Source: an optimization exercise on an open RTL-to-GDS flow (aim: small area, a short achievable clock period and few clock cycles per item). Production flows keep margins and buffers that such runs may drop.
Where RTL was checked, it was by simulation tests only, not by an equivalence proof against the original.
Not every run is shown, and edits may drop behaviour that the tests do not exercise.
Only the layout flow was run in runs 8 to 11; the RTL was not checked for function there.

### Metal layers overlaid, run 1

The bar under the picture is 50 microns long.
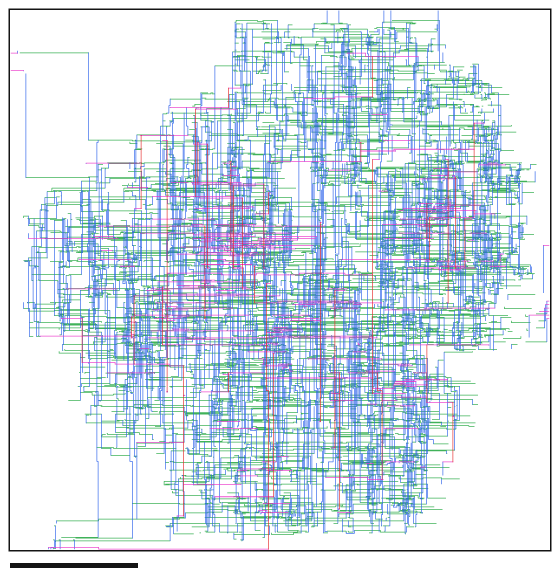
### Routed clock nets over the placement, run 1

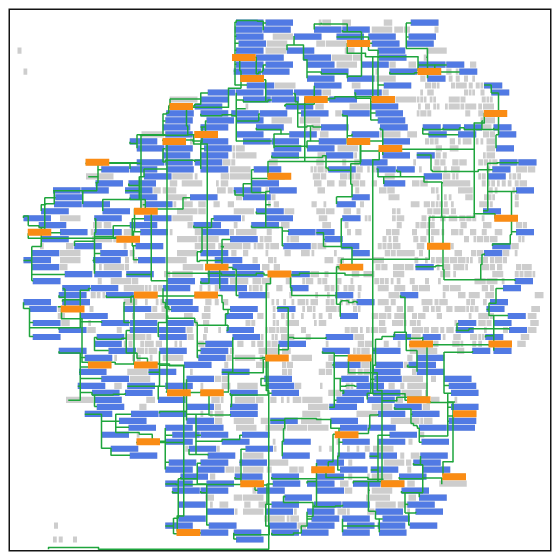
### Final layout, run 1

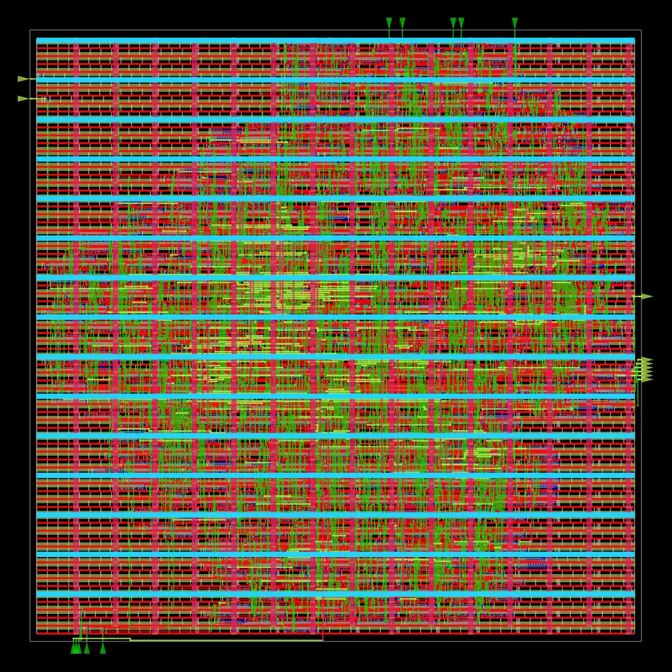
### PDN straps and rails, run 1

Pins as bars on the die edge. Tap cells in grey.
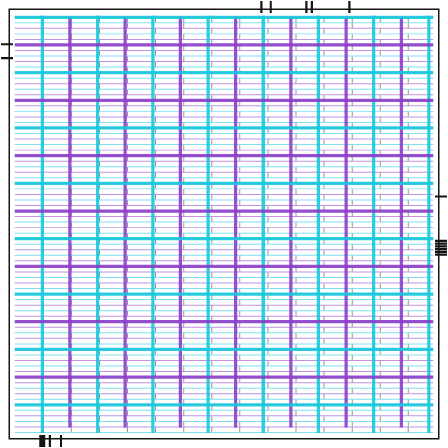
==> design.v <==
module SME(clk,reset,chardata,isstring,ispattern,valid,match,match_index);
input clk;
input reset;
input [7:0] chardata;
input isstring;
input ispattern;
output match;
output [4:0] match_index;
output valid;
localparam IDLE  = 2'd0;
localparam READ  = 2'd1;
localparam MATCH = 2'd2;
localparam space = 8'h20;
localparam first = 8'h5E;
localparam last  = 8'h24;
localparam dot   = 8'h2E;
localparam star  = 8'h2A;
reg [1:0]   state_r;
reg         instr_r;             
reg         inpat_r;             
reg [7:0]   string_r [31:0];
reg [7:0]   pattern_r[ 7:0];
reg [5:0]   strCnt_r;            
reg [3:0]   patCnt_r;            
reg [5:0]   start_r;             
reg [5:0]   si_r;                
reg [3:0]   pi_r;                
reg         hasStar_r;           
reg [3:0]   starPi_r;            
reg [5:0]   starSi_r;            
reg         valid_r, match_r;
reg [4:0]   matchIdx_r;
assign valid = valid_r;
assign match = match_r;
assign match_index = matchIdx_r;
integer i;
wire        anchorFirst = (pattern_r[0] == first);
wire [3:0]  patBegin    = anchorFirst ? 4'd1 : 4'd0;
wire [7:0]  pc          = pattern_r[pi_r[2:0]];
wire        atEnd       = (si_r >= strCnt_r);
wire [7:0]  sc          = string_r[si_r[4:0]];
wire [7:0]  prevc       = string_r[start_r[4:0] - 5'd1];
wire        startOk     = !anchorFirst || (start_r == 6'd0) || (prevc == space);
wire        patDone     = (pi_r >= patCnt_r);
wire        isStar      = (pc == star);
wire        chrMatch    = (pc == last) ? (atEnd || sc == space) :
                          atEnd        ? 1'b0 :
                          (pc == dot)  ? 1'b1 : (sc == pc);
wire        canRetry    = hasStar_r && (starSi_r < strCnt_r);
wire        lastStart   = (start_r + 6'd1 >= strCnt_r);
always @(posedge clk) begin
    if (reset) begin
        state_r    <= IDLE;
        instr_r    <= 1'b0;
        inpat_r    <= 1'b0;
        strCnt_r   <= 6'd0;
        patCnt_r   <= 4'd0;
        start_r    <= 6'd0;
        si_r       <= 6'd0;
        pi_r       <= 4'd0;
        hasStar_r  <= 1'b0;
        starPi_r   <= 4'd0;
        starSi_r   <= 6'd0;
        valid_r    <= 1'b0;
        match_r    <= 1'b0;
        matchIdx_r <= 5'd0;
    end
    else begin
        valid_r    <= 1'b0;
        match_r    <= 1'b0;
        matchIdx_r <= 5'd0;
        instr_r    <= isstring;
        inpat_r    <= ispattern;
        if (isstring) begin
            if (instr_r) begin
                string_r[strCnt_r[4:0]] <= chardata;
                strCnt_r <= strCnt_r + 6'd1;
            end
            else begin
                string_r[0] <= chardata;
                strCnt_r <= 6'd1;
            end
        end
        if (ispattern) begin
            if (inpat_r) begin
                pattern_r[patCnt_r[2:0]] <= chardata;
                patCnt_r <= patCnt_r + 4'd1;
            end
            else begin
                pattern_r[0] <= chardata;
                patCnt_r <= 4'd1;
            end
        end
        case (state_r)
            IDLE, READ: begin
                state_r <= (isstring || ispattern) ? READ : IDLE;
                if (inpat_r && !ispattern) begin
                    state_r   <= MATCH;
                    start_r   <= 6'd0;
                    si_r      <= 6'd0;
                    pi_r      <= patBegin;
                    hasStar_r <= 1'b0;
                end
            end
            MATCH: begin
                if (startOk && patDone) begin
                    state_r    <= IDLE;
                    valid_r    <= 1'b1;
                    match_r    <= 1'b1;
                    matchIdx_r <= start_r[4:0];
                end
                else if (startOk && isStar) begin
                    hasStar_r <= 1'b1;
                    starPi_r  <= pi_r;
                    starSi_r  <= si_r;
                    pi_r      <= pi_r + 4'd1;
                end
                else if (startOk && chrMatch) begin
                    pi_r <= pi_r + 4'd1;
                    if (!atEnd) si_r <= si_r + 6'd1;
                end
                else if (startOk && canRetry) begin
                    starSi_r <= starSi_r + 6'd1;
                    si_r     <= starSi_r + 6'd1;
                    pi_r     <= starPi_r + 4'd1;
                end
                else if (lastStart) begin
                    state_r <= IDLE;
                    valid_r <= 1'b1;
                end
                else begin
                    start_r   <= start_r + 6'd1;
                    si_r      <= start_r + 6'd1;
                    pi_r      <= patBegin;
                    hasStar_r <= 1'b0;
                end
            end
            default: state_r <= IDLE;
        endcase
    end
end
endmodule
==> run.sh <==
#!/bin/bash
# synth_recipe.tcl (not shown) runs the flow's synth.tcl, then flattens the netlist and writes it again
# the make line also repeats each setting of config.mk as NAME=value (left out here)
make -C /OpenROAD-flow-scripts/flow DESIGN_CONFIG=/design/flow/config.mk WORK_HOME=/design/flow/orfs CLKGATE_MAP_FILE= SYNTH_SCRIPT=/design/flow/synth_recipe.tcl finish
==> config.mk <==
export PLATFORM = sky130hd
export DESIGN_NAME = SME
export DESIGN_NICKNAME = SME
export VERILOG_FILES = /design/flow/design.v
export SDC_FILE = /design/flow/constraint.sdc
export NUM_CORES = 4
export LEC_CHECK = 0
export CAP_MARGIN = 20
export CORE_MARGIN = 2
export CORE_UTILIZATION = 40
export SLEW_MARGIN = 20
==> constraint.sdc <==
create_clock -name core_clock -period 5.0 [get_ports {clk}]
set_input_delay 1.0000 -clock core_clock [delete_from_list [all_inputs] [get_ports {clk}]]
set_output_delay 1.0000 -clock core_clock [all_outputs]
set_load 0.01 [all_outputs]
==> flow_summary.json, run 1 <==
{
  "status": "timing/DRC/antenna clean",
  "diodes": 0,
  "crit_type": "reg2reg",
  "fmax_ghz": 0.220,
  "synth_area_per_cell_sq_um": 14.6,
  "core_area_sq_mm": 0.0419,
  "cts_buffer_depth": 3,
  "ys.flop_type": "edfxtp_1",
  "grt_setup_unrepaired": "false",
  "maxSlewViolCount": 0,
  "grt_overflow": 0,
  "worst_pin_slew_ns": 1.07,
  "grt_pass1_wl_microns": 69300,
  "clk_latency_ns": 0.57,
  "via_per_inst": 6.08,
  "start_kind": "flip-flop",
  "holdBufCountCts": 0,
  "slew_headroom_pct": 28.4,
  "place_area_sq_mm": 0.0178,
  "drv_cap": 0,
  "min_to": "starPi_r[3]",
  "syn-num-nets": 1204,
  "async_reset_ff_share_pct": 0,
  "worstHoldStart": "starPi_r[3]",
  "syn_area_sq_mm": 0.0170,
  "routedWlPerCell_microns": 26.0,
  "post-cts-setup-buffers": 0,
  "skew_ns": 0.0267,
  "clock-sinks": 376,
  "ys_seq_elements": 376,
  "post-place-ws_ns": 0.0854,
  "path_clk_slew_ns": 0.06,
  "final_common_cell": "edfxtp_1",
  "ff2ff_path_depth": 11,
  "cp-end-kind": "flip-flop",
  "hold_class": "reg2reg",
  "synthCells": 1162,
  "cp_max_fo": 29,
  "hold_viol_final": 0,
  "cts_resized": 0,
  "rr_endpoint": "start_r[2]",
  "setup_ws_ns": 0.459,
  "ant_nets": 0,
  "area_delta_synth_final_pct": 12.9,
  "tns_ns": 0,
  "fillerInstances": 3660
}
Testbench counts for the RTL of run 1, summed over its fixed seeds: cycles 69,761, patterns 1,963.
About 'Metal layers overlaid':
Magenta shows M3, wire length 3,100 microns. Green shows M1, wire length 20.4 mm. Red shows M4, wire length 1,300 microns. Blue shows M2, wire length 21.3 mm.

About 'Routed clock nets over the placement':
Green shows clock wires, length 4,820 microns. Blue shows flip-flops, count 376. Orange shows clock-net drivers, count 42.
Position of the flops: spread over the die. There are 43 routed clock nets.

About 'Final layout':
Site Rows: 75
design area: 0.0192 sq mm
post-route insts no fill: 1,772
die height: 210 microns
Die Area: 0.0442 sq mm

About 'PDN straps and rails':
Cyan shows VSS. Purple shows VDD.
15 straps on met5. 539 tap cells. 15 straps on met4. 76 met1 rails follow the rows. The core has 75 rows.

## run 1: cell families after synthesis
logic type / after synthesis / share of synthesized area (%)
buffers and inverters: 80 / 2.14
XOR/XNOR: 26 / 1.34
flip-flops: 376 / 63.0
AND/OR/NAND/NOR: 349 / 10.9
adder cells (fa/ha/maj): 30 / 2.21
multiplexers: 129 / 13.3
AO/OA/AOI/OAI: 172 / 7.12
## run 1: flip-flops by register name, summed over array words and instances (netlist names), 2 cells and up, named ones only
name        flops
string_r      256
state_r         2
starSi_r        6
matchIdx_r      5
patCnt_r        4
si_r            6
strCnt_r        6
start_r         6
pattern_r      64
starPi_r        4
pi_r            4
## run 1: metal layers
layer / GRT usage (%) / vias to the layer above / routed length, microns
li1: - / 4731 / -
met1: 29.6 / 5516 / 20400
met2: 33.7 / 445 / 21300
met3: 3.44 / 87 / 3100
met4: 7.34 / 0 / 1300
met5: 0 / - / 0
## run 1: final cells by class
class	instances	area, sq um	area share, %
Sequential cell	376	10700	55.9
Multi-Input combinational cell	706	5940	30.9
Clock buffer	53	1110	5.79
Tap cell	539	674	3.51
Timing Repair Buffer	45	373	1.94
Clock inverter	24	273	1.42
Inverter	29	109	0.566
## run 1: Yosys cell counts (6+ instances only)
library cell	n	area, sq um
o21ai_0	25	125
nor4_1	21	131
o2111ai_1	7	61.3
a22oi_1	20	150
a21oi_1	36	180
clkbuf_1	25	93.8
o211ai_1	7	52.6
nand2b_1	10	62.6
a211oi_1	7	52.6
xor2_1	13	114
nand2_1	44	165
buf_1	6	22.5
nor3_1	28	140
inv_1	29	109
nand3_1	42	210
mux2i_1	49	490
or3_1	9	56.3
nand4_1	15	93.8
ha_1	30	375
nor2_1	109	409
a31oi_1	8	50.1
mux4_2	77	1730
and3_1	6	37.5
buf_2	12	60.1
dfxtp_1	56	1120
a21o_1	6	45.0
edfxtp_1	320	9610
xnor2_1	13	114
and2_1	6	37.5
nor4b_1	19	166
nor2b_1	11	68.8
## run 1: critical path, stage by stage (launching register included)
cell       delay [ns]
dfxtp_2          0.88
buf_4            0.34
nor2b_1          0.21
a22oi_1          0.26
a211oi_1         0.15
a2111oi_2        0.74
nor3_2           0.10
a21oi_2          0.28
nor3_2           0.14
a21oi_2          0.63
nand3_1          0.38
o221ai_1         0.28
## run 1: metrics by stage
step	std cells	hold WS (ns)	util, %
detailed placement	1695	0.483	42.5
global route	1772	0.527	45.8
floorplan	1162	0.458	-
finish	1772	0.497	45.8
global placement	1695	0.477	42.5
CTS	1772	0.501	45.8
## run 1: how the worst max path moves through the flow
stage	start	slack [ns]	to	cells after the start
floorplan	start_r[0]	1.22	flip-flop	14
global placement	flip-flop	0.20	start_r[2]	10
detailed placement	flip-flop	0.09	start_r[2]	10
CTS	flip-flop	0.01	start_r[2]	10
global route	flip-flop	0.15	start_r[2]	11
finish	flip-flop	0.46	start_r[2]	11
==> run 1 -> run 2 <==
==> design.v (replaced) <==
module SME(clk,reset,chardata,isstring,ispattern,valid,match,match_index);
input clk;
input reset;
input [7:0] chardata;
input isstring;
input ispattern;
output match;
output [4:0] match_index;
output valid;
localparam space = 8'h20;
localparam first = 8'h5E;
localparam last  = 8'h24;
localparam dot   = 8'h2E;
localparam star  = 8'h2A;
reg         isstr_r, isstr_rr;
reg         ispat_r, ispat_rr;
reg  [7:0]  chr_r;               
reg         tStar_r, tDot_r, tLast_r, tFirst_r;
reg  [7:0]  str_r [31:0];
reg  [5:0]  strCnt_r;
reg  [32:0] act_r;
reg         hasStar_r;
reg         frozen_r;
reg  [4:0]  off_r;               
reg  [5:0]  pos_r;
reg         any_r;
reg         fin_r;
reg         valid_r, match_r;
reg  [4:0]  matchIdx_r;
assign valid = valid_r;
assign match = match_r;
assign match_index = matchIdx_r;
integer q;
wire inFirst = (chardata == first);
wire inLast  = (chardata == last);
always @(posedge clk) begin
    if (reset) begin
        isstr_r  <= 1'b0;
        isstr_rr <= 1'b0;
        ispat_r  <= 1'b0;
        ispat_rr <= 1'b0;
    end
    else begin
        isstr_r  <= isstring;
        isstr_rr <= isstr_r;
        ispat_r  <= ispattern;
        ispat_rr <= ispat_r;
    end
    chr_r    <= (inFirst || inLast) ? space : chardata;
    tStar_r  <= (chardata == star);
    tDot_r   <= (chardata == dot);
    tLast_r  <= inLast;
    tFirst_r <= inFirst;
end
always @(posedge clk) begin
    if (isstr_r) begin
        for (q = 0; q < 31; q = q + 1)
            str_r[q] <= str_r[q+1];
        str_r[31] <= chr_r;
    end
end
always @(posedge clk) begin
    if (reset)
        strCnt_r <= 6'd0;
    else if (isstr_r)
        strCnt_r <= isstr_rr ? strCnt_r + 6'd1 : 6'd1;
end
reg  [31:0] eq;
reg  [32:0] startSet;
reg  [32:0] src;
reg  [32:0] nxt;
reg  [32:0] pre;
wire        patFirst = ispat_r && !ispat_rr;
always @(*) begin
    for (q = 0; q < 32; q = q + 1) begin
        eq[q]       = (str_r[q] == chr_r);
        startSet[q] = ({1'b0, strCnt_r} + q >= 7'd32);
    end
    startSet[32] = 1'b0;
    src = patFirst ? startSet : act_r;
    pre[0] = src[0];
    for (q = 1; q < 33; q = q + 1)
        pre[q] = pre[q-1] | src[q];
    if (tStar_r)
        nxt = pre;
    else if (tFirst_r) begin
        nxt[0] = src[0];
        for (q = 1; q < 33; q = q + 1)
            nxt[q] = src[q] & (!src[q-1] | eq[q-1]);
        nxt[32] = 1'b0;
    end
    else if (tLast_r) begin
        for (q = 0; q < 32; q = q + 1)
            nxt[q] = src[q] & eq[q];
        nxt[32] = src[32];
    end
    else begin
        nxt[0] = 1'b0;
        for (q = 0; q < 32; q = q + 1)
            nxt[q+1] = src[q] & (tDot_r | eq[q]);
    end
end
wire       curStar = hasStar_r && !patFirst;
wire [4:0] curOff  = patFirst ? strCnt_r[4:0] : off_r;
wire       consume = !(tStar_r || tFirst_r || tLast_r);
always @(posedge clk) begin
    if (ispat_r) begin
        act_r <= nxt;
        off_r <= (consume && !curStar) ? curOff - 5'd1 : curOff;
    end
end
always @(posedge clk) begin
    if (reset) begin
        hasStar_r <= 1'b0;
        frozen_r  <= 1'b0;
    end
    else begin
        hasStar_r <= ispat_r && (curStar || tStar_r);
        frozen_r  <= hasStar_r;
    end
end
reg [5:0] lead;
always @(*) begin
    lead = 6'd0;
    for (q = 32; q >= 0; q = q - 1)
        if (act_r[q]) lead = q;
end
always @(posedge clk) begin
    if (!frozen_r) pos_r <= lead;
    any_r <= |act_r;
end
always @(posedge clk) begin
    if (reset) begin
        fin_r      <= 1'b0;
        valid_r    <= 1'b0;
        match_r    <= 1'b0;
        matchIdx_r <= 5'd0;
    end
    else begin
        fin_r      <= ispat_rr && !ispat_r;
        valid_r    <= fin_r;
        match_r    <= fin_r && any_r;
        matchIdx_r <= (fin_r && any_r) ? pos_r[4:0] + off_r : 5'd0;
    end
end
endmodule
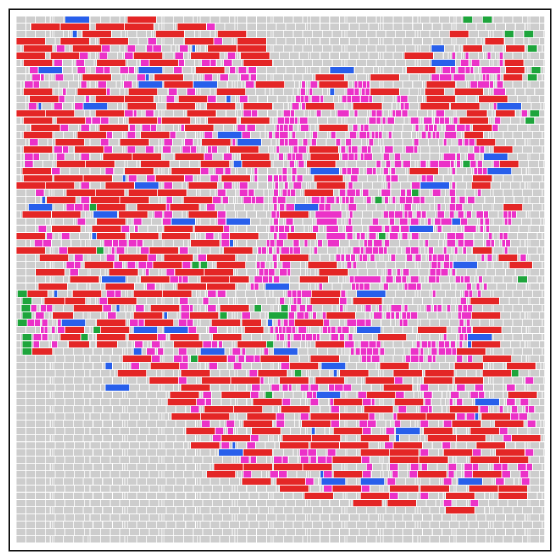
*Placement by cell class, run 2*
Fill, decap, tap and diode cells in grey.
Magenta shows remaining logic cells, cells 905, share of their area 35%. Green shows remaining buffers and delay cells, cells 37, share of their area 2.0%. Red shows registers, cells 332, share of their area 56%. Blue shows clock drivers and dummy loads, cells 68, share of their area 7.0%.

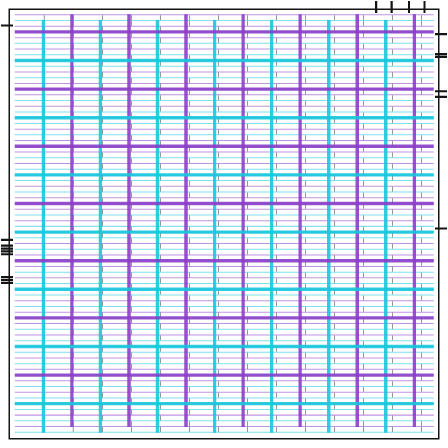
*PDN straps and rails, run 2*
Pins as bars on the die edge. Tap cells in grey.
Cyan shows VSS. Purple shows VDD.
19 signal pins sit on the boundary. 14 straps on met4. 74 met1 rails follow the rows. 525 tap cells. 14 straps on met5.

==> run 2 against run 1 <==
Net effect:
- core utilization down 0.73 points
- highest routed layer unchanged
- sequential share of layout area shrank 1.7 points
- critical path type unchanged
- synthesized cell count rose by 13%
- global-route usage fell by 3.6 points
- critical path depth is 4 lower
- worst hold slack got worse by 0.037 ns
- still clean on timing, DRC and antenna
- non-clock buffer count decreased by 8
- via count shrank 5.6%
- maximum frequency rose by 24%
- final area shrank 7.2%
- cell count up 5.4%
==> flow_summary.json, run 2 <==
{
  "yosys-top-cells-count": "edfxtp_1 (299), xnor2_1 (182), nor2_1 (108)",
  "largestRegisters": "str_r (256), act_r (33), chr_r (8)",
  "status": "timing/DRC/antenna clean",
  "post-place-ws_ns": 1.36,
  "cp_max_fo": 25,
  "critical_path.max_stage_delay_ns": 0.70,
  "yosysMostFrequentCell": "edfxtp_1",
  "setup_ws_ns": 1.34,
  "drv_cap": 0,
  "syn-num-nets": 1331,
  "fin_cells": 1867,
  "dp.cells": 1799,
  "grt_overflow": 0,
  "ff2ff_path_depth": 7,
  "largest_reg_flops": 256,
  "clk_latency_ns": 0.55,
  "placement_rows": 73,
  "synth_area_per_cell_sq_um": 12.2,
  "ys.flop_type": "edfxtp_1",
  "via_per_inst": 5.45,
  "grt_setup_unrepaired": "false",
  "synthTopCellsByArea": "edfxtp_1 (56%), xnor2_1 (10%), xor2_1 (4.6%)",
  "die_area_sq_mm": 0.0414,
  "min_to": "str_r[9][6]",
  "area_delta_synth_final_pct": 11.9,
  "worstHoldStart": "str_r[10][6]",
  "crit_slowest_cell": "nor2b_2"
}
Testbench counts for the RTL of run 2, summed over its fixed seeds: cycles 25,363, patterns 1,963.
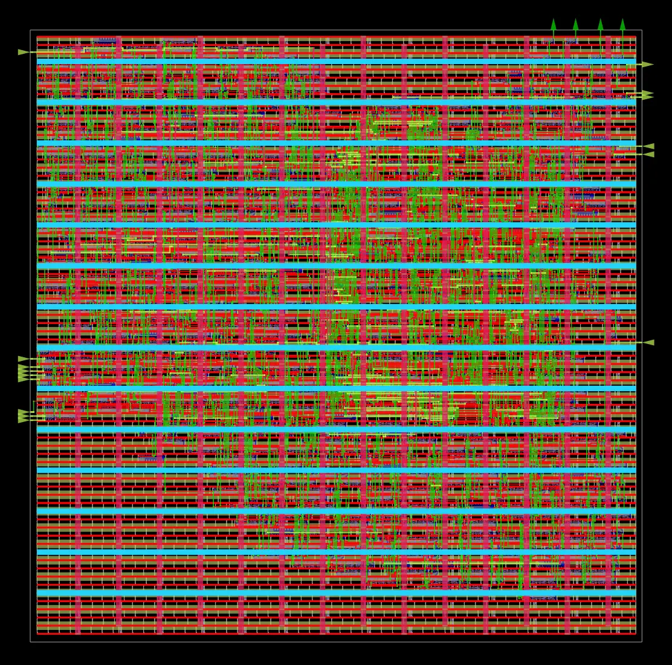
*Final layout, run 2*
Die X: 204 microns
DRT Wirelength: 35,400 microns
die height: 204 microns

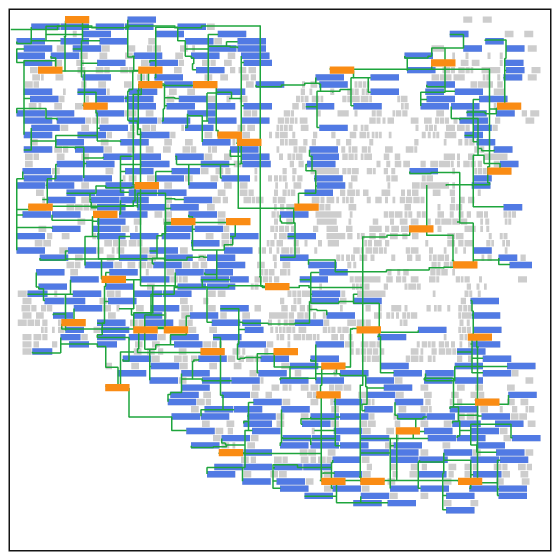
*Routed clock nets over the placement, run 2*
Orange shows clock-net drivers, count 38. Blue shows flip-flops, count 332. Green shows clock wires, length 4,440 microns.
Position of the flops: spread over the die.

-- run 2: through the flow --
step / area (sq um)
floorplan: 15900
global placement: 16600
detailed placement: 16600
CTS: 17800
global route: 17800
finish: 17800
-- run 2: final cells by class --
class	count	share of cell area, %
sequential	332	54.1
multi-input combinational	878	33.0
clock buffer	49	5.74
tap	525	3.68
timing repair buffer	37	1.88
clock inverter	19	0.982
inverter	27	0.568
-- run 2: kinds of logic (layout without fill, tap and decap cells) --
group | Yosys count | after routing | synth area share (%)
xor+xnor | 266 | 266 | 14.6
mux | 4 | 4 | 0.259
flops | 332 | 332 | 60.5
simple gates | 359 | 359 | 11.2
compound gates | 240 | 240 | 10.1
fa+ha+maj | 9 | 9 | 0.754
buf+inv | 100 | 132 | 2.55
-- run 2: worst max-delay path by stage --
| stage | slack, ns | cells after the start | end | from |
|---|---|---|---|---|
| after detailed placement | 1.36 | 7 | act_r[30] | ispat_r |
| after global routing | 1.07 | 9 | act_r[30] | ispat_r |
| final | 1.34 | 7 | act_r[30] | ispat_r |
| after global placement | 1.42 | 7 | act_r[30] | ispat_r |
| after floorplan | 0.85 | 5 | strCnt_r[2] | isstr_r |
| after CTS | 1.34 | 7 | act_r[30] | ispat_r |
-- run 2: layer usage --
layer	track usage [%]	part of all wire (%)	routed length (microns)
met1	24.4	46	16300
met2	27.7	46	16200
met3	3.18	5.9	2070
met4	6.05	2.5	886
met5	0	0	0
-- run 2: critical path, delay by kind of cell, from the launching register on --
| family | cells | cell delay, ns |
|---|---|---|
| AND/OR/NAND/NOR | 2 | 1.00 |
| AO/OA/AOI/OAI | 4 | 1.35 |
| flip-flops | 1 | 0.61 |
| buffers and inverters | 1 | 0.41 |
==> run 2 -> run 3 <==
--- a/design.v
+++ b/design.v
@@ -62,8 +62,8 @@
 always @(posedge clk) begin
     if (reset)
         strCnt_r <= 6'd0;
-    else if (isstr_r)
-        strCnt_r <= isstr_rr ? strCnt_r + 6'd1 : 6'd1;
+    else if (isstring)
+        strCnt_r <= isstr_r ? strCnt_r + 6'd1 : 6'd1;
 end
 reg  [31:0] eq;
 reg  [32:0] startSet;
@@ -77,10 +77,14 @@
         startSet[q] = ({1'b0, strCnt_r} + q >= 7'd32);
     end
     startSet[32] = 1'b0;
-    src = patFirst ? startSet : act_r;
-    pre[0] = src[0];
-    for (q = 1; q < 33; q = q + 1)
-        pre[q] = pre[q-1] | src[q];
+    src = act_r;
+    pre = src;
+    for (q = 32; q >= 1; q = q - 1) pre[q] = pre[q] | pre[q-1];
+    for (q = 32; q >= 2; q = q - 1) pre[q] = pre[q] | pre[q-2];
+    for (q = 32; q >= 4; q = q - 1) pre[q] = pre[q] | pre[q-4];
+    for (q = 32; q >= 8; q = q - 1) pre[q] = pre[q] | pre[q-8];
+    for (q = 32; q >= 16; q = q - 1) pre[q] = pre[q] | pre[q-16];
+    for (q = 32; q >= 32; q = q - 1) pre[q] = pre[q] | pre[q-32];
     if (tStar_r)
         nxt = pre;
     else if (tFirst_r) begin
@@ -104,10 +108,9 @@
 wire [4:0] curOff  = patFirst ? strCnt_r[4:0] : off_r;
 wire       consume = !(tStar_r || tFirst_r || tLast_r);
 always @(posedge clk) begin
-    if (ispat_r) begin
-        act_r <= nxt;
+    act_r <= ispat_r ? nxt : startSet;
+    if (ispat_r)
         off_r <= (consume && !curStar) ? curOff - 5'd1 : curOff;
-    end
 end
 always @(posedge clk) begin
     if (reset) begin
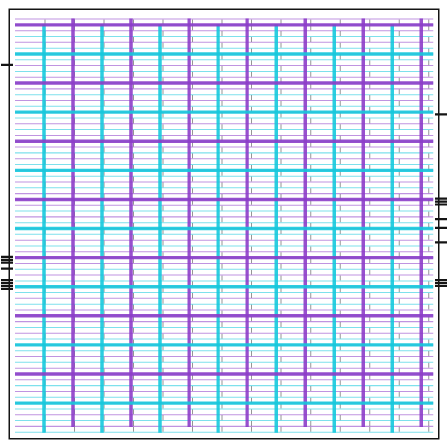
*PDN straps and rails, run 3*
Pins as bars on the die edge. Tap cells in grey.
CORE AREA: 0.0378 sq mm

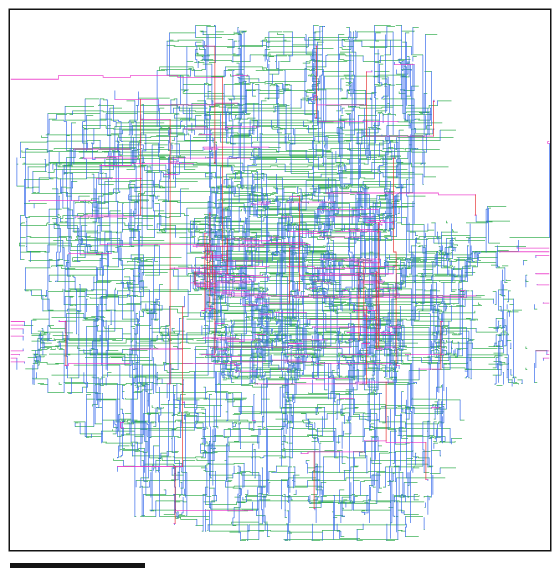
*Metal layers overlaid, run 3*
The bar under the picture is 50 microns long.
Red shows M4, wire length 919 microns. Magenta shows M3, wire length 2,120 microns. Green shows M1, wire length 16,700 microns. Blue shows M2, wire length 15,300 microns.

==> run 3 against run 2 <==
Net effect:
- still clean on timing, DRC and antenna
- via count down 3.1%
- flip-flop and latch count down 1
- worst hold slack better by 0.0040 ns
- die area down 3.4%
- register-to-register slack better by 0.92 ns
- synthesized area down 3.4%
- synthesized cell count down 3.7%
- routed wire length down 1.1%
- critical path type unchanged
- critical endpoint is now act_r[29]
- largest cell class unchanged
==> flow_summary.json, run 3 <==
{
  "synth_compound_area_share_pct": 9.61,
  "via_per_inst": 5.50,
  "final_common_cell": "edfxtp_1",
  "yosys.area_share.xor_xnor_pct": 15.1,
  "largest_reg_flops": 256,
  "clk_latency_ns": 0.54,
  "place_area_sq_mm": 0.0160,
  "post-cts-setup-buffers": 0,
  "crit_path_end": "act_r[29]",
  "status": "timing/DRC/antenna clean",
  "largest-register": "str_r",
  "routedWlPerCell_microns": 19.5,
  "slew_headroom_pct": 31.7,
  "fillerInstances": 3422,
  "critPathLaunch": "tFirst_r",
  "cts_buffer_depth": 3,
  "grt_overflow": 0,
  "yosys-mux-area-fraction_pct": 0.399,
  "ys.flop_type": "edfxtp_1",
  "drt_wl_total_microns": 35000,
  "multi_input_area_sq_mm": 0.00561,
  "fmax_ghz": 0.365,
  "path_clk_slew_ns": 0.06,
  "skew_ns": 0.0122,
  "die_area_sq_mm": 0.0400,
  "ant_nets": 0,
  "synth_top_area_share_pct": 52.1,
  "hold_viol_final": 0,
  "hold_class": "reg2reg",
  "ys_seq_elements": 331,
  "synth_area_leader_cell": "edfxtp_1",
  "yosysMostFrequentCell": "edfxtp_1",
  "async_reset_ff_share_pct": 0,
  "cp-end-kind": "flip-flop",
  "synthTopCellsByArea": "edfxtp_1 (52%), xnor2_1 (11%), dfxtp_1 (8.3%)",
  "die_width_microns": 200,
  "worst_pin_slew_ns": 1.02,
  "synthCells": 1261,
  "placement_rows": 71,
  "diodes": 0,
  "grt_setup_unrepaired": "false",
  "cp_max_fo": 22,
  "regArea_sq_mm": 0.00931,
  "rr_endpoint": "act_r[29]",
  "syn-num-nets": 1282
}
Testbench counts for the RTL of run 3, summed over its fixed seeds: cycles 25,363, patterns 1,963.
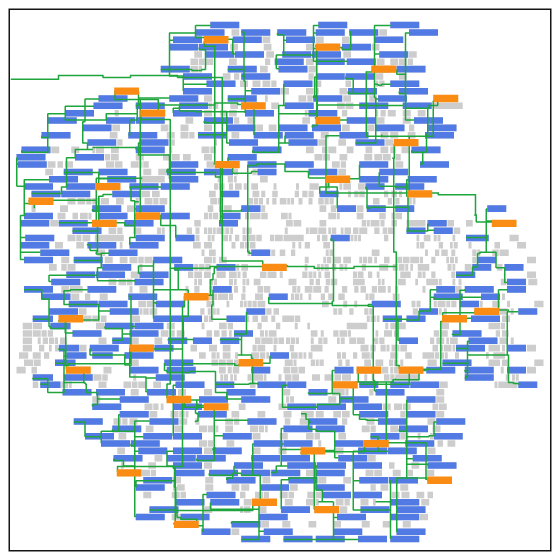
*Routed clock nets over the placement, run 3*
Green shows clock wires, length 4,410 microns. Orange shows clock-net drivers, count 37. Blue shows flip-flops, count 331.
There are 38 routed clock nets.

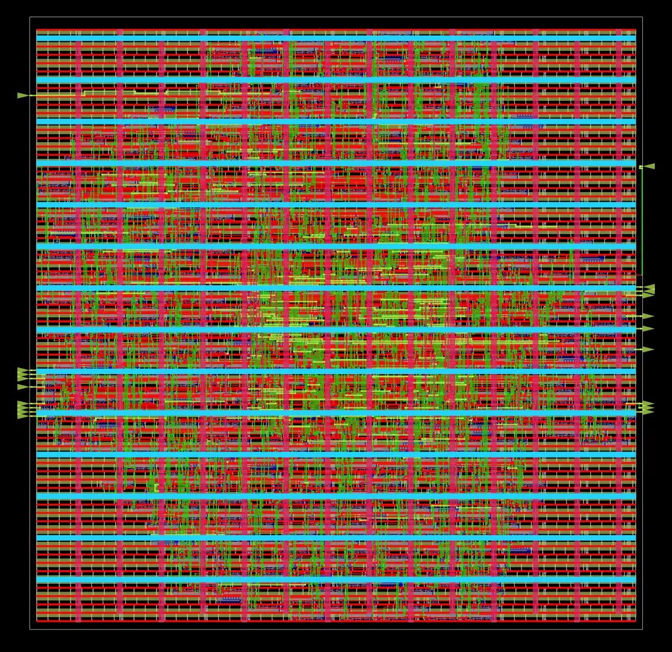
*Final layout, run 3*
die height: 200 microns
post-route insts no fill: 1,792

[run 3: metal layers]
metal	GRT usage, %	part of all wire, %
met1	26.5	48
met2	26.5	44
met3	3.18	6.1
met4	6.17	2.6
met5	0	0
[run 3: through the flow]
step | worst slack (ns) | instances | hold slack [ns]
after global routing | 2.08 | 1792 | 0.472
after floorplan | 0.843 | 1261 | 0.403
after detailed placement | 2.17 | 1724 | 0.454
after global placement | 2.10 | 1724 | 0.451
final | 2.26 | 1792 | 0.464
after CTS | 2.26 | 1792 | 0.464
[run 3: worst min path at each step]
stage            startpoint            to  slack (ns)  depth (start not counted)
3_3_place_gp    str_r[7][6]   str_r[6][6]        0.45                          0
3_5_place_dp   str_r[27][6]  str_r[26][6]        0.45                          0
4_1_cts        str_r[27][6]  str_r[26][6]        0.46                          0
6_report        str_r[9][7]   str_r[8][7]        0.46                          0
5_1_grt         str_r[5][1]   str_r[4][1]        0.47                          0
2_1_floorplan      chr_r[0]  str_r[31][0]        0.40                          0
[run 3: worst max-delay path, cell delays in order, from the launching register on]
cell	delay [ns]
dfxtp_1	0.60
or2_2	0.51
nor2_2	0.71
buf_4	0.32
a22oi_1	0.10
o2111a_1	0.28
a21oi_1	0.12
[run 3: cells by family (layout without fill, tap and decap cells)]
logic type / Yosys count / after routing
AOI/OAI and AO/OA: 222 / 222
xor gates and xnor gates: 265 / 265
adders and majority gates: 9 / 9
buffers and inverters: 114 / 134
DFF: 331 / 331
muxes: 6 / 6
and+or+nand+nor: 314 / 314
[run 3: layout make-up]
class / instances / share of cell area (%)
clock buffers: 55 / 6.20
flip-flops and latches: 331 / 54.2
inverters: 30 / 0.655
multi-input cells: 816 / 32.6
clock inverters: 13 / 0.685
repair buffers: 36 / 1.91
well taps: 511 / 3.72
==> run 3 -> run 4 <==
--- a/config.mk
+++ b/config.mk
@@ -5,7 +5,10 @@
 export SDC_FILE = /design/flow/constraint.sdc
 export NUM_CORES = 4
 export LEC_CHECK = 0
+export ABC_CLOCK_PERIOD_IN_PS = 2000
 export CAP_MARGIN = 20
 export CORE_MARGIN = 2
-export CORE_UTILIZATION = 40
+export CORE_UTILIZATION = 70
+export CTS_BUF_LIST = sky130_fd_sc_hd__clkbuf_8
+export SETUP_SLACK_MARGIN = 2.8
 export SLEW_MARGIN = 20
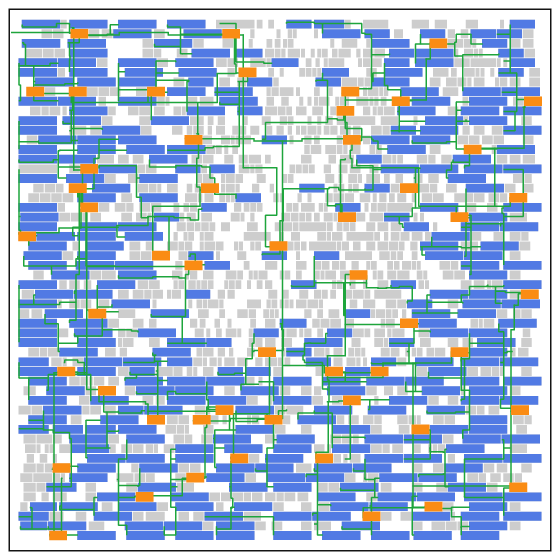
*Routed clock nets over the placement, run 4*
Orange shows clock-net drivers, count 52. Blue shows flip-flops, count 331. Green shows clock wires, length 4,040 microns.
There are 53 routed clock nets.

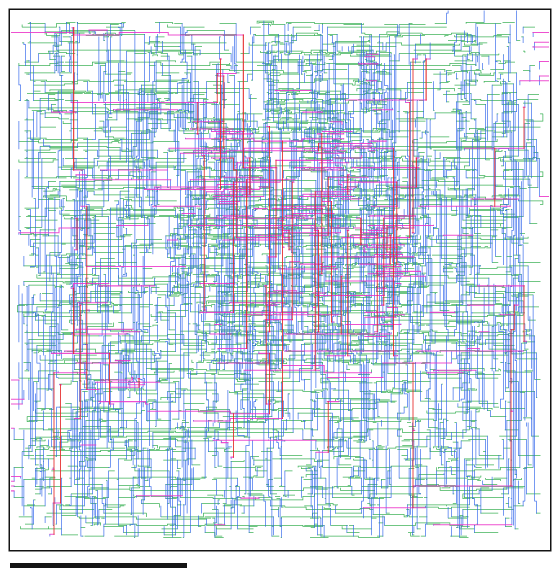
*Metal layers overlaid, run 4*
The bar under the picture is 50 microns long.
DRT Wirelength: 34,100 microns
GR Util All Layers: 29.3%

==> run 4 against run 3 <==
Net effect:
- routed wire length is 2.5% lower
- synthesized area did not move
- register-to-register slack gained 0.55 ns
- flip-flop and latch count unchanged
- via count grew 3.1%
- critical endpoint is now act_r[26]
==> flow_summary.json, run 4 <==
{
  "status": "timing/DRC/antenna clean",
  "async_reset_ff_share_pct": 0,
  "yosys-top-cells-count": "edfxtp_1 (267), xnor2_1 (197), nor2_1 (84)",
  "skew_ns": 0.0259,
  "area_delta_synth_final_pct": 10.8,
  "synthCells": 1261,
  "period_needed_ns": 2.19,
  "syn_area_sq_mm": 0.0154,
  "synthTopCellsByArea": "edfxtp_1 (52%), xnor2_1 (11%), dfxtp_1 (8.3%)",
  "holdBufCountCts": 0,
  "via_per_inst": 6.37,
  "core_area_sq_mm": 0.0217,
  "setup_ws_ns": 2.81,
  "die_area_sq_mm": 0.0232,
  "fmax_ghz": 0.456,
  "initial_core_util_pct": 70.9,
  "cp-end-kind": "flip-flop",
  "crit_type": "reg2reg",
  "syn-num-nets": 1282,
  "maxSlewViolCount": 0,
  "start_kind": "flip-flop",
  "slew_headroom_pct": 30.8,
  "drv_cap": 0,
  "largest-register": "str_r",
  "grt_setup_unrepaired": "true",
  "post-place-ws_ns": 2.05,
  "fin_crit_sh_pct": 43.8,
  "largestRegisters": "str_r (256), act_r (33), chr_r (8)",
  "routedWlPerCell_microns": 21.4,
  "largest_reg_flops": 256,
  "clock-sinks": 331,
  "final_common_cell": "edfxtp_1",
  "ys_seq_elements": 331,
  "clk_latency_ns": 0.60,
  "grt_overflow": 0,
  "diodes": 0,
  "grt_pass1_wl_microns": 53600,
  "tns_ns": 0,
  "hold_viol_final": 0,
  "fillerInstances": 1354,
  "ant_nets": 0,
  "cts_buffer_depth": 3,
  "cts_tree": "built",
  "synth_area_per_cell_sq_um": 12.2,
  "worst_pin_slew_ns": 1.04,
  "synth_top_area_share_pct": 52.1,
  "vias": 10200,
  "synth_area_leader_cell": "edfxtp_1",
  "ys.flop_type": "edfxtp_1",
  "cp_max_fo": 9,
  "hold_class": "reg2reg",
  "yosysMostFrequentCell": "edfxtp_1",
  "path_clk_slew_ns": 0.07
}
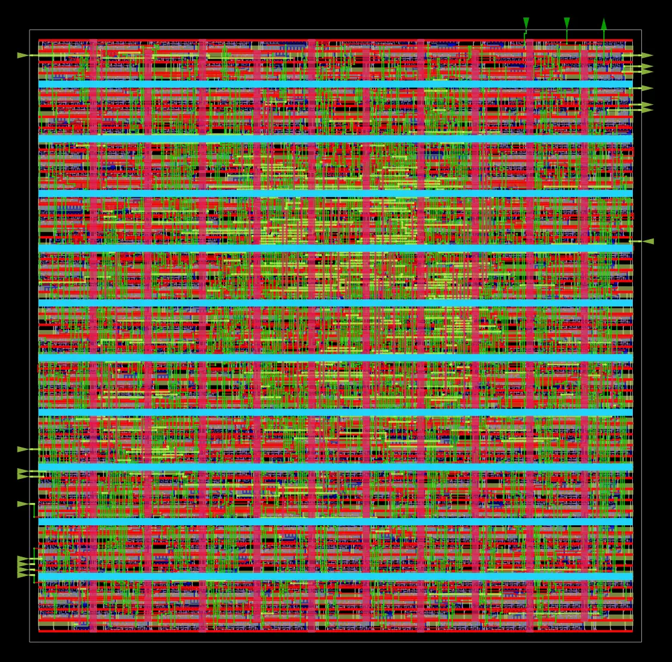
*Final layout, run 4*
post-route insts no fill: 1,596
I/O pin total: 19
Site Rows: 54
final core occ: 78.6%
Die X: 152 microns

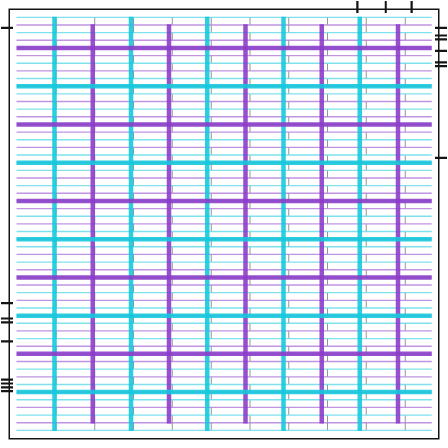
*PDN straps and rails, run 4*
Pins as bars on the die edge. Tap cells in grey.
Purple shows VDD. Cyan shows VSS.
10 straps on met4. 19 signal pins sit on the boundary. The core has 54 rows. 10 straps on met5.

run 4: cell type report:
type	count	area [sq um]	area share (%)
Inverter	30	116	0.683
Clock buffer	65	895	5.25
Tap cell	280	350	2.06
Sequential cell	331	9330	54.8
Timing Repair Buffer	41	398	2.34
Clock inverter	33	239	1.40
Multi-Input combinational cell	816	5710	33.5
run 4: routing by layer:
metal / track usage [%] / share of wire, % / vias to the layer above
met5: 0 / 0 / -
li1: - / - / 4653
met4: 14.0 / 4.2 / 0
met2: 47.5 / 48 / 458
met1: 39.0 / 40 / 4939
met3: 5.32 / 6.9 / 118
run 4: repair_timing:
item | CTS | global route
endpoints found under the setup margin | 43 | 46
pin swaps | 3 | 4
gates resized for setup | 28 | 17
setup buffers | 3 | 7
run 4: per-stage QoR:
stage	util, %	std cells	area (sq um)	hold slack, ns
6_report	78.6	1596	17000	0.462
3_5_place_dp	72.2	1488	15700	0.454
5_1_grt	78.6	1596	17000	0.470
2_1_floorplan	-	1261	15400	0.403
4_1_cts	78.0	1589	16900	0.458
3_3_place_gp	72.2	1488	15700	0.449
run 4: logic make-up (layout without fill, tap and decap cells):
group	count (synthesis)	in the layout	share of synthesized area, %
flip-flops	331	331	60.5
buffers and inverters	114	169	3.09
XOR/XNOR	265	265	15.1
AND/OR/NAND/NOR	314	314	10.6
adder cells (fa/ha/maj)	9	9	0.781
AO/OA/AOI/OAI	222	222	9.61
multiplexers	6	6	0.399
run 4: path summary, 6_finish.rpt:
check                from           end  slack [ns]  cells after the start
max              act_r[0]     act_r[26]        2.81                      5
min reg2reg  str_r[24][7]  str_r[23][7]        0.46                      0
min          str_r[24][7]  str_r[23][7]        0.46                      0
max reg2reg      act_r[0]     act_r[26]        2.81                      5
run 4: worst max-delay path: stages (launching register included):
cell and delay, ns:
edfxtp_1 0.48, nor4_4 0.48, nand4_4 0.23, nor2_1 0.23, a41oi_1 0.25, o311a_1 0.39
==> run 4 -> run 5 <==
--- a/config.mk
+++ b/config.mk
@@ -8,7 +8,9 @@
 export ABC_CLOCK_PERIOD_IN_PS = 2000
 export CAP_MARGIN = 20
 export CORE_MARGIN = 2
-export CORE_UTILIZATION = 70
+export CORE_UTILIZATION = 60
 export CTS_BUF_LIST = sky130_fd_sc_hd__clkbuf_8
+export CTS_CLUSTER_DIAMETER = 60
+export CTS_CLUSTER_SIZE = 20
 export SETUP_SLACK_MARGIN = 2.8
 export SLEW_MARGIN = 20
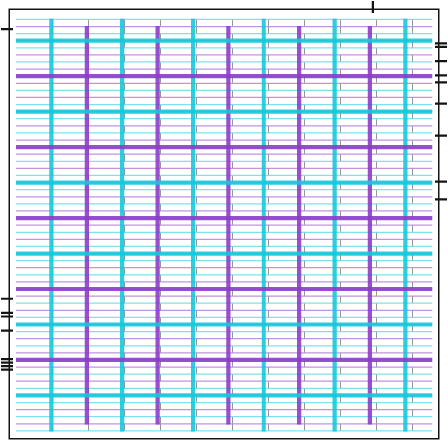
*PDN straps and rails, run 5*
Pins as bars on the die edge. Tap cells in grey.
Purple shows VDD. Cyan shows VSS.
59 met1 rails follow the rows. The core has 58 rows.

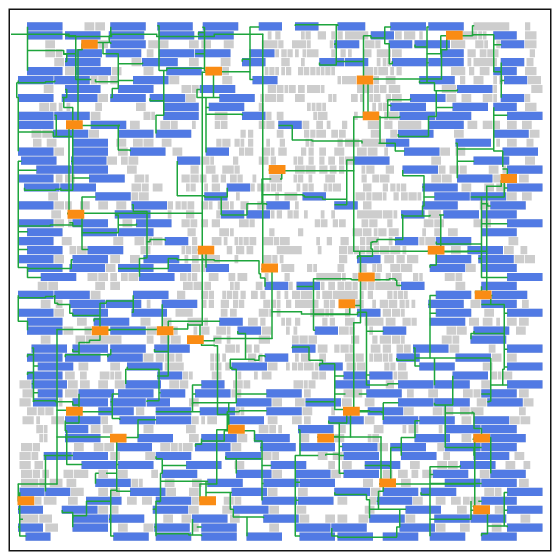
*Routed clock nets over the placement, run 5*
Setup Skew: 0.0336 ns
Worst-Skew Late Latency: 0.61 ns

==> run 5 against run 4 <==
Net effect:
- cell count grew 0.50%
- worst hold slack lost 0.0019 ns
- non-clock buffer count grew 4
- synthesized area is the same
- still clean on timing, DRC and antenna
==> flow_summary.json, run 5 <==
{
  "status": "timing/DRC/antenna clean",
  "die_width_microns": 164,
  "grt_pass1_wl_microns": 53300,
  "synth_area_leader_cell": "edfxtp_1",
  "area_delta_synth_final_pct": 8.24,
  "period_needed_ns": 2.20,
  "diodes": 0,
  "clock-sinks": 331,
  "hold_path_depth": 0,
  "slew_headroom_pct": 43.0,
  "grt_overflow": 0,
  "crit_type": "reg2reg",
  "critical_path.max_stage_delay_ns": 0.65,
  "path_clk_slew_ns": 0.12,
  "synthTopCellsByArea": "edfxtp_1 (52%), xnor2_1 (11%), dfxtp_1 (8.3%)",
  "holdBufCountCts": 0,
  "fin_crit_sh_pct": 44.0,
  "grt_use_total_pct": 25.7,
  "yosysMostFrequentCell": "edfxtp_1",
  "routedWlPerCell_microns": 21.3,
  "cp_max_fo": 10,
  "largest-register": "str_r",
  "maxSlewViolCount": 0,
  "cts_tree": "built",
  "ys_seq_elements": 331,
  "via_per_inst": 6.13,
  "final_common_cell": "edfxtp_1",
  "core_area_sq_mm": 0.0252,
  "hold_class": "reg2reg",
  "die_area_sq_mm": 0.0269
}
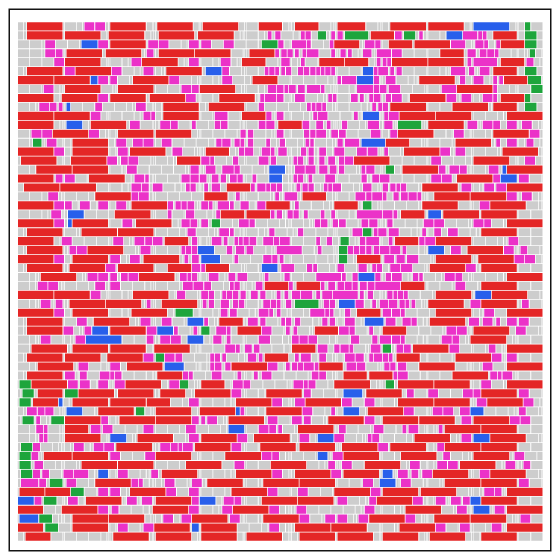
*Placement by cell class, run 5*
Fill, decap, tap and diode cells in grey.
Green shows remaining buffers and delay cells, cells 45, share of their area 2.8%. Red shows registers, cells 331, share of their area 57%. Blue shows clock drivers and dummy loads, cells 52, share of their area 4.1%. Magenta shows remaining logic cells, cells 846, share of their area 36%.

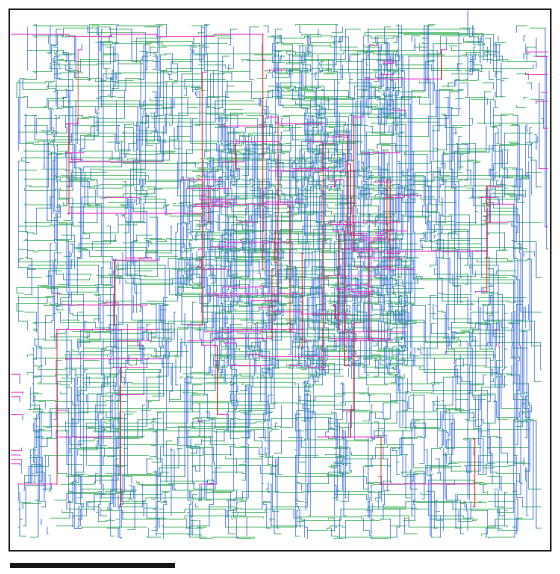
*Metal layers overlaid, run 5*
The bar under the picture is 50 microns long.
Blue shows M2, wire length 16,900 microns. Magenta shows M3, wire length 1,340 microns. Green shows M1, wire length 15,100 microns. Red shows M4, wire length 929 microns.

run 5: cell count changes in the layout (fill, tap and decap cells not counted), moves of 4 or more:
cell	previous run	this run
inv_1	43	33
dfxtp_4	7	2
clkinv_2	6	0
dlygate4sd2_1	7	0
dfxtp_2	6	13
clkinv_8	0	4
clkinvlp_4	4	0
clkbuf_8	66	30
run 5: final cells by class:
type | count | area [sq um]
flip-flops and latches | 331 | 9320
fillers | 1882 | 8540
multi-input cells | 816 | 5680
repair buffers | 45 | 447
well taps | 330 | 413
clock buffers | 29 | 399
clock inverters | 23 | 270
inverters | 30 | 113
run 5: repair_timing:
item,in CTS,in global routing
setup buffers,0,8
pin swaps,1,4
gates resized for setup,29,25
setup endpoints to repair,39,29
run 5: worst max-delay path, delay by kind of cell, from the launching register on:
kind	cells	cell delay (ns)
and+or+nand+nor	2	0.74
AOI/OAI and AO/OA	3	0.81
DFF	1	0.44
run 5: kinds of logic (layout without fill, tap and decap cells):
kind of cell    after synthesis  after routing  share of synthesized area [%]
flops                       331            331                           60.5
simple gates                314            314                           10.6
xor+xnor                    265            265                           15.1
compound gates              222            222                           9.61
buf+inv                     114            127                           3.09
fa+ha+maj                     9              9                          0.781
mux                           6              6                          0.399
run 5: path summary, 6_finish.rpt:
kind / slack [ns] / to / from
setup / recovery: 2.80 / pos_r[2] / act_r[25]
hold / removal: 0.46 / str_r[13][3] / str_r[14][3]
setup reg to reg: 2.80 / pos_r[2] / act_r[25]
hold reg to reg: 0.46 / str_r[13][3] / str_r[14][3]
run 5: stage by stage:
stage	area, sq um	setup WS (ns)
after global routing	16600	2.77
after floorplan	15400	2.27
after CTS	16500	2.72
after detailed placement	15800	2.28
after global placement	15800	2.40
final	16600	2.80
run 5: routing by layer:
metal	routed length [microns]	vias to the layer above	global-route usage, %	part of all wire [%]
met5	0	-	0	0
met1	15100	4877	34.9	44
met3	1340	71	2.53	3.9
met2	16900	274	43.9	49
li1	-	4606	-	-
met4	928	0	7.66	2.7
==> run 5 -> run 6 <==
--- a/config.mk
+++ b/config.mk
@@ -9,8 +9,5 @@
 export CAP_MARGIN = 20
 export CORE_MARGIN = 2
 export CORE_UTILIZATION = 60
-export CTS_BUF_LIST = sky130_fd_sc_hd__clkbuf_8
-export CTS_CLUSTER_DIAMETER = 60
-export CTS_CLUSTER_SIZE = 20
 export SETUP_SLACK_MARGIN = 2.8
 export SLEW_MARGIN = 20
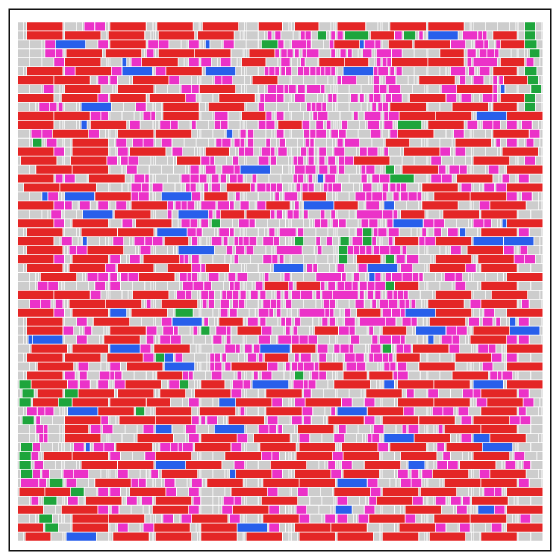
*Placement by cell class, run 6*
Fill, decap, tap and diode cells in grey.
Blue shows clock drivers and dummy loads, cells 66, share of their area 7.0%. Green shows remaining buffers and delay cells, cells 48, share of their area 2.8%. Red shows registers, cells 331, share of their area 56%. Magenta shows remaining logic cells, cells 846, share of their area 35%.

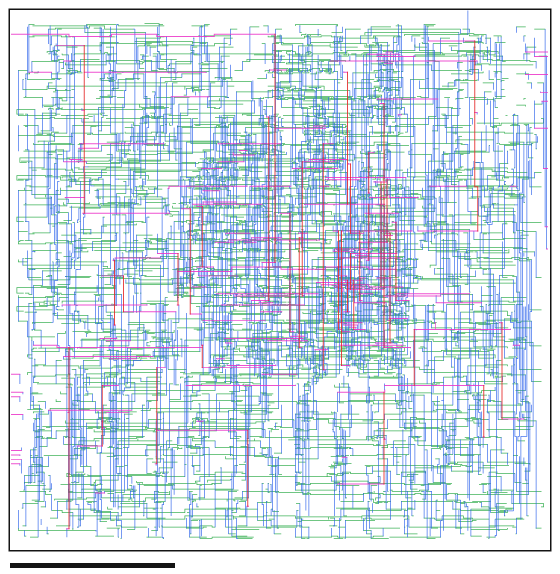
*Metal layers overlaid, run 6*
The bar under the picture is 50 microns long.
Green shows M1, wire length 14,800 microns. Blue shows M2, wire length 16,900 microns. Red shows M4, wire length 1,130 microns. Magenta shows M3, wire length 1,730 microns.

==> run 6 against run 5 <==
Net effect:
- non-clock buffer count up 3
- worst hold slack improved by 0.0038 ns
- critical endpoint is now act_r[10]
- maximum frequency increased by 2.4%
- highest routed layer unchanged
- critical path type unchanged
- global-route usage is 0.49 points higher
- clock-buffer cell count up 20
- largest cell class unchanged
==> flow_summary.json, run 6 <==
{
  "maxSlewViolCount": 0,
  "synth_area_leader_cell": "edfxtp_1",
  "critical_path.max_stage_delay_ns": 0.50,
  "grt_setup_unrepaired": "true",
  "ys_seq_elements": 331,
  "fin_crit_sh_pct": 42.9,
  "status": "timing/DRC/antenna clean",
  "synth_area_per_cell_sq_um": 12.2,
  "final_common_cell": "edfxtp_1",
  "timing.rr.start": "act_r[0]",
  "path_cells": "nor4_4 > buf_4 > nand2_1 > o41ai_1 > nand3_1 > o21a_1",
  "cp-end-kind": "flip-flop",
  "cts_tree": "built",
  "yosysMostFrequentCell": "edfxtp_1",
  "ff2ff_path_depth": 6,
  "synthTopCellsByArea": "edfxtp_1 (52%), xnor2_1 (11%), dfxtp_1 (8.3%)",
  "slew_headroom_pct": 44.1,
  "crit_slowest_cell": "edfxtp_1",
  "initial_core_util_pct": 61.1,
  "reg2reg_slack_ns": 2.85,
  "fillerInstances": 1831,
  "ys.flop_type": "edfxtp_1",
  "vias": 9916,
  "rr_endpoint": "act_r[10]",
  "area_delta_synth_final_pct": 11.9,
  "grt_overflow": 0
}
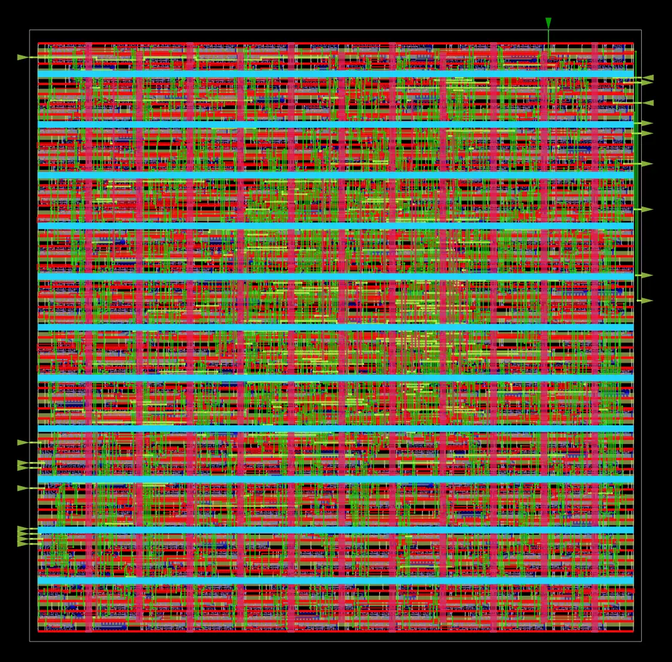
*Final layout, run 6*
Die Area: 0.0269 sq mm
DRT Wirelength: 34,600 microns
final core occ: 68.3%

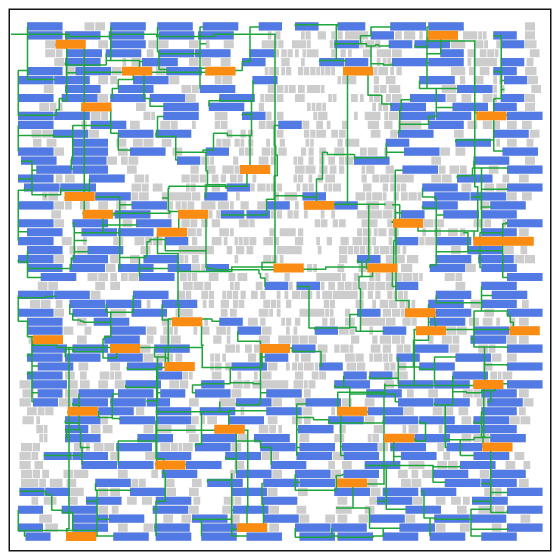
*Routed clock nets over the placement, run 6*
Worst-Skew Late Latency: 0.52 ns

run 6: cell types whose count changed in the layout (fill, tap and decap cells not counted), sizes merged:
cell,previous run,this run
inv,44,31
clkinv,7,13
clkinvlp,0,1
clkbuf,32,50
buf,27,29
clkdlybuf4s15,4,0
dlygate4sd2,0,7
run 6: metrics by stage:
| stage | cells | cell area (sq um) | hold WS [ns] | setup slack, ns |
|---|---|---|---|---|
| global route | 1621 | 17200 | 0.472 | 2.80 |
| global placement | 1544 | 15800 | 0.449 | 2.40 |
| detailed placement | 1544 | 15800 | 0.452 | 2.28 |
| floorplan | 1261 | 15400 | 0.403 | 2.27 |
| finish | 1621 | 17200 | 0.464 | 2.85 |
| CTS | 1610 | 17000 | 0.466 | 2.80 |
run 6: how the worst min path moves through the flow:
stage                               to  slack, ns  cells past startpoint
final                     str_r[26][5]       0.46                      0
after global routing      str_r[13][3]       0.47                      0
after CTS                        any_r       0.47                      1
after detailed placement         any_r       0.45                      1
after global placement    str_r[11][0]       0.45                      0
after floorplan           str_r[31][0]       0.40                      0
run 6: kinds of logic after synthesis:
| kind of cell | count (synthesis) | synth area share (%) |
|---|---|---|
| simple gates | 314 | 10.6 |
| mux | 6 | 0.399 |
| xor+xnor | 265 | 15.1 |
| buf+inv | 114 | 3.09 |
| compound gates | 222 | 9.61 |
| fa+ha+maj | 9 | 0.781 |
| flops | 331 | 60.5 |
run 6: cell type report:
| type | instances | area, sq um | area share, % |
|---|---|---|---|
| multi-input combinational | 816 | 5700 | 33.1 |
| clock inverter | 17 | 141 | 0.822 |
| tap | 330 | 413 | 2.40 |
| timing repair buffer | 48 | 474 | 2.76 |
| sequential | 331 | 9320 | 54.2 |
| clock buffer | 49 | 1040 | 6.05 |
| inverter | 30 | 113 | 0.654 |
run 6: timing repair:
action                                  CTS  global route
resized for setup                        20            25
endpoints found under the setup margin   38            28
setup buffers                             0            11
pin swaps                                 1             4
run 6: metal layers:
| layer | GRT usage [%] | vias to the layer above | routed length, microns |
|---|---|---|---|
| li1 | - | 4629 | - |
| met2 | 43.8 | 326 | 16900 |
| met5 | 0 | - | 0 |
| met3 | 3.76 | 84 | 1730 |
| met1 | 35.3 | 4877 | 14800 |
| met4 | 8.53 | 0 | 1130 |
run 6: worst register-to-register path, delay by kind of cell (launching register included):
family / cells / cell delay (ns)
compound gates: 2 / 0.70
buf+inv: 1 / 0.19
simple gates: 3 / 0.64
flops: 1 / 0.50
==> run 6 -> run 7 <==
==> config.mk (replaced) <==
export PLATFORM = sky130hd
export DESIGN_NAME = SME
export DESIGN_NICKNAME = SME
export VERILOG_FILES = /design/flow/design.v
export SDC_FILE = /design/flow/constraint.sdc
export NUM_CORES = 4
export LEC_CHECK = 0
export ABC_CLOCK_PERIOD_IN_PS = 1500
export CAP_MARGIN = 20
export CORE_MARGIN = 2
export CORE_UTILIZATION = 60
export SETUP_SLACK_MARGIN = 3.2
export SLEW_MARGIN = 20
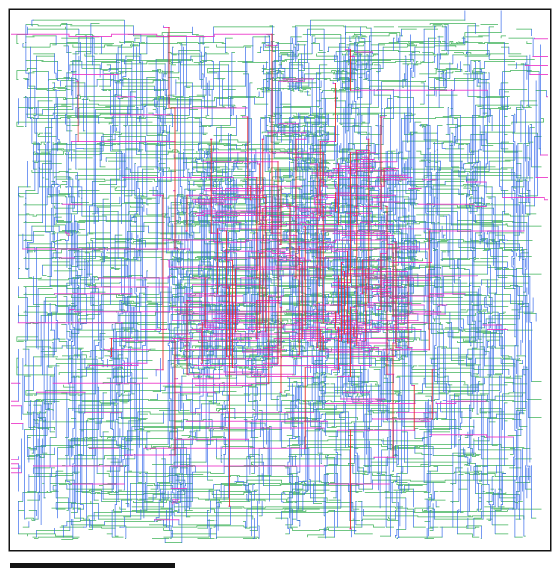
*Metal layers overlaid, run 7*
The bar under the picture is 50 microns long.
Magenta shows M3, wire length 3,520 microns. Green shows M1, wire length 17,000 microns. Red shows M4, wire length 1,820 microns. Blue shows M2, wire length 20.3 mm.

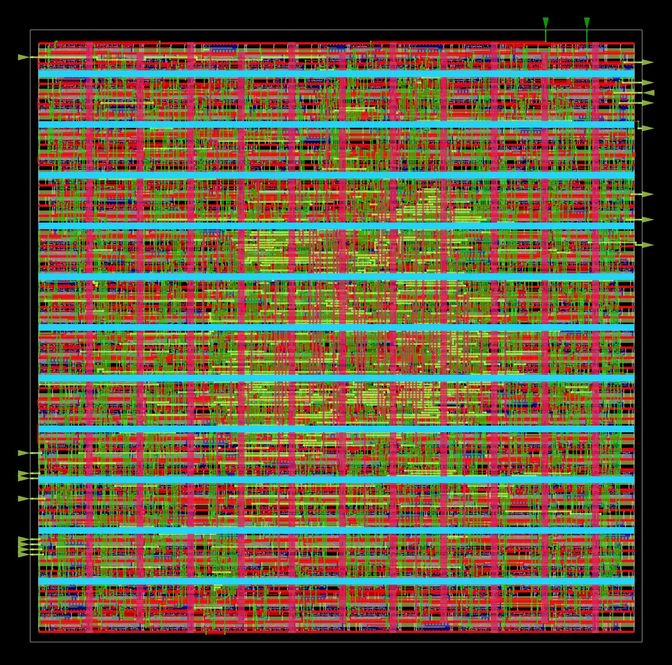
*Final layout, run 7*
die height: 164 microns
Die X: 164 microns
Site Rows: 58

==> run 7 against run 6 <==
Net effect:
- final area increased by 12%
- global-route usage increased by 2.6 points
- synthesized area unchanged
- via count increased by 11%
- non-clock buffer count increased by 120
- flip-flop and latch count unchanged
- still clean
- cell count increased by 7.5%
- maximum frequency increased by 8.3%
- worst hold slack improved by 0.0015 ns
==> flow_summary.json, run 7 <==
{
  "vias": 11000,
  "synthCells": 1261,
  "path_cells": "nor4_4 > nand4_4 > nand2b_4 > buf_4 > o31ai_2 > a31oi_1",
  "fmax_ghz": 0.505,
  "drv_cap": 0,
  "final_common_cell": "edfxtp_1",
  "cts_tree": "built",
  "critical_path.max_stage_delay_ns": 0.44,
  "cp_max_fo": 6,
  "async_reset_ff_share_pct": 0,
  "largest_reg_flops": 256,
  "routedWlPerCell_microns": 24.5,
  "initial_core_util_pct": 61.1,
  "largestRegisters": "str_r (256), act_r (33), chr_r (8)",
  "hold_class": "reg2reg",
  "synth_area_per_cell_sq_um": 12.2,
  "core_area_sq_mm": 0.0252,
  "skew_ns": 0.0140,
  "grt_setup_unrepaired": "true",
  "drt_wl_total_microns": 42600,
  "ant_nets": 0,
  "hold_viol_final": 0,
  "tns_ns": 0,
  "slew_headroom_pct": 40.2,
  "status": "timing/DRC/antenna clean",
  "synth_area_leader_cell": "edfxtp_1",
  "cts_buffer_depth": 3,
  "ys.flop_type": "edfxtp_1",
  "ys_seq_elements": 331,
  "grt_overflow": 0,
  "die_area_sq_mm": 0.0269,
  "path_clk_slew_ns": 0.06,
  "worst_pin_slew_ns": 0.890,
  "via_per_inst": 6.33,
  "postLayoutCellArea_sq_mm": 0.0193,
  "yosysMostFrequentCell": "edfxtp_1",
  "syn-num-nets": 1282,
  "maxSlewViolCount": 0,
  "yosys-top-cells-count": "edfxtp_1 (267), xnor2_1 (197), nor2_1 (84)",
  "syn_area_sq_mm": 0.0154,
  "area_delta_synth_final_pct": 25.8,
  "final_util_pct": 76.8,
  "largest-register": "str_r",
  "crit_type": "reg2reg",
  "crit_slowest_cell": "edfxtp_1",
  "fin_crit_sh_pct": 39.6,
  "clk_latency_ns": 0.52,
  "clock-sinks": 331
}
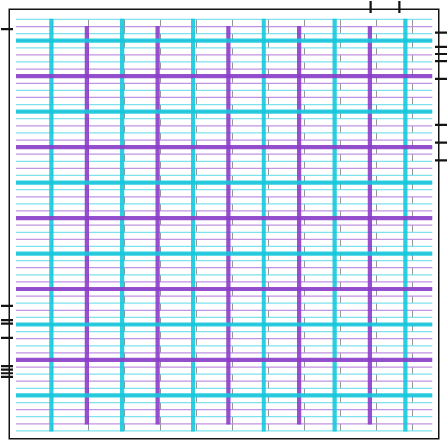
*PDN straps and rails, run 7*
Pins as bars on the die edge. Tap cells in grey.
Purple shows VDD. Cyan shows VSS.
11 straps on met5. 19 signal pins sit on the boundary. The core has 58 rows.

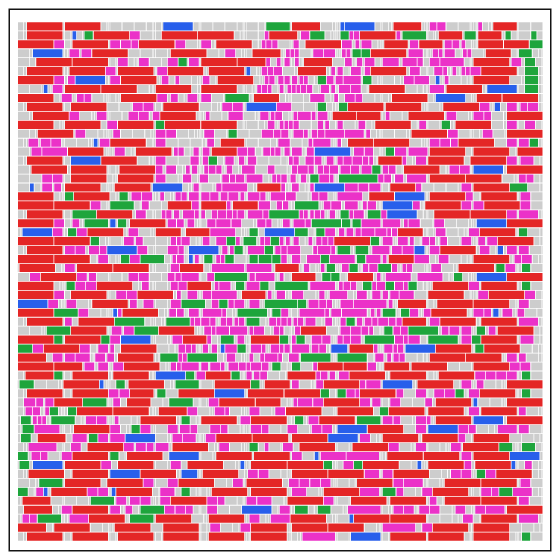
*Placement by cell class, run 7*
Fill, decap, tap and diode cells in grey.
Magenta shows remaining logic cells, cells 848, share of their area 34%. Blue shows clock drivers and dummy loads, cells 64, share of their area 5.7%. Green shows remaining buffers and delay cells, cells 168, share of their area 10%. Red shows registers, cells 331, share of their area 50%.

## run 7: cell counts after synthesis
No cell type changed its count.
## run 7: cell families after synthesis
| logic type | share of synthesized area, % |
|---|---|
| and+or+nand+nor | 10.6 |
| muxes | 0.399 |
| DFF | 60.5 |
| AOI/OAI and AO/OA | 9.61 |
| xor gates and xnor gates | 15.1 |
| adders and majority gates | 0.781 |
| buffers and inverters | 3.09 |
## run 7: cell type report
type	instances	area (sq um)
sequential	331	9400
antenna	1	2.50
tap	330	413
multi-input combinational	818	6400
timing repair buffer	168	1930
fill	1588	5830
clock buffer	53	1010
inverter	30	123
clock inverter	11	77.6
## run 7: critical path, delay by kind of cell (launching register included)
family                 cells  cell delay [ns]
AOI/OAI and AO/OA          2             0.40
buffers and inverters      1             0.16
DFF                        1             0.44
and+or+nand+nor            3             0.89
## run 7: timing repair
action | in CTS | in global routing
hold buffers | 0 | 0
gates resized for setup | 150 | 148
buffers inserted | 55 | 65
setup endpoints to repair | 258 | 56
cloned | 5 | 11
pin swaps | 34 | 94
## run 7: final timing paths
| path | start | to | slack (ns) | cells past startpoint |
|---|---|---|---|---|
| worst min register to register | str_r[16][0] | str_r[15][0] | 0.47 | 0 |
| worst max register to register | act_r[0] | act_r[23] | 3.02 | 6 |
| worst min-delay path | str_r[16][0] | str_r[15][0] | 0.47 | 0 |
| worst max-delay path | act_r[0] | act_r[23] | 3.02 | 6 |
## run 7: stage by stage
stage,cells,worst slack (ns)
4_1_cts,1665,3.03
3_3_place_gp,1541,2.26
6_report,1742,3.02
3_5_place_dp,1541,2.28
2_1_floorplan,1261,2.27
5_1_grt,1742,2.98
## run 7: per-layer routing
layer / global-route usage, % / vias to the layer above / wire (microns)
met1: 38.0 / 5424 / 17000
li1: - / 4875 / -
met4: 10.6 / 0 / 1820
met5: 0 / - / 0
met3: 5.56 / 159 / 3520
met2: 47.5 / 577 / 20300
==> run 7 -> run 8 <==
==> design.v (replaced) <==
module SME(clk,reset,chardata,isstring,ispattern,valid,match,match_index);
input clk;
input reset;
input [7:0] chardata;
input isstring;
input ispattern;
output match;
output [4:0] match_index;
output valid;
localparam space = 8'h20;
localparam first = 8'h5E;
localparam last  = 8'h24;
localparam dot   = 8'h2E;
localparam star  = 8'h2A;
reg         isstr_r;             
reg         ispat_r;             
reg  [7:0]  str_r [31:0];
reg  [5:0]  strCnt_r;
reg  [32:0] act_r;
reg         hasStar_r;
reg         frozen_r;
reg  [4:0]  off_r;               
reg  [5:0]  pos_r;
reg         any_r;
reg         fin_r;
reg         valid_r, match_r;
reg  [4:0]  matchIdx_r;
assign valid = valid_r;
assign match = match_r;
assign match_index = matchIdx_r;
integer q;
always @(posedge clk) begin
    if (reset) begin
        isstr_r <= 1'b0;
        ispat_r <= 1'b0;
    end
    else begin
        isstr_r <= isstring;
        ispat_r <= ispattern;
    end
end
always @(posedge clk) begin
    if (isstring) begin
        for (q = 0; q < 31; q = q + 1)
            str_r[q] <= str_r[q+1];
        str_r[31] <= chardata;
    end
end
wire [5:0] strCntNxt = !isstring ? strCnt_r :
                       isstr_r   ? strCnt_r + 6'd1 : 6'd1;
always @(posedge clk) begin
    if (reset)
        strCnt_r <= 6'd0;
    else
        strCnt_r <= strCntNxt;
end
wire        tStar  = (chardata == star);
wire        tDot   = (chardata == dot);
wire        tFirst = (chardata == first);
wire        tLast  = (chardata == last);
reg  [31:0] eq, sp;
reg  [32:0] startSet;
reg  [32:0] src;
reg  [32:0] nxt;
reg  [32:0] pre;
always @(*) begin
    for (q = 0; q < 32; q = q + 1) begin
        eq[q]       = (str_r[q] == chardata);
        sp[q]       = (str_r[q] == space);
        startSet[q] = ({1'b0, strCntNxt} + q >= 7'd32);
    end
    startSet[32] = 1'b0;
    src = act_r;
    pre = src;
    for (q = 32; q >= 1; q = q - 1) pre[q] = pre[q] | pre[q-1];
    for (q = 32; q >= 2; q = q - 1) pre[q] = pre[q] | pre[q-2];
    for (q = 32; q >= 4; q = q - 1) pre[q] = pre[q] | pre[q-4];
    for (q = 32; q >= 8; q = q - 1) pre[q] = pre[q] | pre[q-8];
    for (q = 32; q >= 16; q = q - 1) pre[q] = pre[q] | pre[q-16];
    for (q = 32; q >= 32; q = q - 1) pre[q] = pre[q] | pre[q-32];
    if (tStar)
        nxt = pre;
    else if (tFirst) begin
        nxt[0] = src[0];
        for (q = 1; q < 33; q = q + 1)
            nxt[q] = src[q] & (!src[q-1] | sp[q-1]);
        nxt[32] = 1'b0;
    end
    else if (tLast) begin
        for (q = 0; q < 32; q = q + 1)
            nxt[q] = src[q] & sp[q];
        nxt[32] = src[32];
    end
    else begin
        nxt[0] = 1'b0;
        for (q = 0; q < 32; q = q + 1)
            nxt[q+1] = src[q] & (tDot | eq[q]);
    end
end
wire       patFirst = ispattern && !ispat_r;
wire       curStar  = hasStar_r && !patFirst;
wire [4:0] curOff   = patFirst ? strCnt_r[4:0] : off_r;
wire       consume  = !(tStar || tFirst || tLast);
always @(posedge clk) begin
    act_r <= ispattern ? nxt : startSet;
    if (ispattern)
        off_r <= (consume && !curStar) ? curOff - 5'd1 : curOff;
end
always @(posedge clk) begin
    if (reset) begin
        hasStar_r <= 1'b0;
        frozen_r  <= 1'b0;
    end
    else begin
        hasStar_r <= ispattern && (curStar || tStar);
        frozen_r  <= hasStar_r;
    end
end
reg [5:0] lead;
always @(*) begin
    lead = 6'd0;
    for (q = 32; q >= 0; q = q - 1)
        if (act_r[q]) lead = q;
end
always @(posedge clk) begin
    if (!frozen_r) pos_r <= lead;
    any_r <= |act_r;
end
always @(posedge clk) begin
    if (reset) begin
        fin_r      <= 1'b0;
        valid_r    <= 1'b0;
        match_r    <= 1'b0;
        matchIdx_r <= 5'd0;
    end
    else begin
        fin_r      <= ispat_r && !ispattern;
        valid_r    <= fin_r;
        match_r    <= fin_r && any_r;
        matchIdx_r <= (fin_r && any_r) ? pos_r[4:0] + off_r : 5'd0;
    end
end
endmodule
==> config.mk (replaced) <==
export PLATFORM = sky130hd
export DESIGN_NAME = SME
export DESIGN_NICKNAME = SME
export VERILOG_FILES = /design/flow/design.v
export SDC_FILE = /design/flow/constraint.sdc
export NUM_CORES = 4
export LEC_CHECK = 0
export ABC_CLOCK_PERIOD_IN_PS = 2000
export CAP_MARGIN = 20
export CORE_MARGIN = 2
export CORE_UTILIZATION = 60
export SETUP_SLACK_MARGIN = 2.8
export SLEW_MARGIN = 20
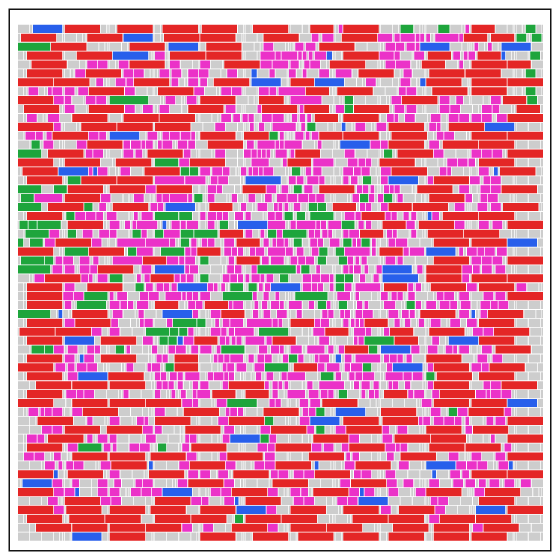
*Placement by cell class, run 8*
Fill, decap, tap and diode cells in grey.
Green shows remaining buffers and delay cells, cells 120, share of their area 7.8%. Red shows registers, cells 318, share of their area 50%. Magenta shows remaining logic cells, cells 901, share of their area 36%. Blue shows clock drivers and dummy loads, cells 62, share of their area 6.1%.

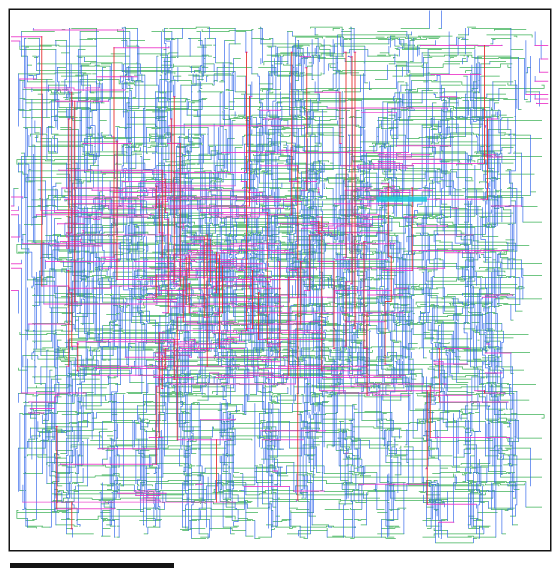
*Metal layers overlaid, run 8*
The bar under the picture is 50 microns long.
GR Util All Layers: 30.6%
vias: 11,300
wire length per cell: 24.7 microns

==> run 8 against run 7 <==
Net effect:
- still clean
- flip-flop and latch count decreased by 13
- die area grew 0.97%
- first-iteration DRC count shrank 8.5%
- global-route usage grew 1.8 points
- register-to-register slack lost 0.19 ns
- critical endpoint is now act_r[17]
==> flow_summary.json, run 8 <==
{
  "synth_area_per_cell_sq_um": 12.1,
  "diodes": 0,
  "status": "timing/DRC/antenna clean",
  "largest-register": "str_r",
  "initial_core_util_pct": 61.3,
  "yosys-top-cells-count": "edfxtp_1 (267), xnor2_1 (255), a21oi_1 (74)",
  "critPathLaunch": "chardata[7]",
  "reg2reg_slack_ns": 2.83,
  "yosys-mux-area-fraction_pct": 0.451,
  "core_area_sq_mm": 0.0253,
  "final_util_pct": 73.2,
  "synthTopCellsByArea": "edfxtp_1 (52%), xnor2_1 (14%), dfxtp_1 (6.6%)",
  "synth_compound_area_share_pct": 9.60,
  "via_per_inst": 6.50,
  "drv_cap": 0,
  "async_reset_ff_share_pct": 0,
  "grt_overflow": 0,
  "synth_simple_gate_area_share_pct": 13.2,
  "cp-end-kind": "flip-flop",
  "synth-adder-area-share_pct": 0.612,
  "synth_top_area_share_pct": 51.6,
  "syn_area_sq_mm": 0.0155,
  "yosysMostFrequentCell": "edfxtp_1",
  "grt_setup_unrepaired": "true",
  "hold_viol_final": 0,
  "ant_nets": 0,
  "final_common_cell": "edfxtp_1",
  "die_width_microns": 165,
  "slew_headroom_pct": 27.6,
  "holdBufCountCts": 0,
  "drt_wl_total_microns": 42800,
  "tns_ns": 0,
  "crit_path_end": "act_r[17]",
  "synthCells": 1287,
  "clock-sinks": 318,
  "ys.flop_type": "edfxtp_1",
  "rr_endpoint": "act_r[29]",
  "ys_seq_elements": 318
}
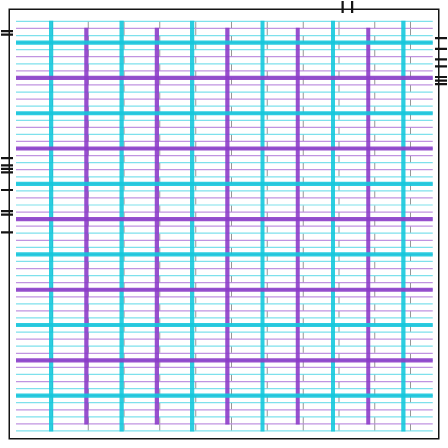
*PDN straps and rails, run 8*
Pins as bars on the die edge. Tap cells in grey.
die height: 165 microns

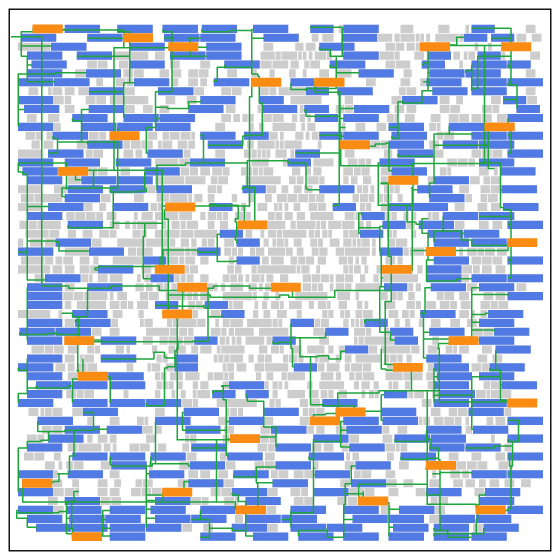
*Routed clock nets over the placement, run 8*
Green shows clock wires, length 3,940 microns. Blue shows flip-flops, count 318. Orange shows clock-net drivers, count 36.
Position of the flops: spread over the die.

run 8: worst min path at each step:
stage | depth (start not counted) | endpoint | start | slack [ns]
after floorplan | 1 | any_r | act_r[32] | 0.42
after global placement | 1 | valid_r | fin_r | 0.47
after detailed placement | 1 | valid_r | fin_r | 0.47
after CTS | 1 | valid_r | fin_r | 0.47
after global routing | 1 | valid_r | fin_r | 0.49
final | 1 | valid_r | fin_r | 0.47
run 8: layer usage:
layer / vias up / share of wire [%] / GRT usage, %
met1: 5489 / 40 / 40.4
met5: - / 0.030 / 0
met2: 589 / 46 / 50.1
li1: 5020 / - / -
met3: 157 / 8.5 / 5.65
met4: 2 / 4.7 / 12.3
run 8: final cells by class:
cell class,count,area [sq um]
inverters,21,86.3
fillers,1682,6800
clock inverters,15,141
flip-flops and latches,318,9040
repair buffers,120,1410
well taps,330,413
multi-input cells,880,6470
clock buffers,47,963
run 8: stage by stage:
| step | cells | hold slack, ns |
|---|---|---|
| 2_1_floorplan | 1287 | 0.416 |
| 3_3_place_gp | 1584 | 0.467 |
| 3_5_place_dp | 1584 | 0.466 |
| 4_1_cts | 1697 | 0.472 |
| 5_1_grt | 1731 | 0.491 |
| 6_report | 1731 | 0.470 |
run 8: kinds of logic after synthesis:
group / after synthesis
buffers and inverters: 90
AO/OA/AOI/OAI: 243
AND/OR/NAND/NOR: 352
multiplexers: 7
XOR/XNOR: 270
flip-flops: 318
adder cells (fa/ha/maj): 7
run 8: what timing repair did:
item / in CTS / in global routing
resized for setup: 98 / 60
gates cloned: 3 / 6
buffers inserted: 48 / 28
pin swaps: 13 / 27
endpoints found under the setup margin: 213 / 36
run 8: critical path, cell delays in order:
cell and delay, ns:
buf_12 0.11, buf_12 0.12, nor4bb_4 0.39, nand3_4 0.16, buf_6 0.15, o21a_4 0.15
buf_12 0.15, a31oi_1 0.20, o21ai_1 0.11, a21boi_1 0.14
==> run 8 -> run 9 <==
--- a/design.v
+++ b/design.v
@@ -58,6 +58,7 @@
 wire        tDot   = (chardata == dot);
 wire        tFirst = (chardata == first);
 wire        tLast  = (chardata == last);
+wire        tNorm  = !(tStar || tFirst || tLast);
 reg  [31:0] eq, sp;
 reg  [32:0] startSet;
 reg  [32:0] src;
@@ -78,23 +79,11 @@
     for (q = 32; q >= 8; q = q - 1) pre[q] = pre[q] | pre[q-8];
     for (q = 32; q >= 16; q = q - 1) pre[q] = pre[q] | pre[q-16];
     for (q = 32; q >= 32; q = q - 1) pre[q] = pre[q] | pre[q-32];
-    if (tStar)
-        nxt = pre;
-    else if (tFirst) begin
-        nxt[0] = src[0];
-        for (q = 1; q < 33; q = q + 1)
-            nxt[q] = src[q] & (!src[q-1] | sp[q-1]);
-        nxt[32] = 1'b0;
-    end
-    else if (tLast) begin
-        for (q = 0; q < 32; q = q + 1)
-            nxt[q] = src[q] & sp[q];
-        nxt[32] = src[32];
-    end
-    else begin
-        nxt[0] = 1'b0;
-        for (q = 0; q < 32; q = q + 1)
-            nxt[q+1] = src[q] & (tDot | eq[q]);
+    for (q = 0; q < 33; q = q + 1) begin
+        nxt[q] = (tStar && pre[q]) ||
+                 (tFirst && q < 32 && src[q] && (q == 0 || !src[q-1] || sp[q-1])) ||
+                 (tLast && src[q] && (q == 32 || sp[q])) ||
+                 (tNorm && q > 0 && src[q-1] && (tDot || eq[q-1]));
     end
 end
 wire       patFirst = ispattern && !ispat_r;
--- a/config.mk
+++ b/config.mk
@@ -9,5 +9,5 @@
 export CAP_MARGIN = 20
 export CORE_MARGIN = 2
 export CORE_UTILIZATION = 60
-export SETUP_SLACK_MARGIN = 2.8
+export SETUP_SLACK_MARGIN = 2.5
 export SLEW_MARGIN = 20
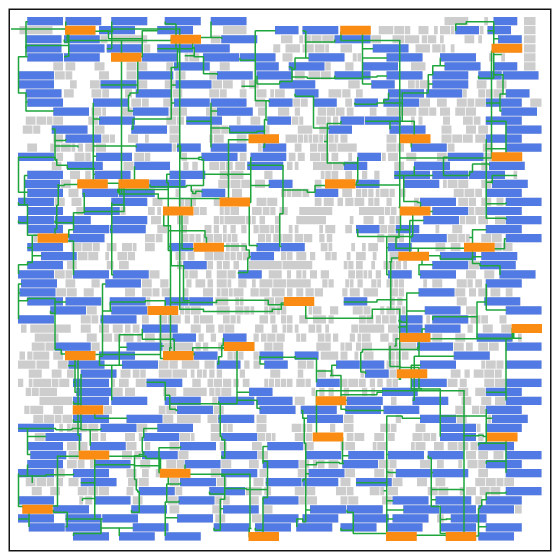
*Routed clock nets over the placement, run 9*
Setup Skew: 0.0134 ns

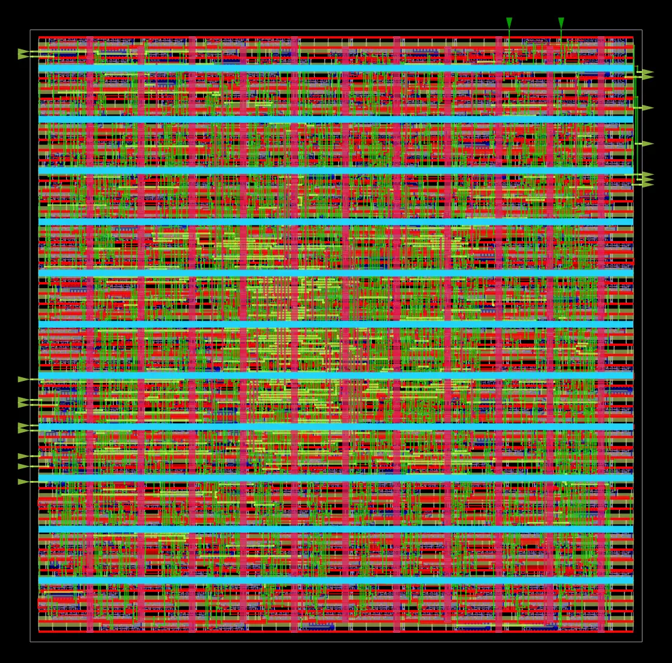
*Final layout, run 9*
DRT Wirelength: 38,200 microns
die height: 162 microns
post-route insts no fill: 1,637

==> run 9 against run 8 <==
Net effect:
- synthesized area is 3.0% lower
- critical endpoint is now act_r[13]
- via count is 7.1% lower
- routed wire length is 11% lower
- largest cell class unchanged
==> flow_summary.json, run 9 <==
{
  "status": "timing/DRC/antenna clean",
  "clock-sinks": 318,
  "slew_headroom_pct": 27.0,
  "synth_area_per_cell_sq_um": 12.2,
  "period_needed_ns": 2.56,
  "cp_top_family": "simple AND/OR/NAND/NOR gates",
  "final_common_cell": "edfxtp_1",
  "synthCells": 1236,
  "initial_core_util_pct": 60.5,
  "ys_seq_elements": 318,
  "largest-register": "str_r",
  "synth_area_leader_cell": "edfxtp_1",
  "grt_overflow": 0,
  "yosysMostFrequentCell": "edfxtp_1",
  "crit_slowest_cell": "or4b_4",
  "clk_latency_ns": 0.52,
  "yosys-top-cells-count": "edfxtp_1 (266), xnor2_1 (237), o21ai_0 (87)",
  "start_kind": "input pin",
  "routedWlPerCell_microns": 23.3,
  "timing.rr.start": "act_r[12]",
  "worstHoldStart": "str_r[29][5]",
  "grt_setup_unrepaired": "true",
  "critPathLaunch": "chardata[6]",
  "largest_reg_flops": 256,
  "async_reset_ff_share_pct": 0,
  "fillerInstances": 1773,
  "cp-end-kind": "flip-flop",
  "critical_path.max_stage_delay_ns": 0.58,
  "synth_top_area_share_pct": 53.0,
  "fin_crit_sh_pct": 51.2,
  "drv_cap": 0,
  "final_util_pct": 69.5,
  "path_depth": 7,
  "path_clk_slew_ns": 0.06,
  "path_cells": "buf_8 > or4b_4 > or4_4 > buf_12 > and3_4 > a311oi_2 > a22oi_1",
  "via_per_inst": 6.39,
  "cp_max_fo": 7,
  "hold_class": "reg2reg",
  "worst_pin_slew_ns": 1.09,
  "cts_buffer_depth": 3,
  "ant_nets": 0,
  "hold_viol_final": 0,
  "rr_endpoint": "act_r[30]",
  "syn-num-nets": 1255,
  "area_delta_synth_final_pct": 14.8,
  "placement_rows": 58,
  "crit_path_end": "act_r[13]",
  "grt_pass1_wl_microns": 57800,
  "reg2reg_slack_ns": 2.46,
  "cts_tree": "built"
}
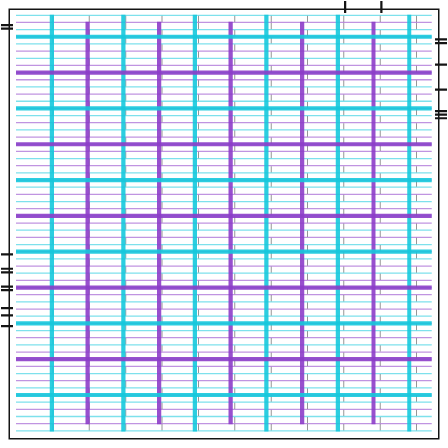
*PDN straps and rails, run 9*
Pins as bars on the die edge. Tap cells in grey.
CORE AREA: 0.0249 sq mm
Die X: 162 microns

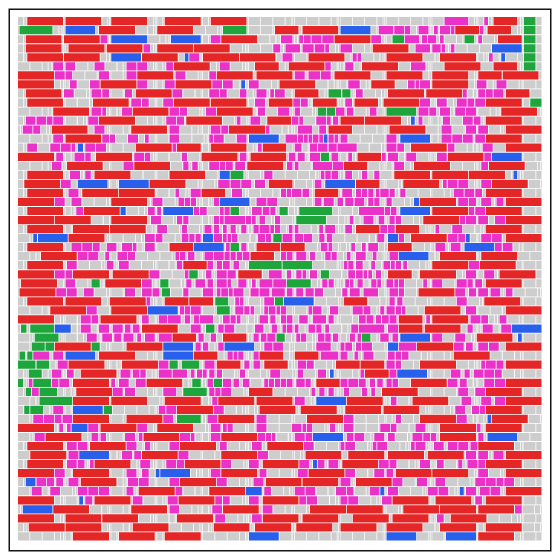
*Placement by cell class, run 9*
Fill, decap, tap and diode cells in grey.
Green shows remaining buffers and delay cells, cells 63, share of their area 4.4%. Red shows registers, cells 318, share of their area 53%. Blue shows clock drivers and dummy loads, cells 65, share of their area 6.6%. Magenta shows remaining logic cells, cells 861, share of their area 35%.

[run 9: metal layers]
metal | part of all wire (%) | global-route usage [%] | up-vias
li1 | - | - | 4754
met1 | 42 | 38.8 | 5155
met3 | 7.8 | 4.13 | 90
met2 | 47 | 47.4 | 462
met4 | 2.9 | 9.29 | 0
met5 | 0 | 0 | -
[run 9: final cells by class]
class	count	area, sq um	share of cell area [%]
Multi-Input combinational cell	844	5930	34.3
Timing Repair Buffer	63	747	4.32
Tap cell	330	413	2.39
Sequential cell	318	9030	52.2
Clock inverter	15	111	0.644
Clock buffer	50	1000	5.81
Inverter	17	67.6	0.391
[run 9: kinds of logic after synthesis]
kind of cell,after synthesis,synth area share (%)
fa+ha+maj,7,0.631
simple gates,329,12.3
flops,318,59.9
mux,6,0.399
buf+inv,80,2.18
xor+xnor,267,15.5
compound gates,229,9.09
[run 9: worst min-delay path by stage]
| stage | endpoint | slack (ns) | cells after the start |
|---|---|---|---|
| after floorplan | any_r | 0.42 | 1 |
| after global placement | any_r | 0.47 | 1 |
| after detailed placement | any_r | 0.47 | 1 |
| after CTS | str_r[26][5] | 0.49 | 0 |
| after global routing | any_r | 0.49 | 1 |
| final | str_r[28][5] | 0.49 | 0 |
[run 9: repair_timing]
item	4_1_cts	5_1_grt
gates cloned	7	4
pin swaps	9	19
resized for setup	50	34
endpoints found under the setup margin	38	38
setup buffers	13	10
[run 9: worst register-to-register path, delay by kind of cell, from the launching register on]
| family | cells | cell delay [ns] |
|---|---|---|
| AND/OR/NAND/NOR | 4 | 1.56 |
| flip-flops | 1 | 0.38 |
| AO/OA/AOI/OAI | 2 | 0.49 |
[run 9: stage by stage]
step / std cells / worst slack [ns] / hold slack, ns / instance area [sq um]
4_1_cts: 1623 / 2.44 / 0.488 / 17000
3_5_place_dp: 1538 / 1.52 / 0.474 / 15500
2_1_floorplan: 1236 / 2.04 / 0.418 / 15100
3_3_place_gp: 1538 / 1.55 / 0.474 / 15500
5_1_grt: 1637 / 2.39 / 0.491 / 17300
6_report: 1637 / 2.44 / 0.489 / 17300
==> run 9 -> run 10 <==
--- a/config.mk
+++ b/config.mk
@@ -9,5 +9,5 @@
 export CAP_MARGIN = 20
 export CORE_MARGIN = 2
 export CORE_UTILIZATION = 60
-export SETUP_SLACK_MARGIN = 2.5
+export SETUP_SLACK_MARGIN = 2.8
 export SLEW_MARGIN = 20
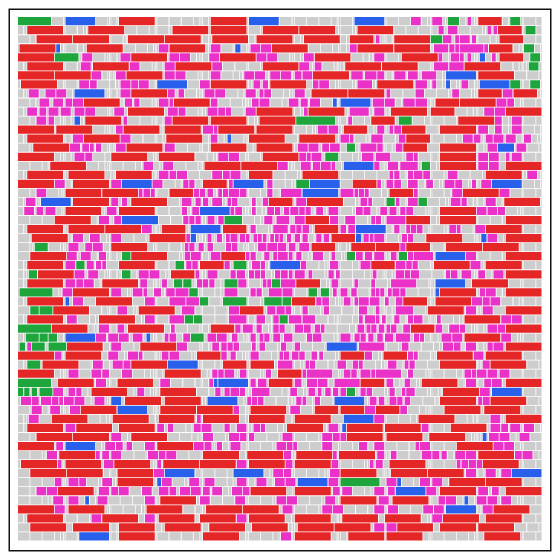
*Placement by cell class, run 10*
Fill, decap, tap and diode cells in grey.
Blue shows clock drivers and dummy loads, cells 61, share of their area 6.5%. Magenta shows remaining logic cells, cells 860, share of their area 36%. Red shows registers, cells 318, share of their area 53%. Green shows remaining buffers and delay cells, cells 62, share of their area 4.1%.

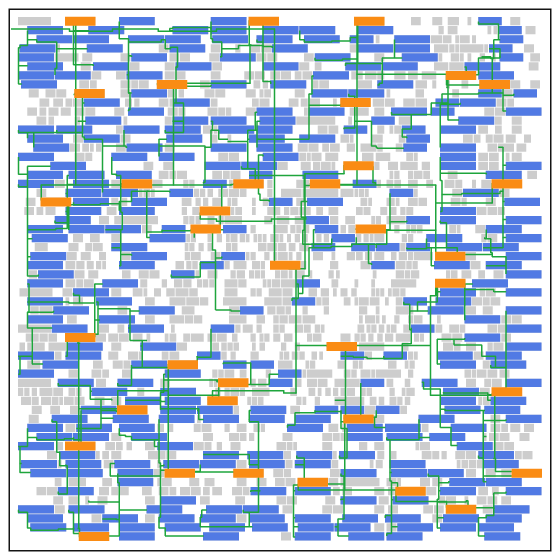
*Routed clock nets over the placement, run 10*
Green shows clock wires, length 3,770 microns. Orange shows clock-net drivers, count 36. Blue shows flip-flops, count 318.
Position of the flops: spread over the die. There are 37 routed clock nets.

==> run 10 against run 9 <==
Net effect:
- highest routed layer unchanged
- critical path depth did not move
- final area barely moved
- flip-flop and latch count unchanged
- die area is the same
- register-to-register slack gained 0.22 ns
- worst setup slack gained 0.080 ns
- critical path type unchanged
- maximum frequency rose by 3.2%
- first-iteration DRC count shrank 17%
==> flow_summary.json, run 10 <==
{
  "tns_ns": 0,
  "fin_crit_sh_pct": 49.6,
  "cp-end-kind": "flip-flop",
  "num_io_pins": 19,
  "async_reset_ff_share_pct": 0,
  "ys.flop_type": "edfxtp_1",
  "die_width_microns": 162,
  "synth_top_family_by_area": "XOR/XNOR gates",
  "cts_tree": "built",
  "die_h_microns": 162,
  "skew_ns": 0.0208,
  "crit_type": "in2reg",
  "synth_top_area_share_pct": 53.0,
  "hold_class": "reg2reg",
  "via_per_inst": 6.39,
  "clock-sinks": 318,
  "maxSlewViolCount": 0,
  "yosys-top-cells-count": "edfxtp_1 (266), xnor2_1 (237), o21ai_0 (87)",
  "fillerInstances": 1739,
  "synthTopCellsByArea": "edfxtp_1 (53%), xnor2_1 (14%), dfxtp_1 (6.9%)",
  "placement_rows": 58,
  "largest-register": "str_r",
  "yosys.area_share.xor_xnor_pct": 15.5,
  "diodes": 0,
  "slew_headroom_pct": 30.7,
  "status": "timing/DRC/antenna clean",
  "largestRegisters": "str_r (256), act_r (33), strCnt_r (6)",
  "drv_cap": 0,
  "post-place-ws_ns": 1.29,
  "dp.cells": 1539,
  "yosysMostFrequentCell": "edfxtp_1",
  "syn_area_sq_mm": 0.0151,
  "synth_area_leader_cell": "edfxtp_1",
  "start_kind": "input pin"
}
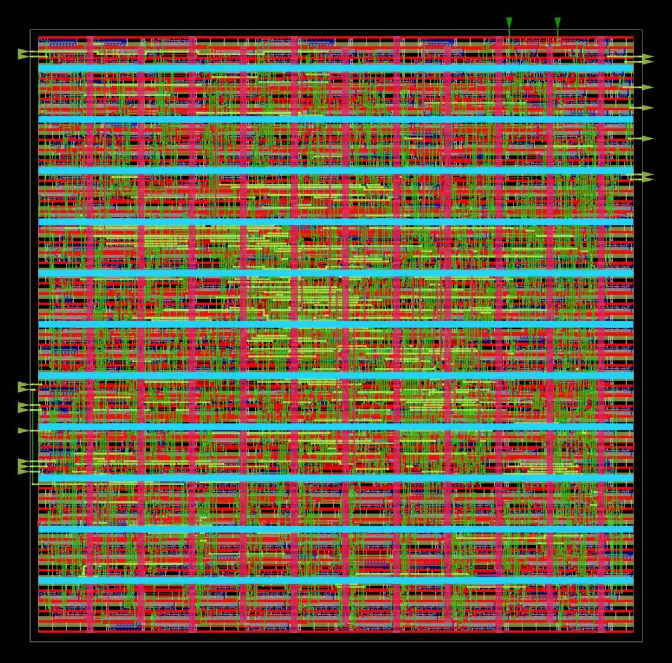
*Final layout, run 10*
DRT Wirelength: 37,900 microns
final core occ: 69.5%
Die Area: 0.0264 sq mm

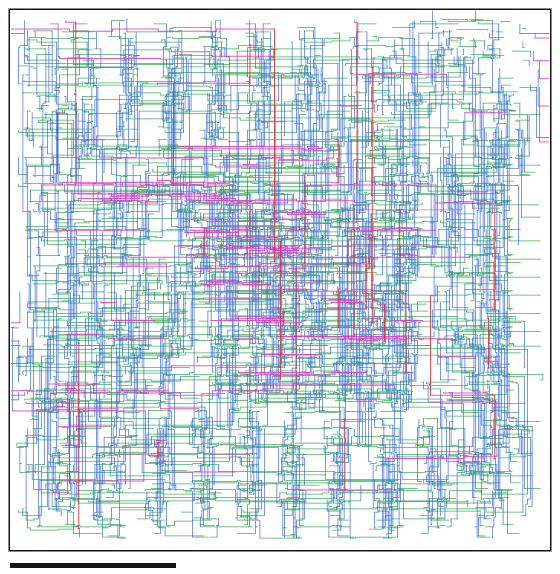
*Metal layers overlaid, run 10*
The bar under the picture is 50 microns long.
Green shows M1, wire length 16,400 microns. Red shows M4, wire length 821 microns. Blue shows M2, wire length 17,800 microns. Magenta shows M3, wire length 2,930 microns.

[run 10: cell counts after synthesis]
No cell type changed its count.
[run 10: kinds of logic (layout without fill, tap and decap cells)]
kind of cell | after synthesis | after routing
flops | 318 | 318
mux | 6 | 6
compound gates | 229 | 229
xor+xnor | 267 | 267
simple gates | 329 | 334
fa+ha+maj | 7 | 7
buf+inv | 80 | 140
[run 10: cell type report]
class	count	area (sq um)	share of cell area [%]
inverters	17	67.6	0.390
well taps	330	413	2.39
flip-flops and latches	318	9030	52.2
multi-input cells	843	6010	34.7
clock buffers	47	973	5.63
repair buffers	62	692	4.00
clock inverters	14	118	0.680
[run 10: timing repair]
item,CTS,global route
setup buffers,20,4
resized for setup,71,38
cloned,5,2
pin swaps,22,19
endpoints found under the setup margin,51,42
[run 10: worst paths after layout]
check / cells after the start / end / slack [ns] / start
setup / recovery: 7 / act_r[14] / 2.52 / chardata[0]
hold / removal: 1 / valid_r / 0.49 / fin_r
setup reg to reg: 6 / act_r[17] / 2.68 / strCnt_r[0]
hold reg to reg: 1 / valid_r / 0.49 / fin_r
[run 10: worst max-delay path: stages]
cell and delay [ns]:
buf_2 0.11, nand2b_1 0.32, or4_4 0.52, buf_4 0.24, and3_2 0.41, nand4_1 0.17, o211ai_1 0.09
[run 10: per-layer routing]
layer  global-route usage (%)  vias to the layer above  share of wire (%)
met4                     7.56                        0                2.2
met1                     40.9                     5172                 43
met5                        0                        -                  0
met2                     45.8                      424                 47
met3                     6.06                       72                7.7
li1                         -                     4751                  -
[run 10: through the flow]
step                hold slack [ns]  util (%)
global route                  0.503      69.5
finish                        0.486      69.5
floorplan                     0.418         -
detailed placement            0.477      62.4
CTS                           0.490      68.8
global placement              0.475      62.4
## Run 11: files that changed since run 10, shown whole
==> design.v <==
module SME(clk,reset,chardata,isstring,ispattern,valid,match,match_index);
input clk;
input reset;
input [7:0] chardata;
input isstring;
input ispattern;
output match;
output [4:0] match_index;
output valid;
localparam space = 8'h20;
localparam first = 8'h5E;
localparam last  = 8'h24;
localparam dot   = 8'h2E;
localparam star  = 8'h2A;
reg         isstr_r;             
reg         ispat_r, ispat_rr;   
reg  [31:0] eq_r;                
reg         tStar_r, tDot_r, tLast_r, tFirst_r;
reg  [7:0]  str_r [31:0];
reg  [5:0]  strCnt_r;
reg  [32:0] act_r;
reg         hasStar_r;           
reg  [4:0]  off_r;               
reg  [5:0]  pos_r;
reg         any_r;
reg         fin_r;
reg         valid_r, match_r;
reg  [4:0]  matchIdx_r;
assign valid = valid_r;
assign match = match_r;
assign match_index = matchIdx_r;
integer q;
wire       inFirst = (chardata == first);
wire       inLast  = (chardata == last);
wire [7:0] cmpChr  = (inFirst || inLast) ? space : chardata;
always @(posedge clk) begin
    if (reset) begin
        isstr_r  <= 1'b0;
        ispat_r  <= 1'b0;
        ispat_rr <= 1'b0;
    end
    else begin
        isstr_r  <= isstring;
        ispat_r  <= ispattern;
        ispat_rr <= ispat_r;
    end
    for (q = 0; q < 32; q = q + 1)
        eq_r[q] <= (str_r[q] == cmpChr);
    tStar_r  <= (chardata == star);
    tDot_r   <= (chardata == dot);
    tLast_r  <= inLast;
    tFirst_r <= inFirst;
end
always @(posedge clk) begin
    if (isstring) begin
        for (q = 0; q < 31; q = q + 1)
            str_r[q] <= str_r[q+1];
        str_r[31] <= chardata;
    end
end
always @(posedge clk) begin
    if (reset)
        strCnt_r <= 6'd0;
    else if (isstring)
        strCnt_r <= isstr_r ? strCnt_r + 6'd1 : 6'd1;
end
reg  [32:0] startSet;
reg  [32:0] nxt;                 
reg  [32:0] pre;
reg  [32:0] peIn;                
always @(*) begin
    for (q = 0; q < 32; q = q + 1)
        startSet[q] = ({1'b0, strCnt_r} + q >= 7'd32);
    startSet[32] = 1'b0;
    pre = act_r;
    for (q = 32; q >= 1; q = q - 1) pre[q] = pre[q] | pre[q-1];
    for (q = 32; q >= 2; q = q - 1) pre[q] = pre[q] | pre[q-2];
    for (q = 32; q >= 4; q = q - 1) pre[q] = pre[q] | pre[q-4];
    for (q = 32; q >= 8; q = q - 1) pre[q] = pre[q] | pre[q-8];
    for (q = 32; q >= 16; q = q - 1) pre[q] = pre[q] | pre[q-16];
    for (q = 32; q >= 32; q = q - 1) pre[q] = pre[q] | pre[q-32];
    if (tFirst_r) begin
        peIn[0] = act_r[0];
        for (q = 1; q < 33; q = q + 1)
            peIn[q] = act_r[q] & (!act_r[q-1] | eq_r[q-1]);
        peIn[32] = 1'b0;
    end
    else if (tLast_r) begin
        for (q = 0; q < 32; q = q + 1)
            peIn[q] = act_r[q] & eq_r[q];
        peIn[32] = act_r[32];
    end
    else if (tStar_r)
        peIn = act_r;
    else begin
        peIn[0] = 1'b0;
        for (q = 0; q < 32; q = q + 1)
            peIn[q+1] = act_r[q] & (tDot_r | eq_r[q]);
    end
    nxt = tStar_r ? pre : peIn;
end
function [2:0] pe8;
    input [7:0] v;
    begin
        pe8[2] = ~|v[3:0];
        pe8[1] = pe8[2] ? ~|v[5:4] : ~|v[1:0];
        pe8[0] = pe8[2] ? (pe8[1] ? ~v[6] : ~v[4]) : (pe8[1] ? ~v[2] : ~v[0]);
    end
endfunction
wire [3:0] grpAny = {|peIn[31:24], |peIn[23:16], |peIn[15:8], |peIn[7:0]};
wire [2:0] grpLo0 = pe8(peIn[7:0]);
wire [2:0] grpLo1 = pe8(peIn[15:8]);
wire [2:0] grpLo2 = pe8(peIn[23:16]);
wire [2:0] grpLo3 = pe8(peIn[31:24]);
wire [1:0] grpSel;
assign grpSel[1] = !grpAny[0] && !grpAny[1];
assign grpSel[0] = grpSel[1] ? !grpAny[2] : !grpAny[0];
wire [2:0] grpLo  = grpSel[1] ? (grpSel[0] ? grpLo3 : grpLo2) : (grpSel[0] ? grpLo1 : grpLo0);
wire [5:0] lead   = (|grpAny) ? {1'b0, grpSel, grpLo} : 6'd32;
wire       patFirst = ispat_r && !ispat_rr;
wire       consume  = !(tStar_r || tFirst_r || tLast_r);
wire [4:0] strDec   = strCnt_r[4:0] - 5'd1;
wire [4:0] offDec   = off_r - 5'd1;
wire [4:0] offNxt   = patFirst ? (consume ? strDec : strCnt_r[4:0]) :
                      (consume && !hasStar_r) ? offDec : off_r;
always @(posedge clk) begin
    act_r <= ispat_r ? nxt : startSet;
    if (ispat_r) begin
        off_r <= offNxt;
        any_r <= (|peIn[31:0]) || peIn[32];
        if (!hasStar_r) pos_r <= lead;
    end
end
always @(posedge clk) begin
    if (reset) begin
        hasStar_r  <= 1'b0;
        fin_r      <= 1'b0;
        valid_r    <= 1'b0;
        match_r    <= 1'b0;
        matchIdx_r <= 5'd0;
    end
    else begin
        hasStar_r  <= ispat_r && ((hasStar_r && !patFirst) || tStar_r);
        fin_r      <= ispat_r && !ispattern;
        valid_r    <= fin_r;
        match_r    <= fin_r && any_r;
        matchIdx_r <= (fin_r && any_r) ? pos_r[4:0] + off_r : 5'd0;
    end
end
endmodule
==> config.mk <==
export PLATFORM = sky130hd
export DESIGN_NAME = SME
export DESIGN_NICKNAME = SME
export VERILOG_FILES = /design/flow/design.v
export SDC_FILE = /design/flow/constraint.sdc
export NUM_CORES = 4
export LEC_CHECK = 0
export CAP_MARGIN = 20
export CORE_MARGIN = 2
export CORE_UTILIZATION = 60
export SETUP_SLACK_MARGIN = 2.8
export SLEW_MARGIN = 20
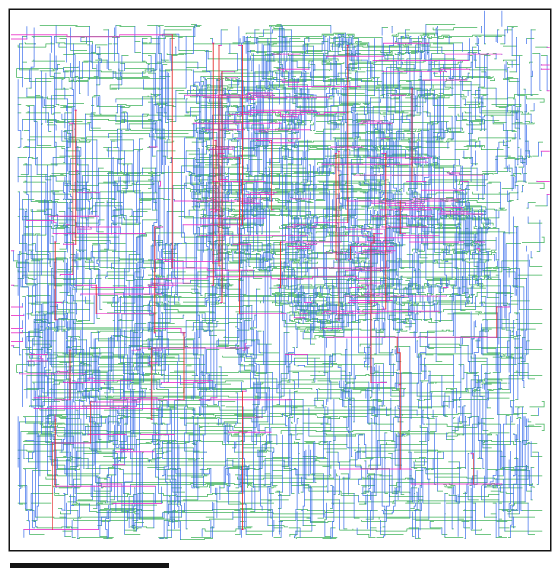
*Metal layers overlaid, run 11*
The bar under the picture is 50 microns long.
DRT Wirelength: 41,200 microns
wire length per cell: 22.1 microns
GR Util All Layers: 28.7%
vias: 11,500

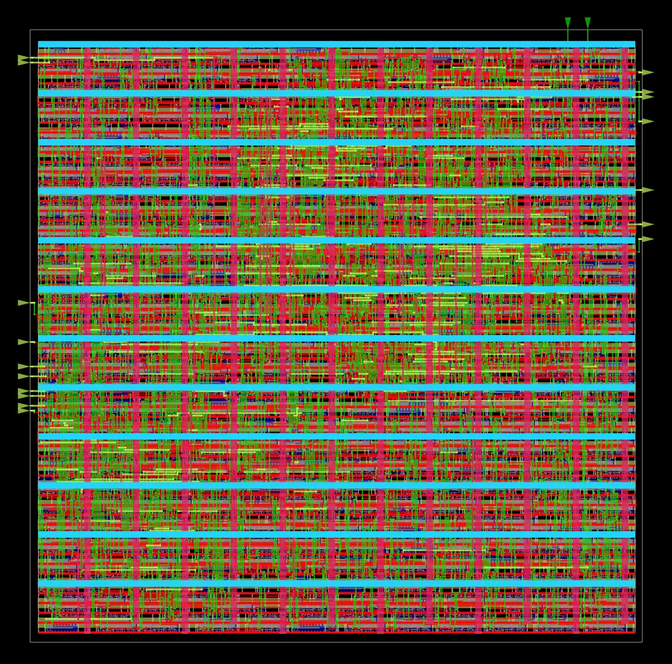
*Final layout, run 11*
design area: 0.0202 sq mm
Site Rows: 60
Die Area: 0.0289 sq mm
post-route insts no fill: 1,865

==> run 11 against run 10 <==
Net effect:
- highest routed layer unchanged
- global-route usage down 0.19 points
- non-clock buffer count up 65
- worst hold slack worse by 0.027 ns
- still clean
- worst setup slack worse by 0.42 ns
- core utilization up 5.3 points
==> flow_summary.json, run 11 <==
{
  "ys_seq_elements": 354,
  "ys.flop_type": "edfxtp_1",
  "worst_pin_slew_ns": 0.876,
  "hold_viol_final": 0,
  "diodes": 0,
  "fmax_ghz": 0.344,
  "yosys-top-cells-count": "edfxtp_1 (268), xnor2_1 (166), xor2_1 (101)",
  "reg2reg_slack_ns": 2.10,
  "dp.cells": 1705,
  "tns_ns": 0,
  "yosys-mux-area-fraction_pct": 0.265,
  "async_reset_ff_share_pct": 0,
  "synth_area_per_cell_sq_um": 11.7,
  "synth_area_leader_cell": "edfxtp_1",
  "skew_ns": 0.0266,
  "syn_area_sq_mm": 0.0165,
  "grt_pass1_wl_microns": 63100,
  "clk_latency_ns": 0.54,
  "synth_simple_gate_area_share_pct": 12.2,
  "setup_ws_ns": 2.10,
  "synth_top_family_by_area": "XOR/XNOR gates",
  "die_width_microns": 170,
  "synthCells": 1407,
  "via_per_inst": 6.17,
  "hold_path_depth": 0,
  "min_to": "str_r[16][5]",
  "grt_setup_unrepaired": "true",
  "initial_core_util_pct": 61.1,
  "cts_tree": "built",
  "post-place-ws_ns": 1.08,
  "ff2ff_path_depth": 10,
  "hold_class": "reg2reg",
  "synth-adder-area-share_pct": 0.727,
  "cts_buffer_depth": 3,
  "yosys.area_share.xor_xnor_pct": 14.2,
  "die_h_microns": 170,
  "final_common_cell": "edfxtp_1",
  "rr_endpoint": "pos_r[0]",
  "num_io_pins": 19,
  "cp-end-kind": "flip-flop",
  "largestRegisters": "str_r (256), act_r (33), eq_r (32)",
  "largest-register": "str_r",
  "crit_type": "reg2reg",
  "syn-num-nets": 1428,
  "clock-sinks": 354,
  "ant_nets": 0,
  "timing.rr.start": "tLast_r",
  "status": "timing/DRC/antenna clean",
  "period_needed_ns": 2.90,
  "maxSlewViolCount": 0
}
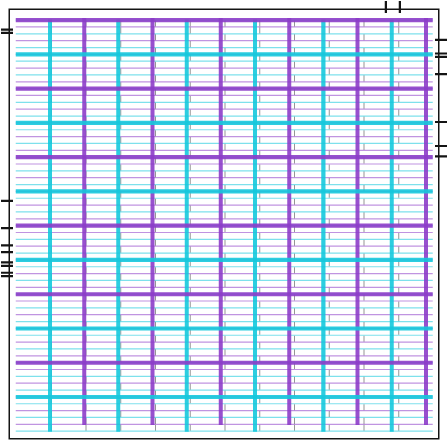
*PDN straps and rails, run 11*
Pins as bars on the die edge. Tap cells in grey.
Purple shows VDD. Cyan shows VSS.
341 tap cells. 61 met1 rails follow the rows. 19 signal pins sit on the boundary.

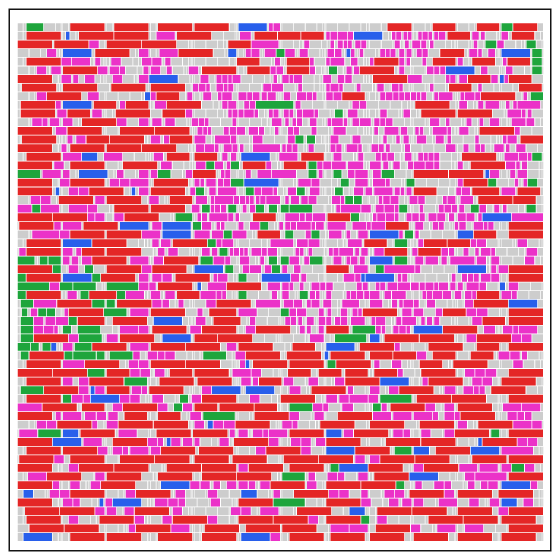
*Placement by cell class, run 11*
Fill, decap, tap and diode cells in grey.
Seq area share: 48.5%
final core occ: 74.8%
CORE AREA: 0.0270 sq mm

## run 11: per-layer routing
| layer | GRT usage (%) | up-vias | routed length (microns) |
|---|---|---|---|
| met2 | 49.0 | 410 | 20300 |
| met4 | 8.99 | 0 | 1120 |
| met5 | 0 | - | 0 |
| li1 | - | 5314 | - |
| met1 | 38.5 | 5708 | 17500 |
| met3 | 3.53 | 72 | 2300 |
## run 11: cell type report
| class | instances | area [sq um] |
|---|---|---|
| clock buffers | 60 | 1130 |
| clock inverters | 10 | 98.8 |
| fillers | 1745 | 6810 |
| inverters | 30 | 121 |
| multi-input cells | 943 | 7230 |
| flip-flops and latches | 354 | 9790 |
| well taps | 341 | 427 |
| repair buffers | 127 | 1410 |
## run 11: cell families after synthesis
logic type,after synthesis
compound gates,282
xor+xnor,267
fa+ha+maj,9
buf+inv,115
flops,354
mux,4
simple gates,376
## run 11: repair_timing
action                     4_1_cts  5_1_grt
hold buffers                     0        0
gates resized for setup        151       97
hold endpoints to repair         0        0
cloned                          10        1
pin swaps                       46       44
setup endpoints to repair       82       66
setup buffers                   62       17
## run 11: how the worst max path moves through the flow
stage / end / cells past startpoint / slack (ns) / startpoint
CTS: pos_r[0] / 9 / 2.09 / tStar_r
floorplan: act_r[27] / 9 / 2.32 / act_r[3]
finish: pos_r[0] / 10 / 2.10 / tLast_r
global placement: eq_r[17] / 8 / 1.23 / chardata[5]
detailed placement: eq_r[20] / 8 / 1.08 / chardata[5]
global route: act_r[27] / 8 / 1.99 / act_r[0]
## run 11: critical path, stage by stage (launching register included)
cell,delay (ns)
dfxtp_4,0.38
buf_4,0.21
nor4_4,0.26
buf_4,0.19
a21oi_1,0.05
o22ai_2,0.22
nand4_1,0.18
or3_1,0.46
o21ai_2,0.24
o31ai_1,0.13
a32o_2,0.30
## run 11: through the flow
step                      hold WS, ns  area, sq um
after floorplan                 0.448        16900
after global placement          0.448        17200
after detailed placement        0.455        17200
after CTS                       0.463        19600
after global routing            0.468        20200
final                           0.459        20200

==> notes/layouts.md <==
Pictures saved along the way, in no particular order.

Placement by cell class.
Fill, decap, tap and diode cells in grey.
panel A
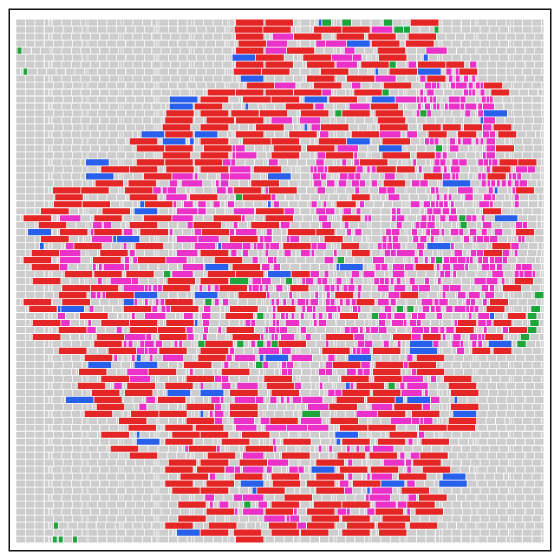
panel B
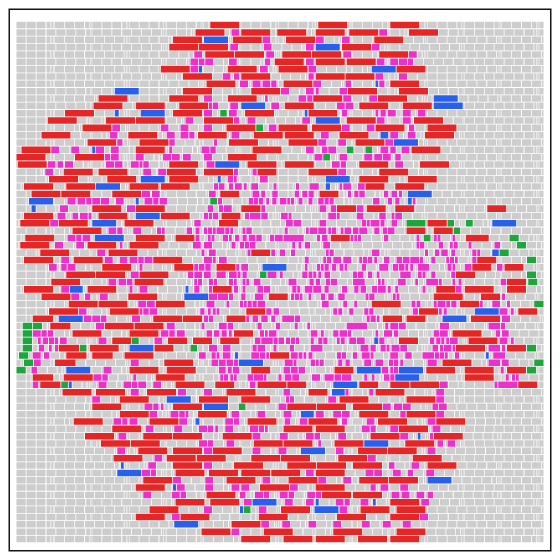
panel C
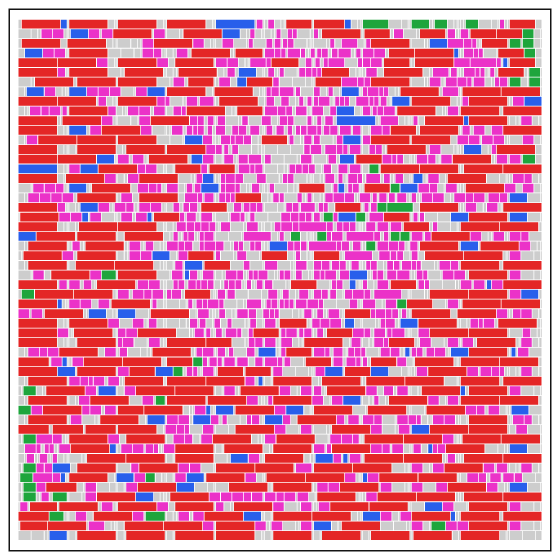
Run 3 is panel B.
Run 1 is panel A.
Run 4 is panel C.
Of these, highest utilization: panel C

Key to panel A:
Red shows registers, cells 376, share of their area 58%. Green shows remaining buffers and delay cells, cells 45, share of their area 2.0%. Magenta shows remaining logic cells, cells 735, share of their area 33%. Blue shows clock drivers and dummy loads, cells 77, share of their area 7.5%.

## re-timing with driven ports
The flow's constraints put no driver on any port. The routed layouts listed below were extracted and timed again, unchanged, in two steps. Step 1 sets driving cells, clkbuf_16 on the clock port and buf_2 on the other inputs (assumed; they add their load-dependent delay and slew). Step 2 moves the port delays by t, midway between the first and last clock arrival at a register: inputs arrive t later, outputs are due t later. That takes back most of the time a late clock gives input paths. a / b / c = no drivers / after step 1 / after step 2; a / b = the first two.
run | t, ns | setup slack, ns | worst hold slack (ns) | worst setup path at the end
run 1 | 0.609 | 0.459 / 0.459 / 0.459 | 0.497 / 0.497 / 0.497 | register to register
run 2 | 0.595 | 1.344 / 1.344 / 1.344 | 0.460 / 0.460 / 0.460 | register to register
run 3 | 0.581 | 2.262 / 2.262 / 2.036 | 0.464 / 0.464 / 0.464 | input to register
run 4 | 0.625 | 2.809 / 2.809 / 2.416 | 0.462 / 0.462 / 0.462 | input to register
run 5 | 0.643 | 2.801 / 2.801 / 2.481 | 0.460 / 0.460 / 0.460 | input to register
run 6 | 0.559 | 2.853 / 2.838 / 2.435 | 0.464 / 0.464 / 0.464 | input to register
run 7 | 0.559 | 3.018 / 3.001 / 2.742 | 0.466 / 0.466 / 0.466 | input to register
run 8 | 0.570 | 2.695 / 2.670 / 2.100 | 0.470 / 0.470 / 0.470 | input to register
run 9 | 0.570 | 2.438 / 2.454 / 1.884 | 0.489 / 0.489 / 0.489 | input to register
run 10 | 0.557 | 2.519 / 2.464 / 1.907 | 0.486 / 0.486 / 0.486 | input to register
run 11 | 0.579 | 2.095 / 2.095 / 2.095 | 0.459 / 0.459 / 0.459 | register to register
After both steps every run listed still meets setup and hold. For run 10, which loses most, drivers alone change the setup slack by -0.055 ns; drivers and shift together by -0.612 ns.
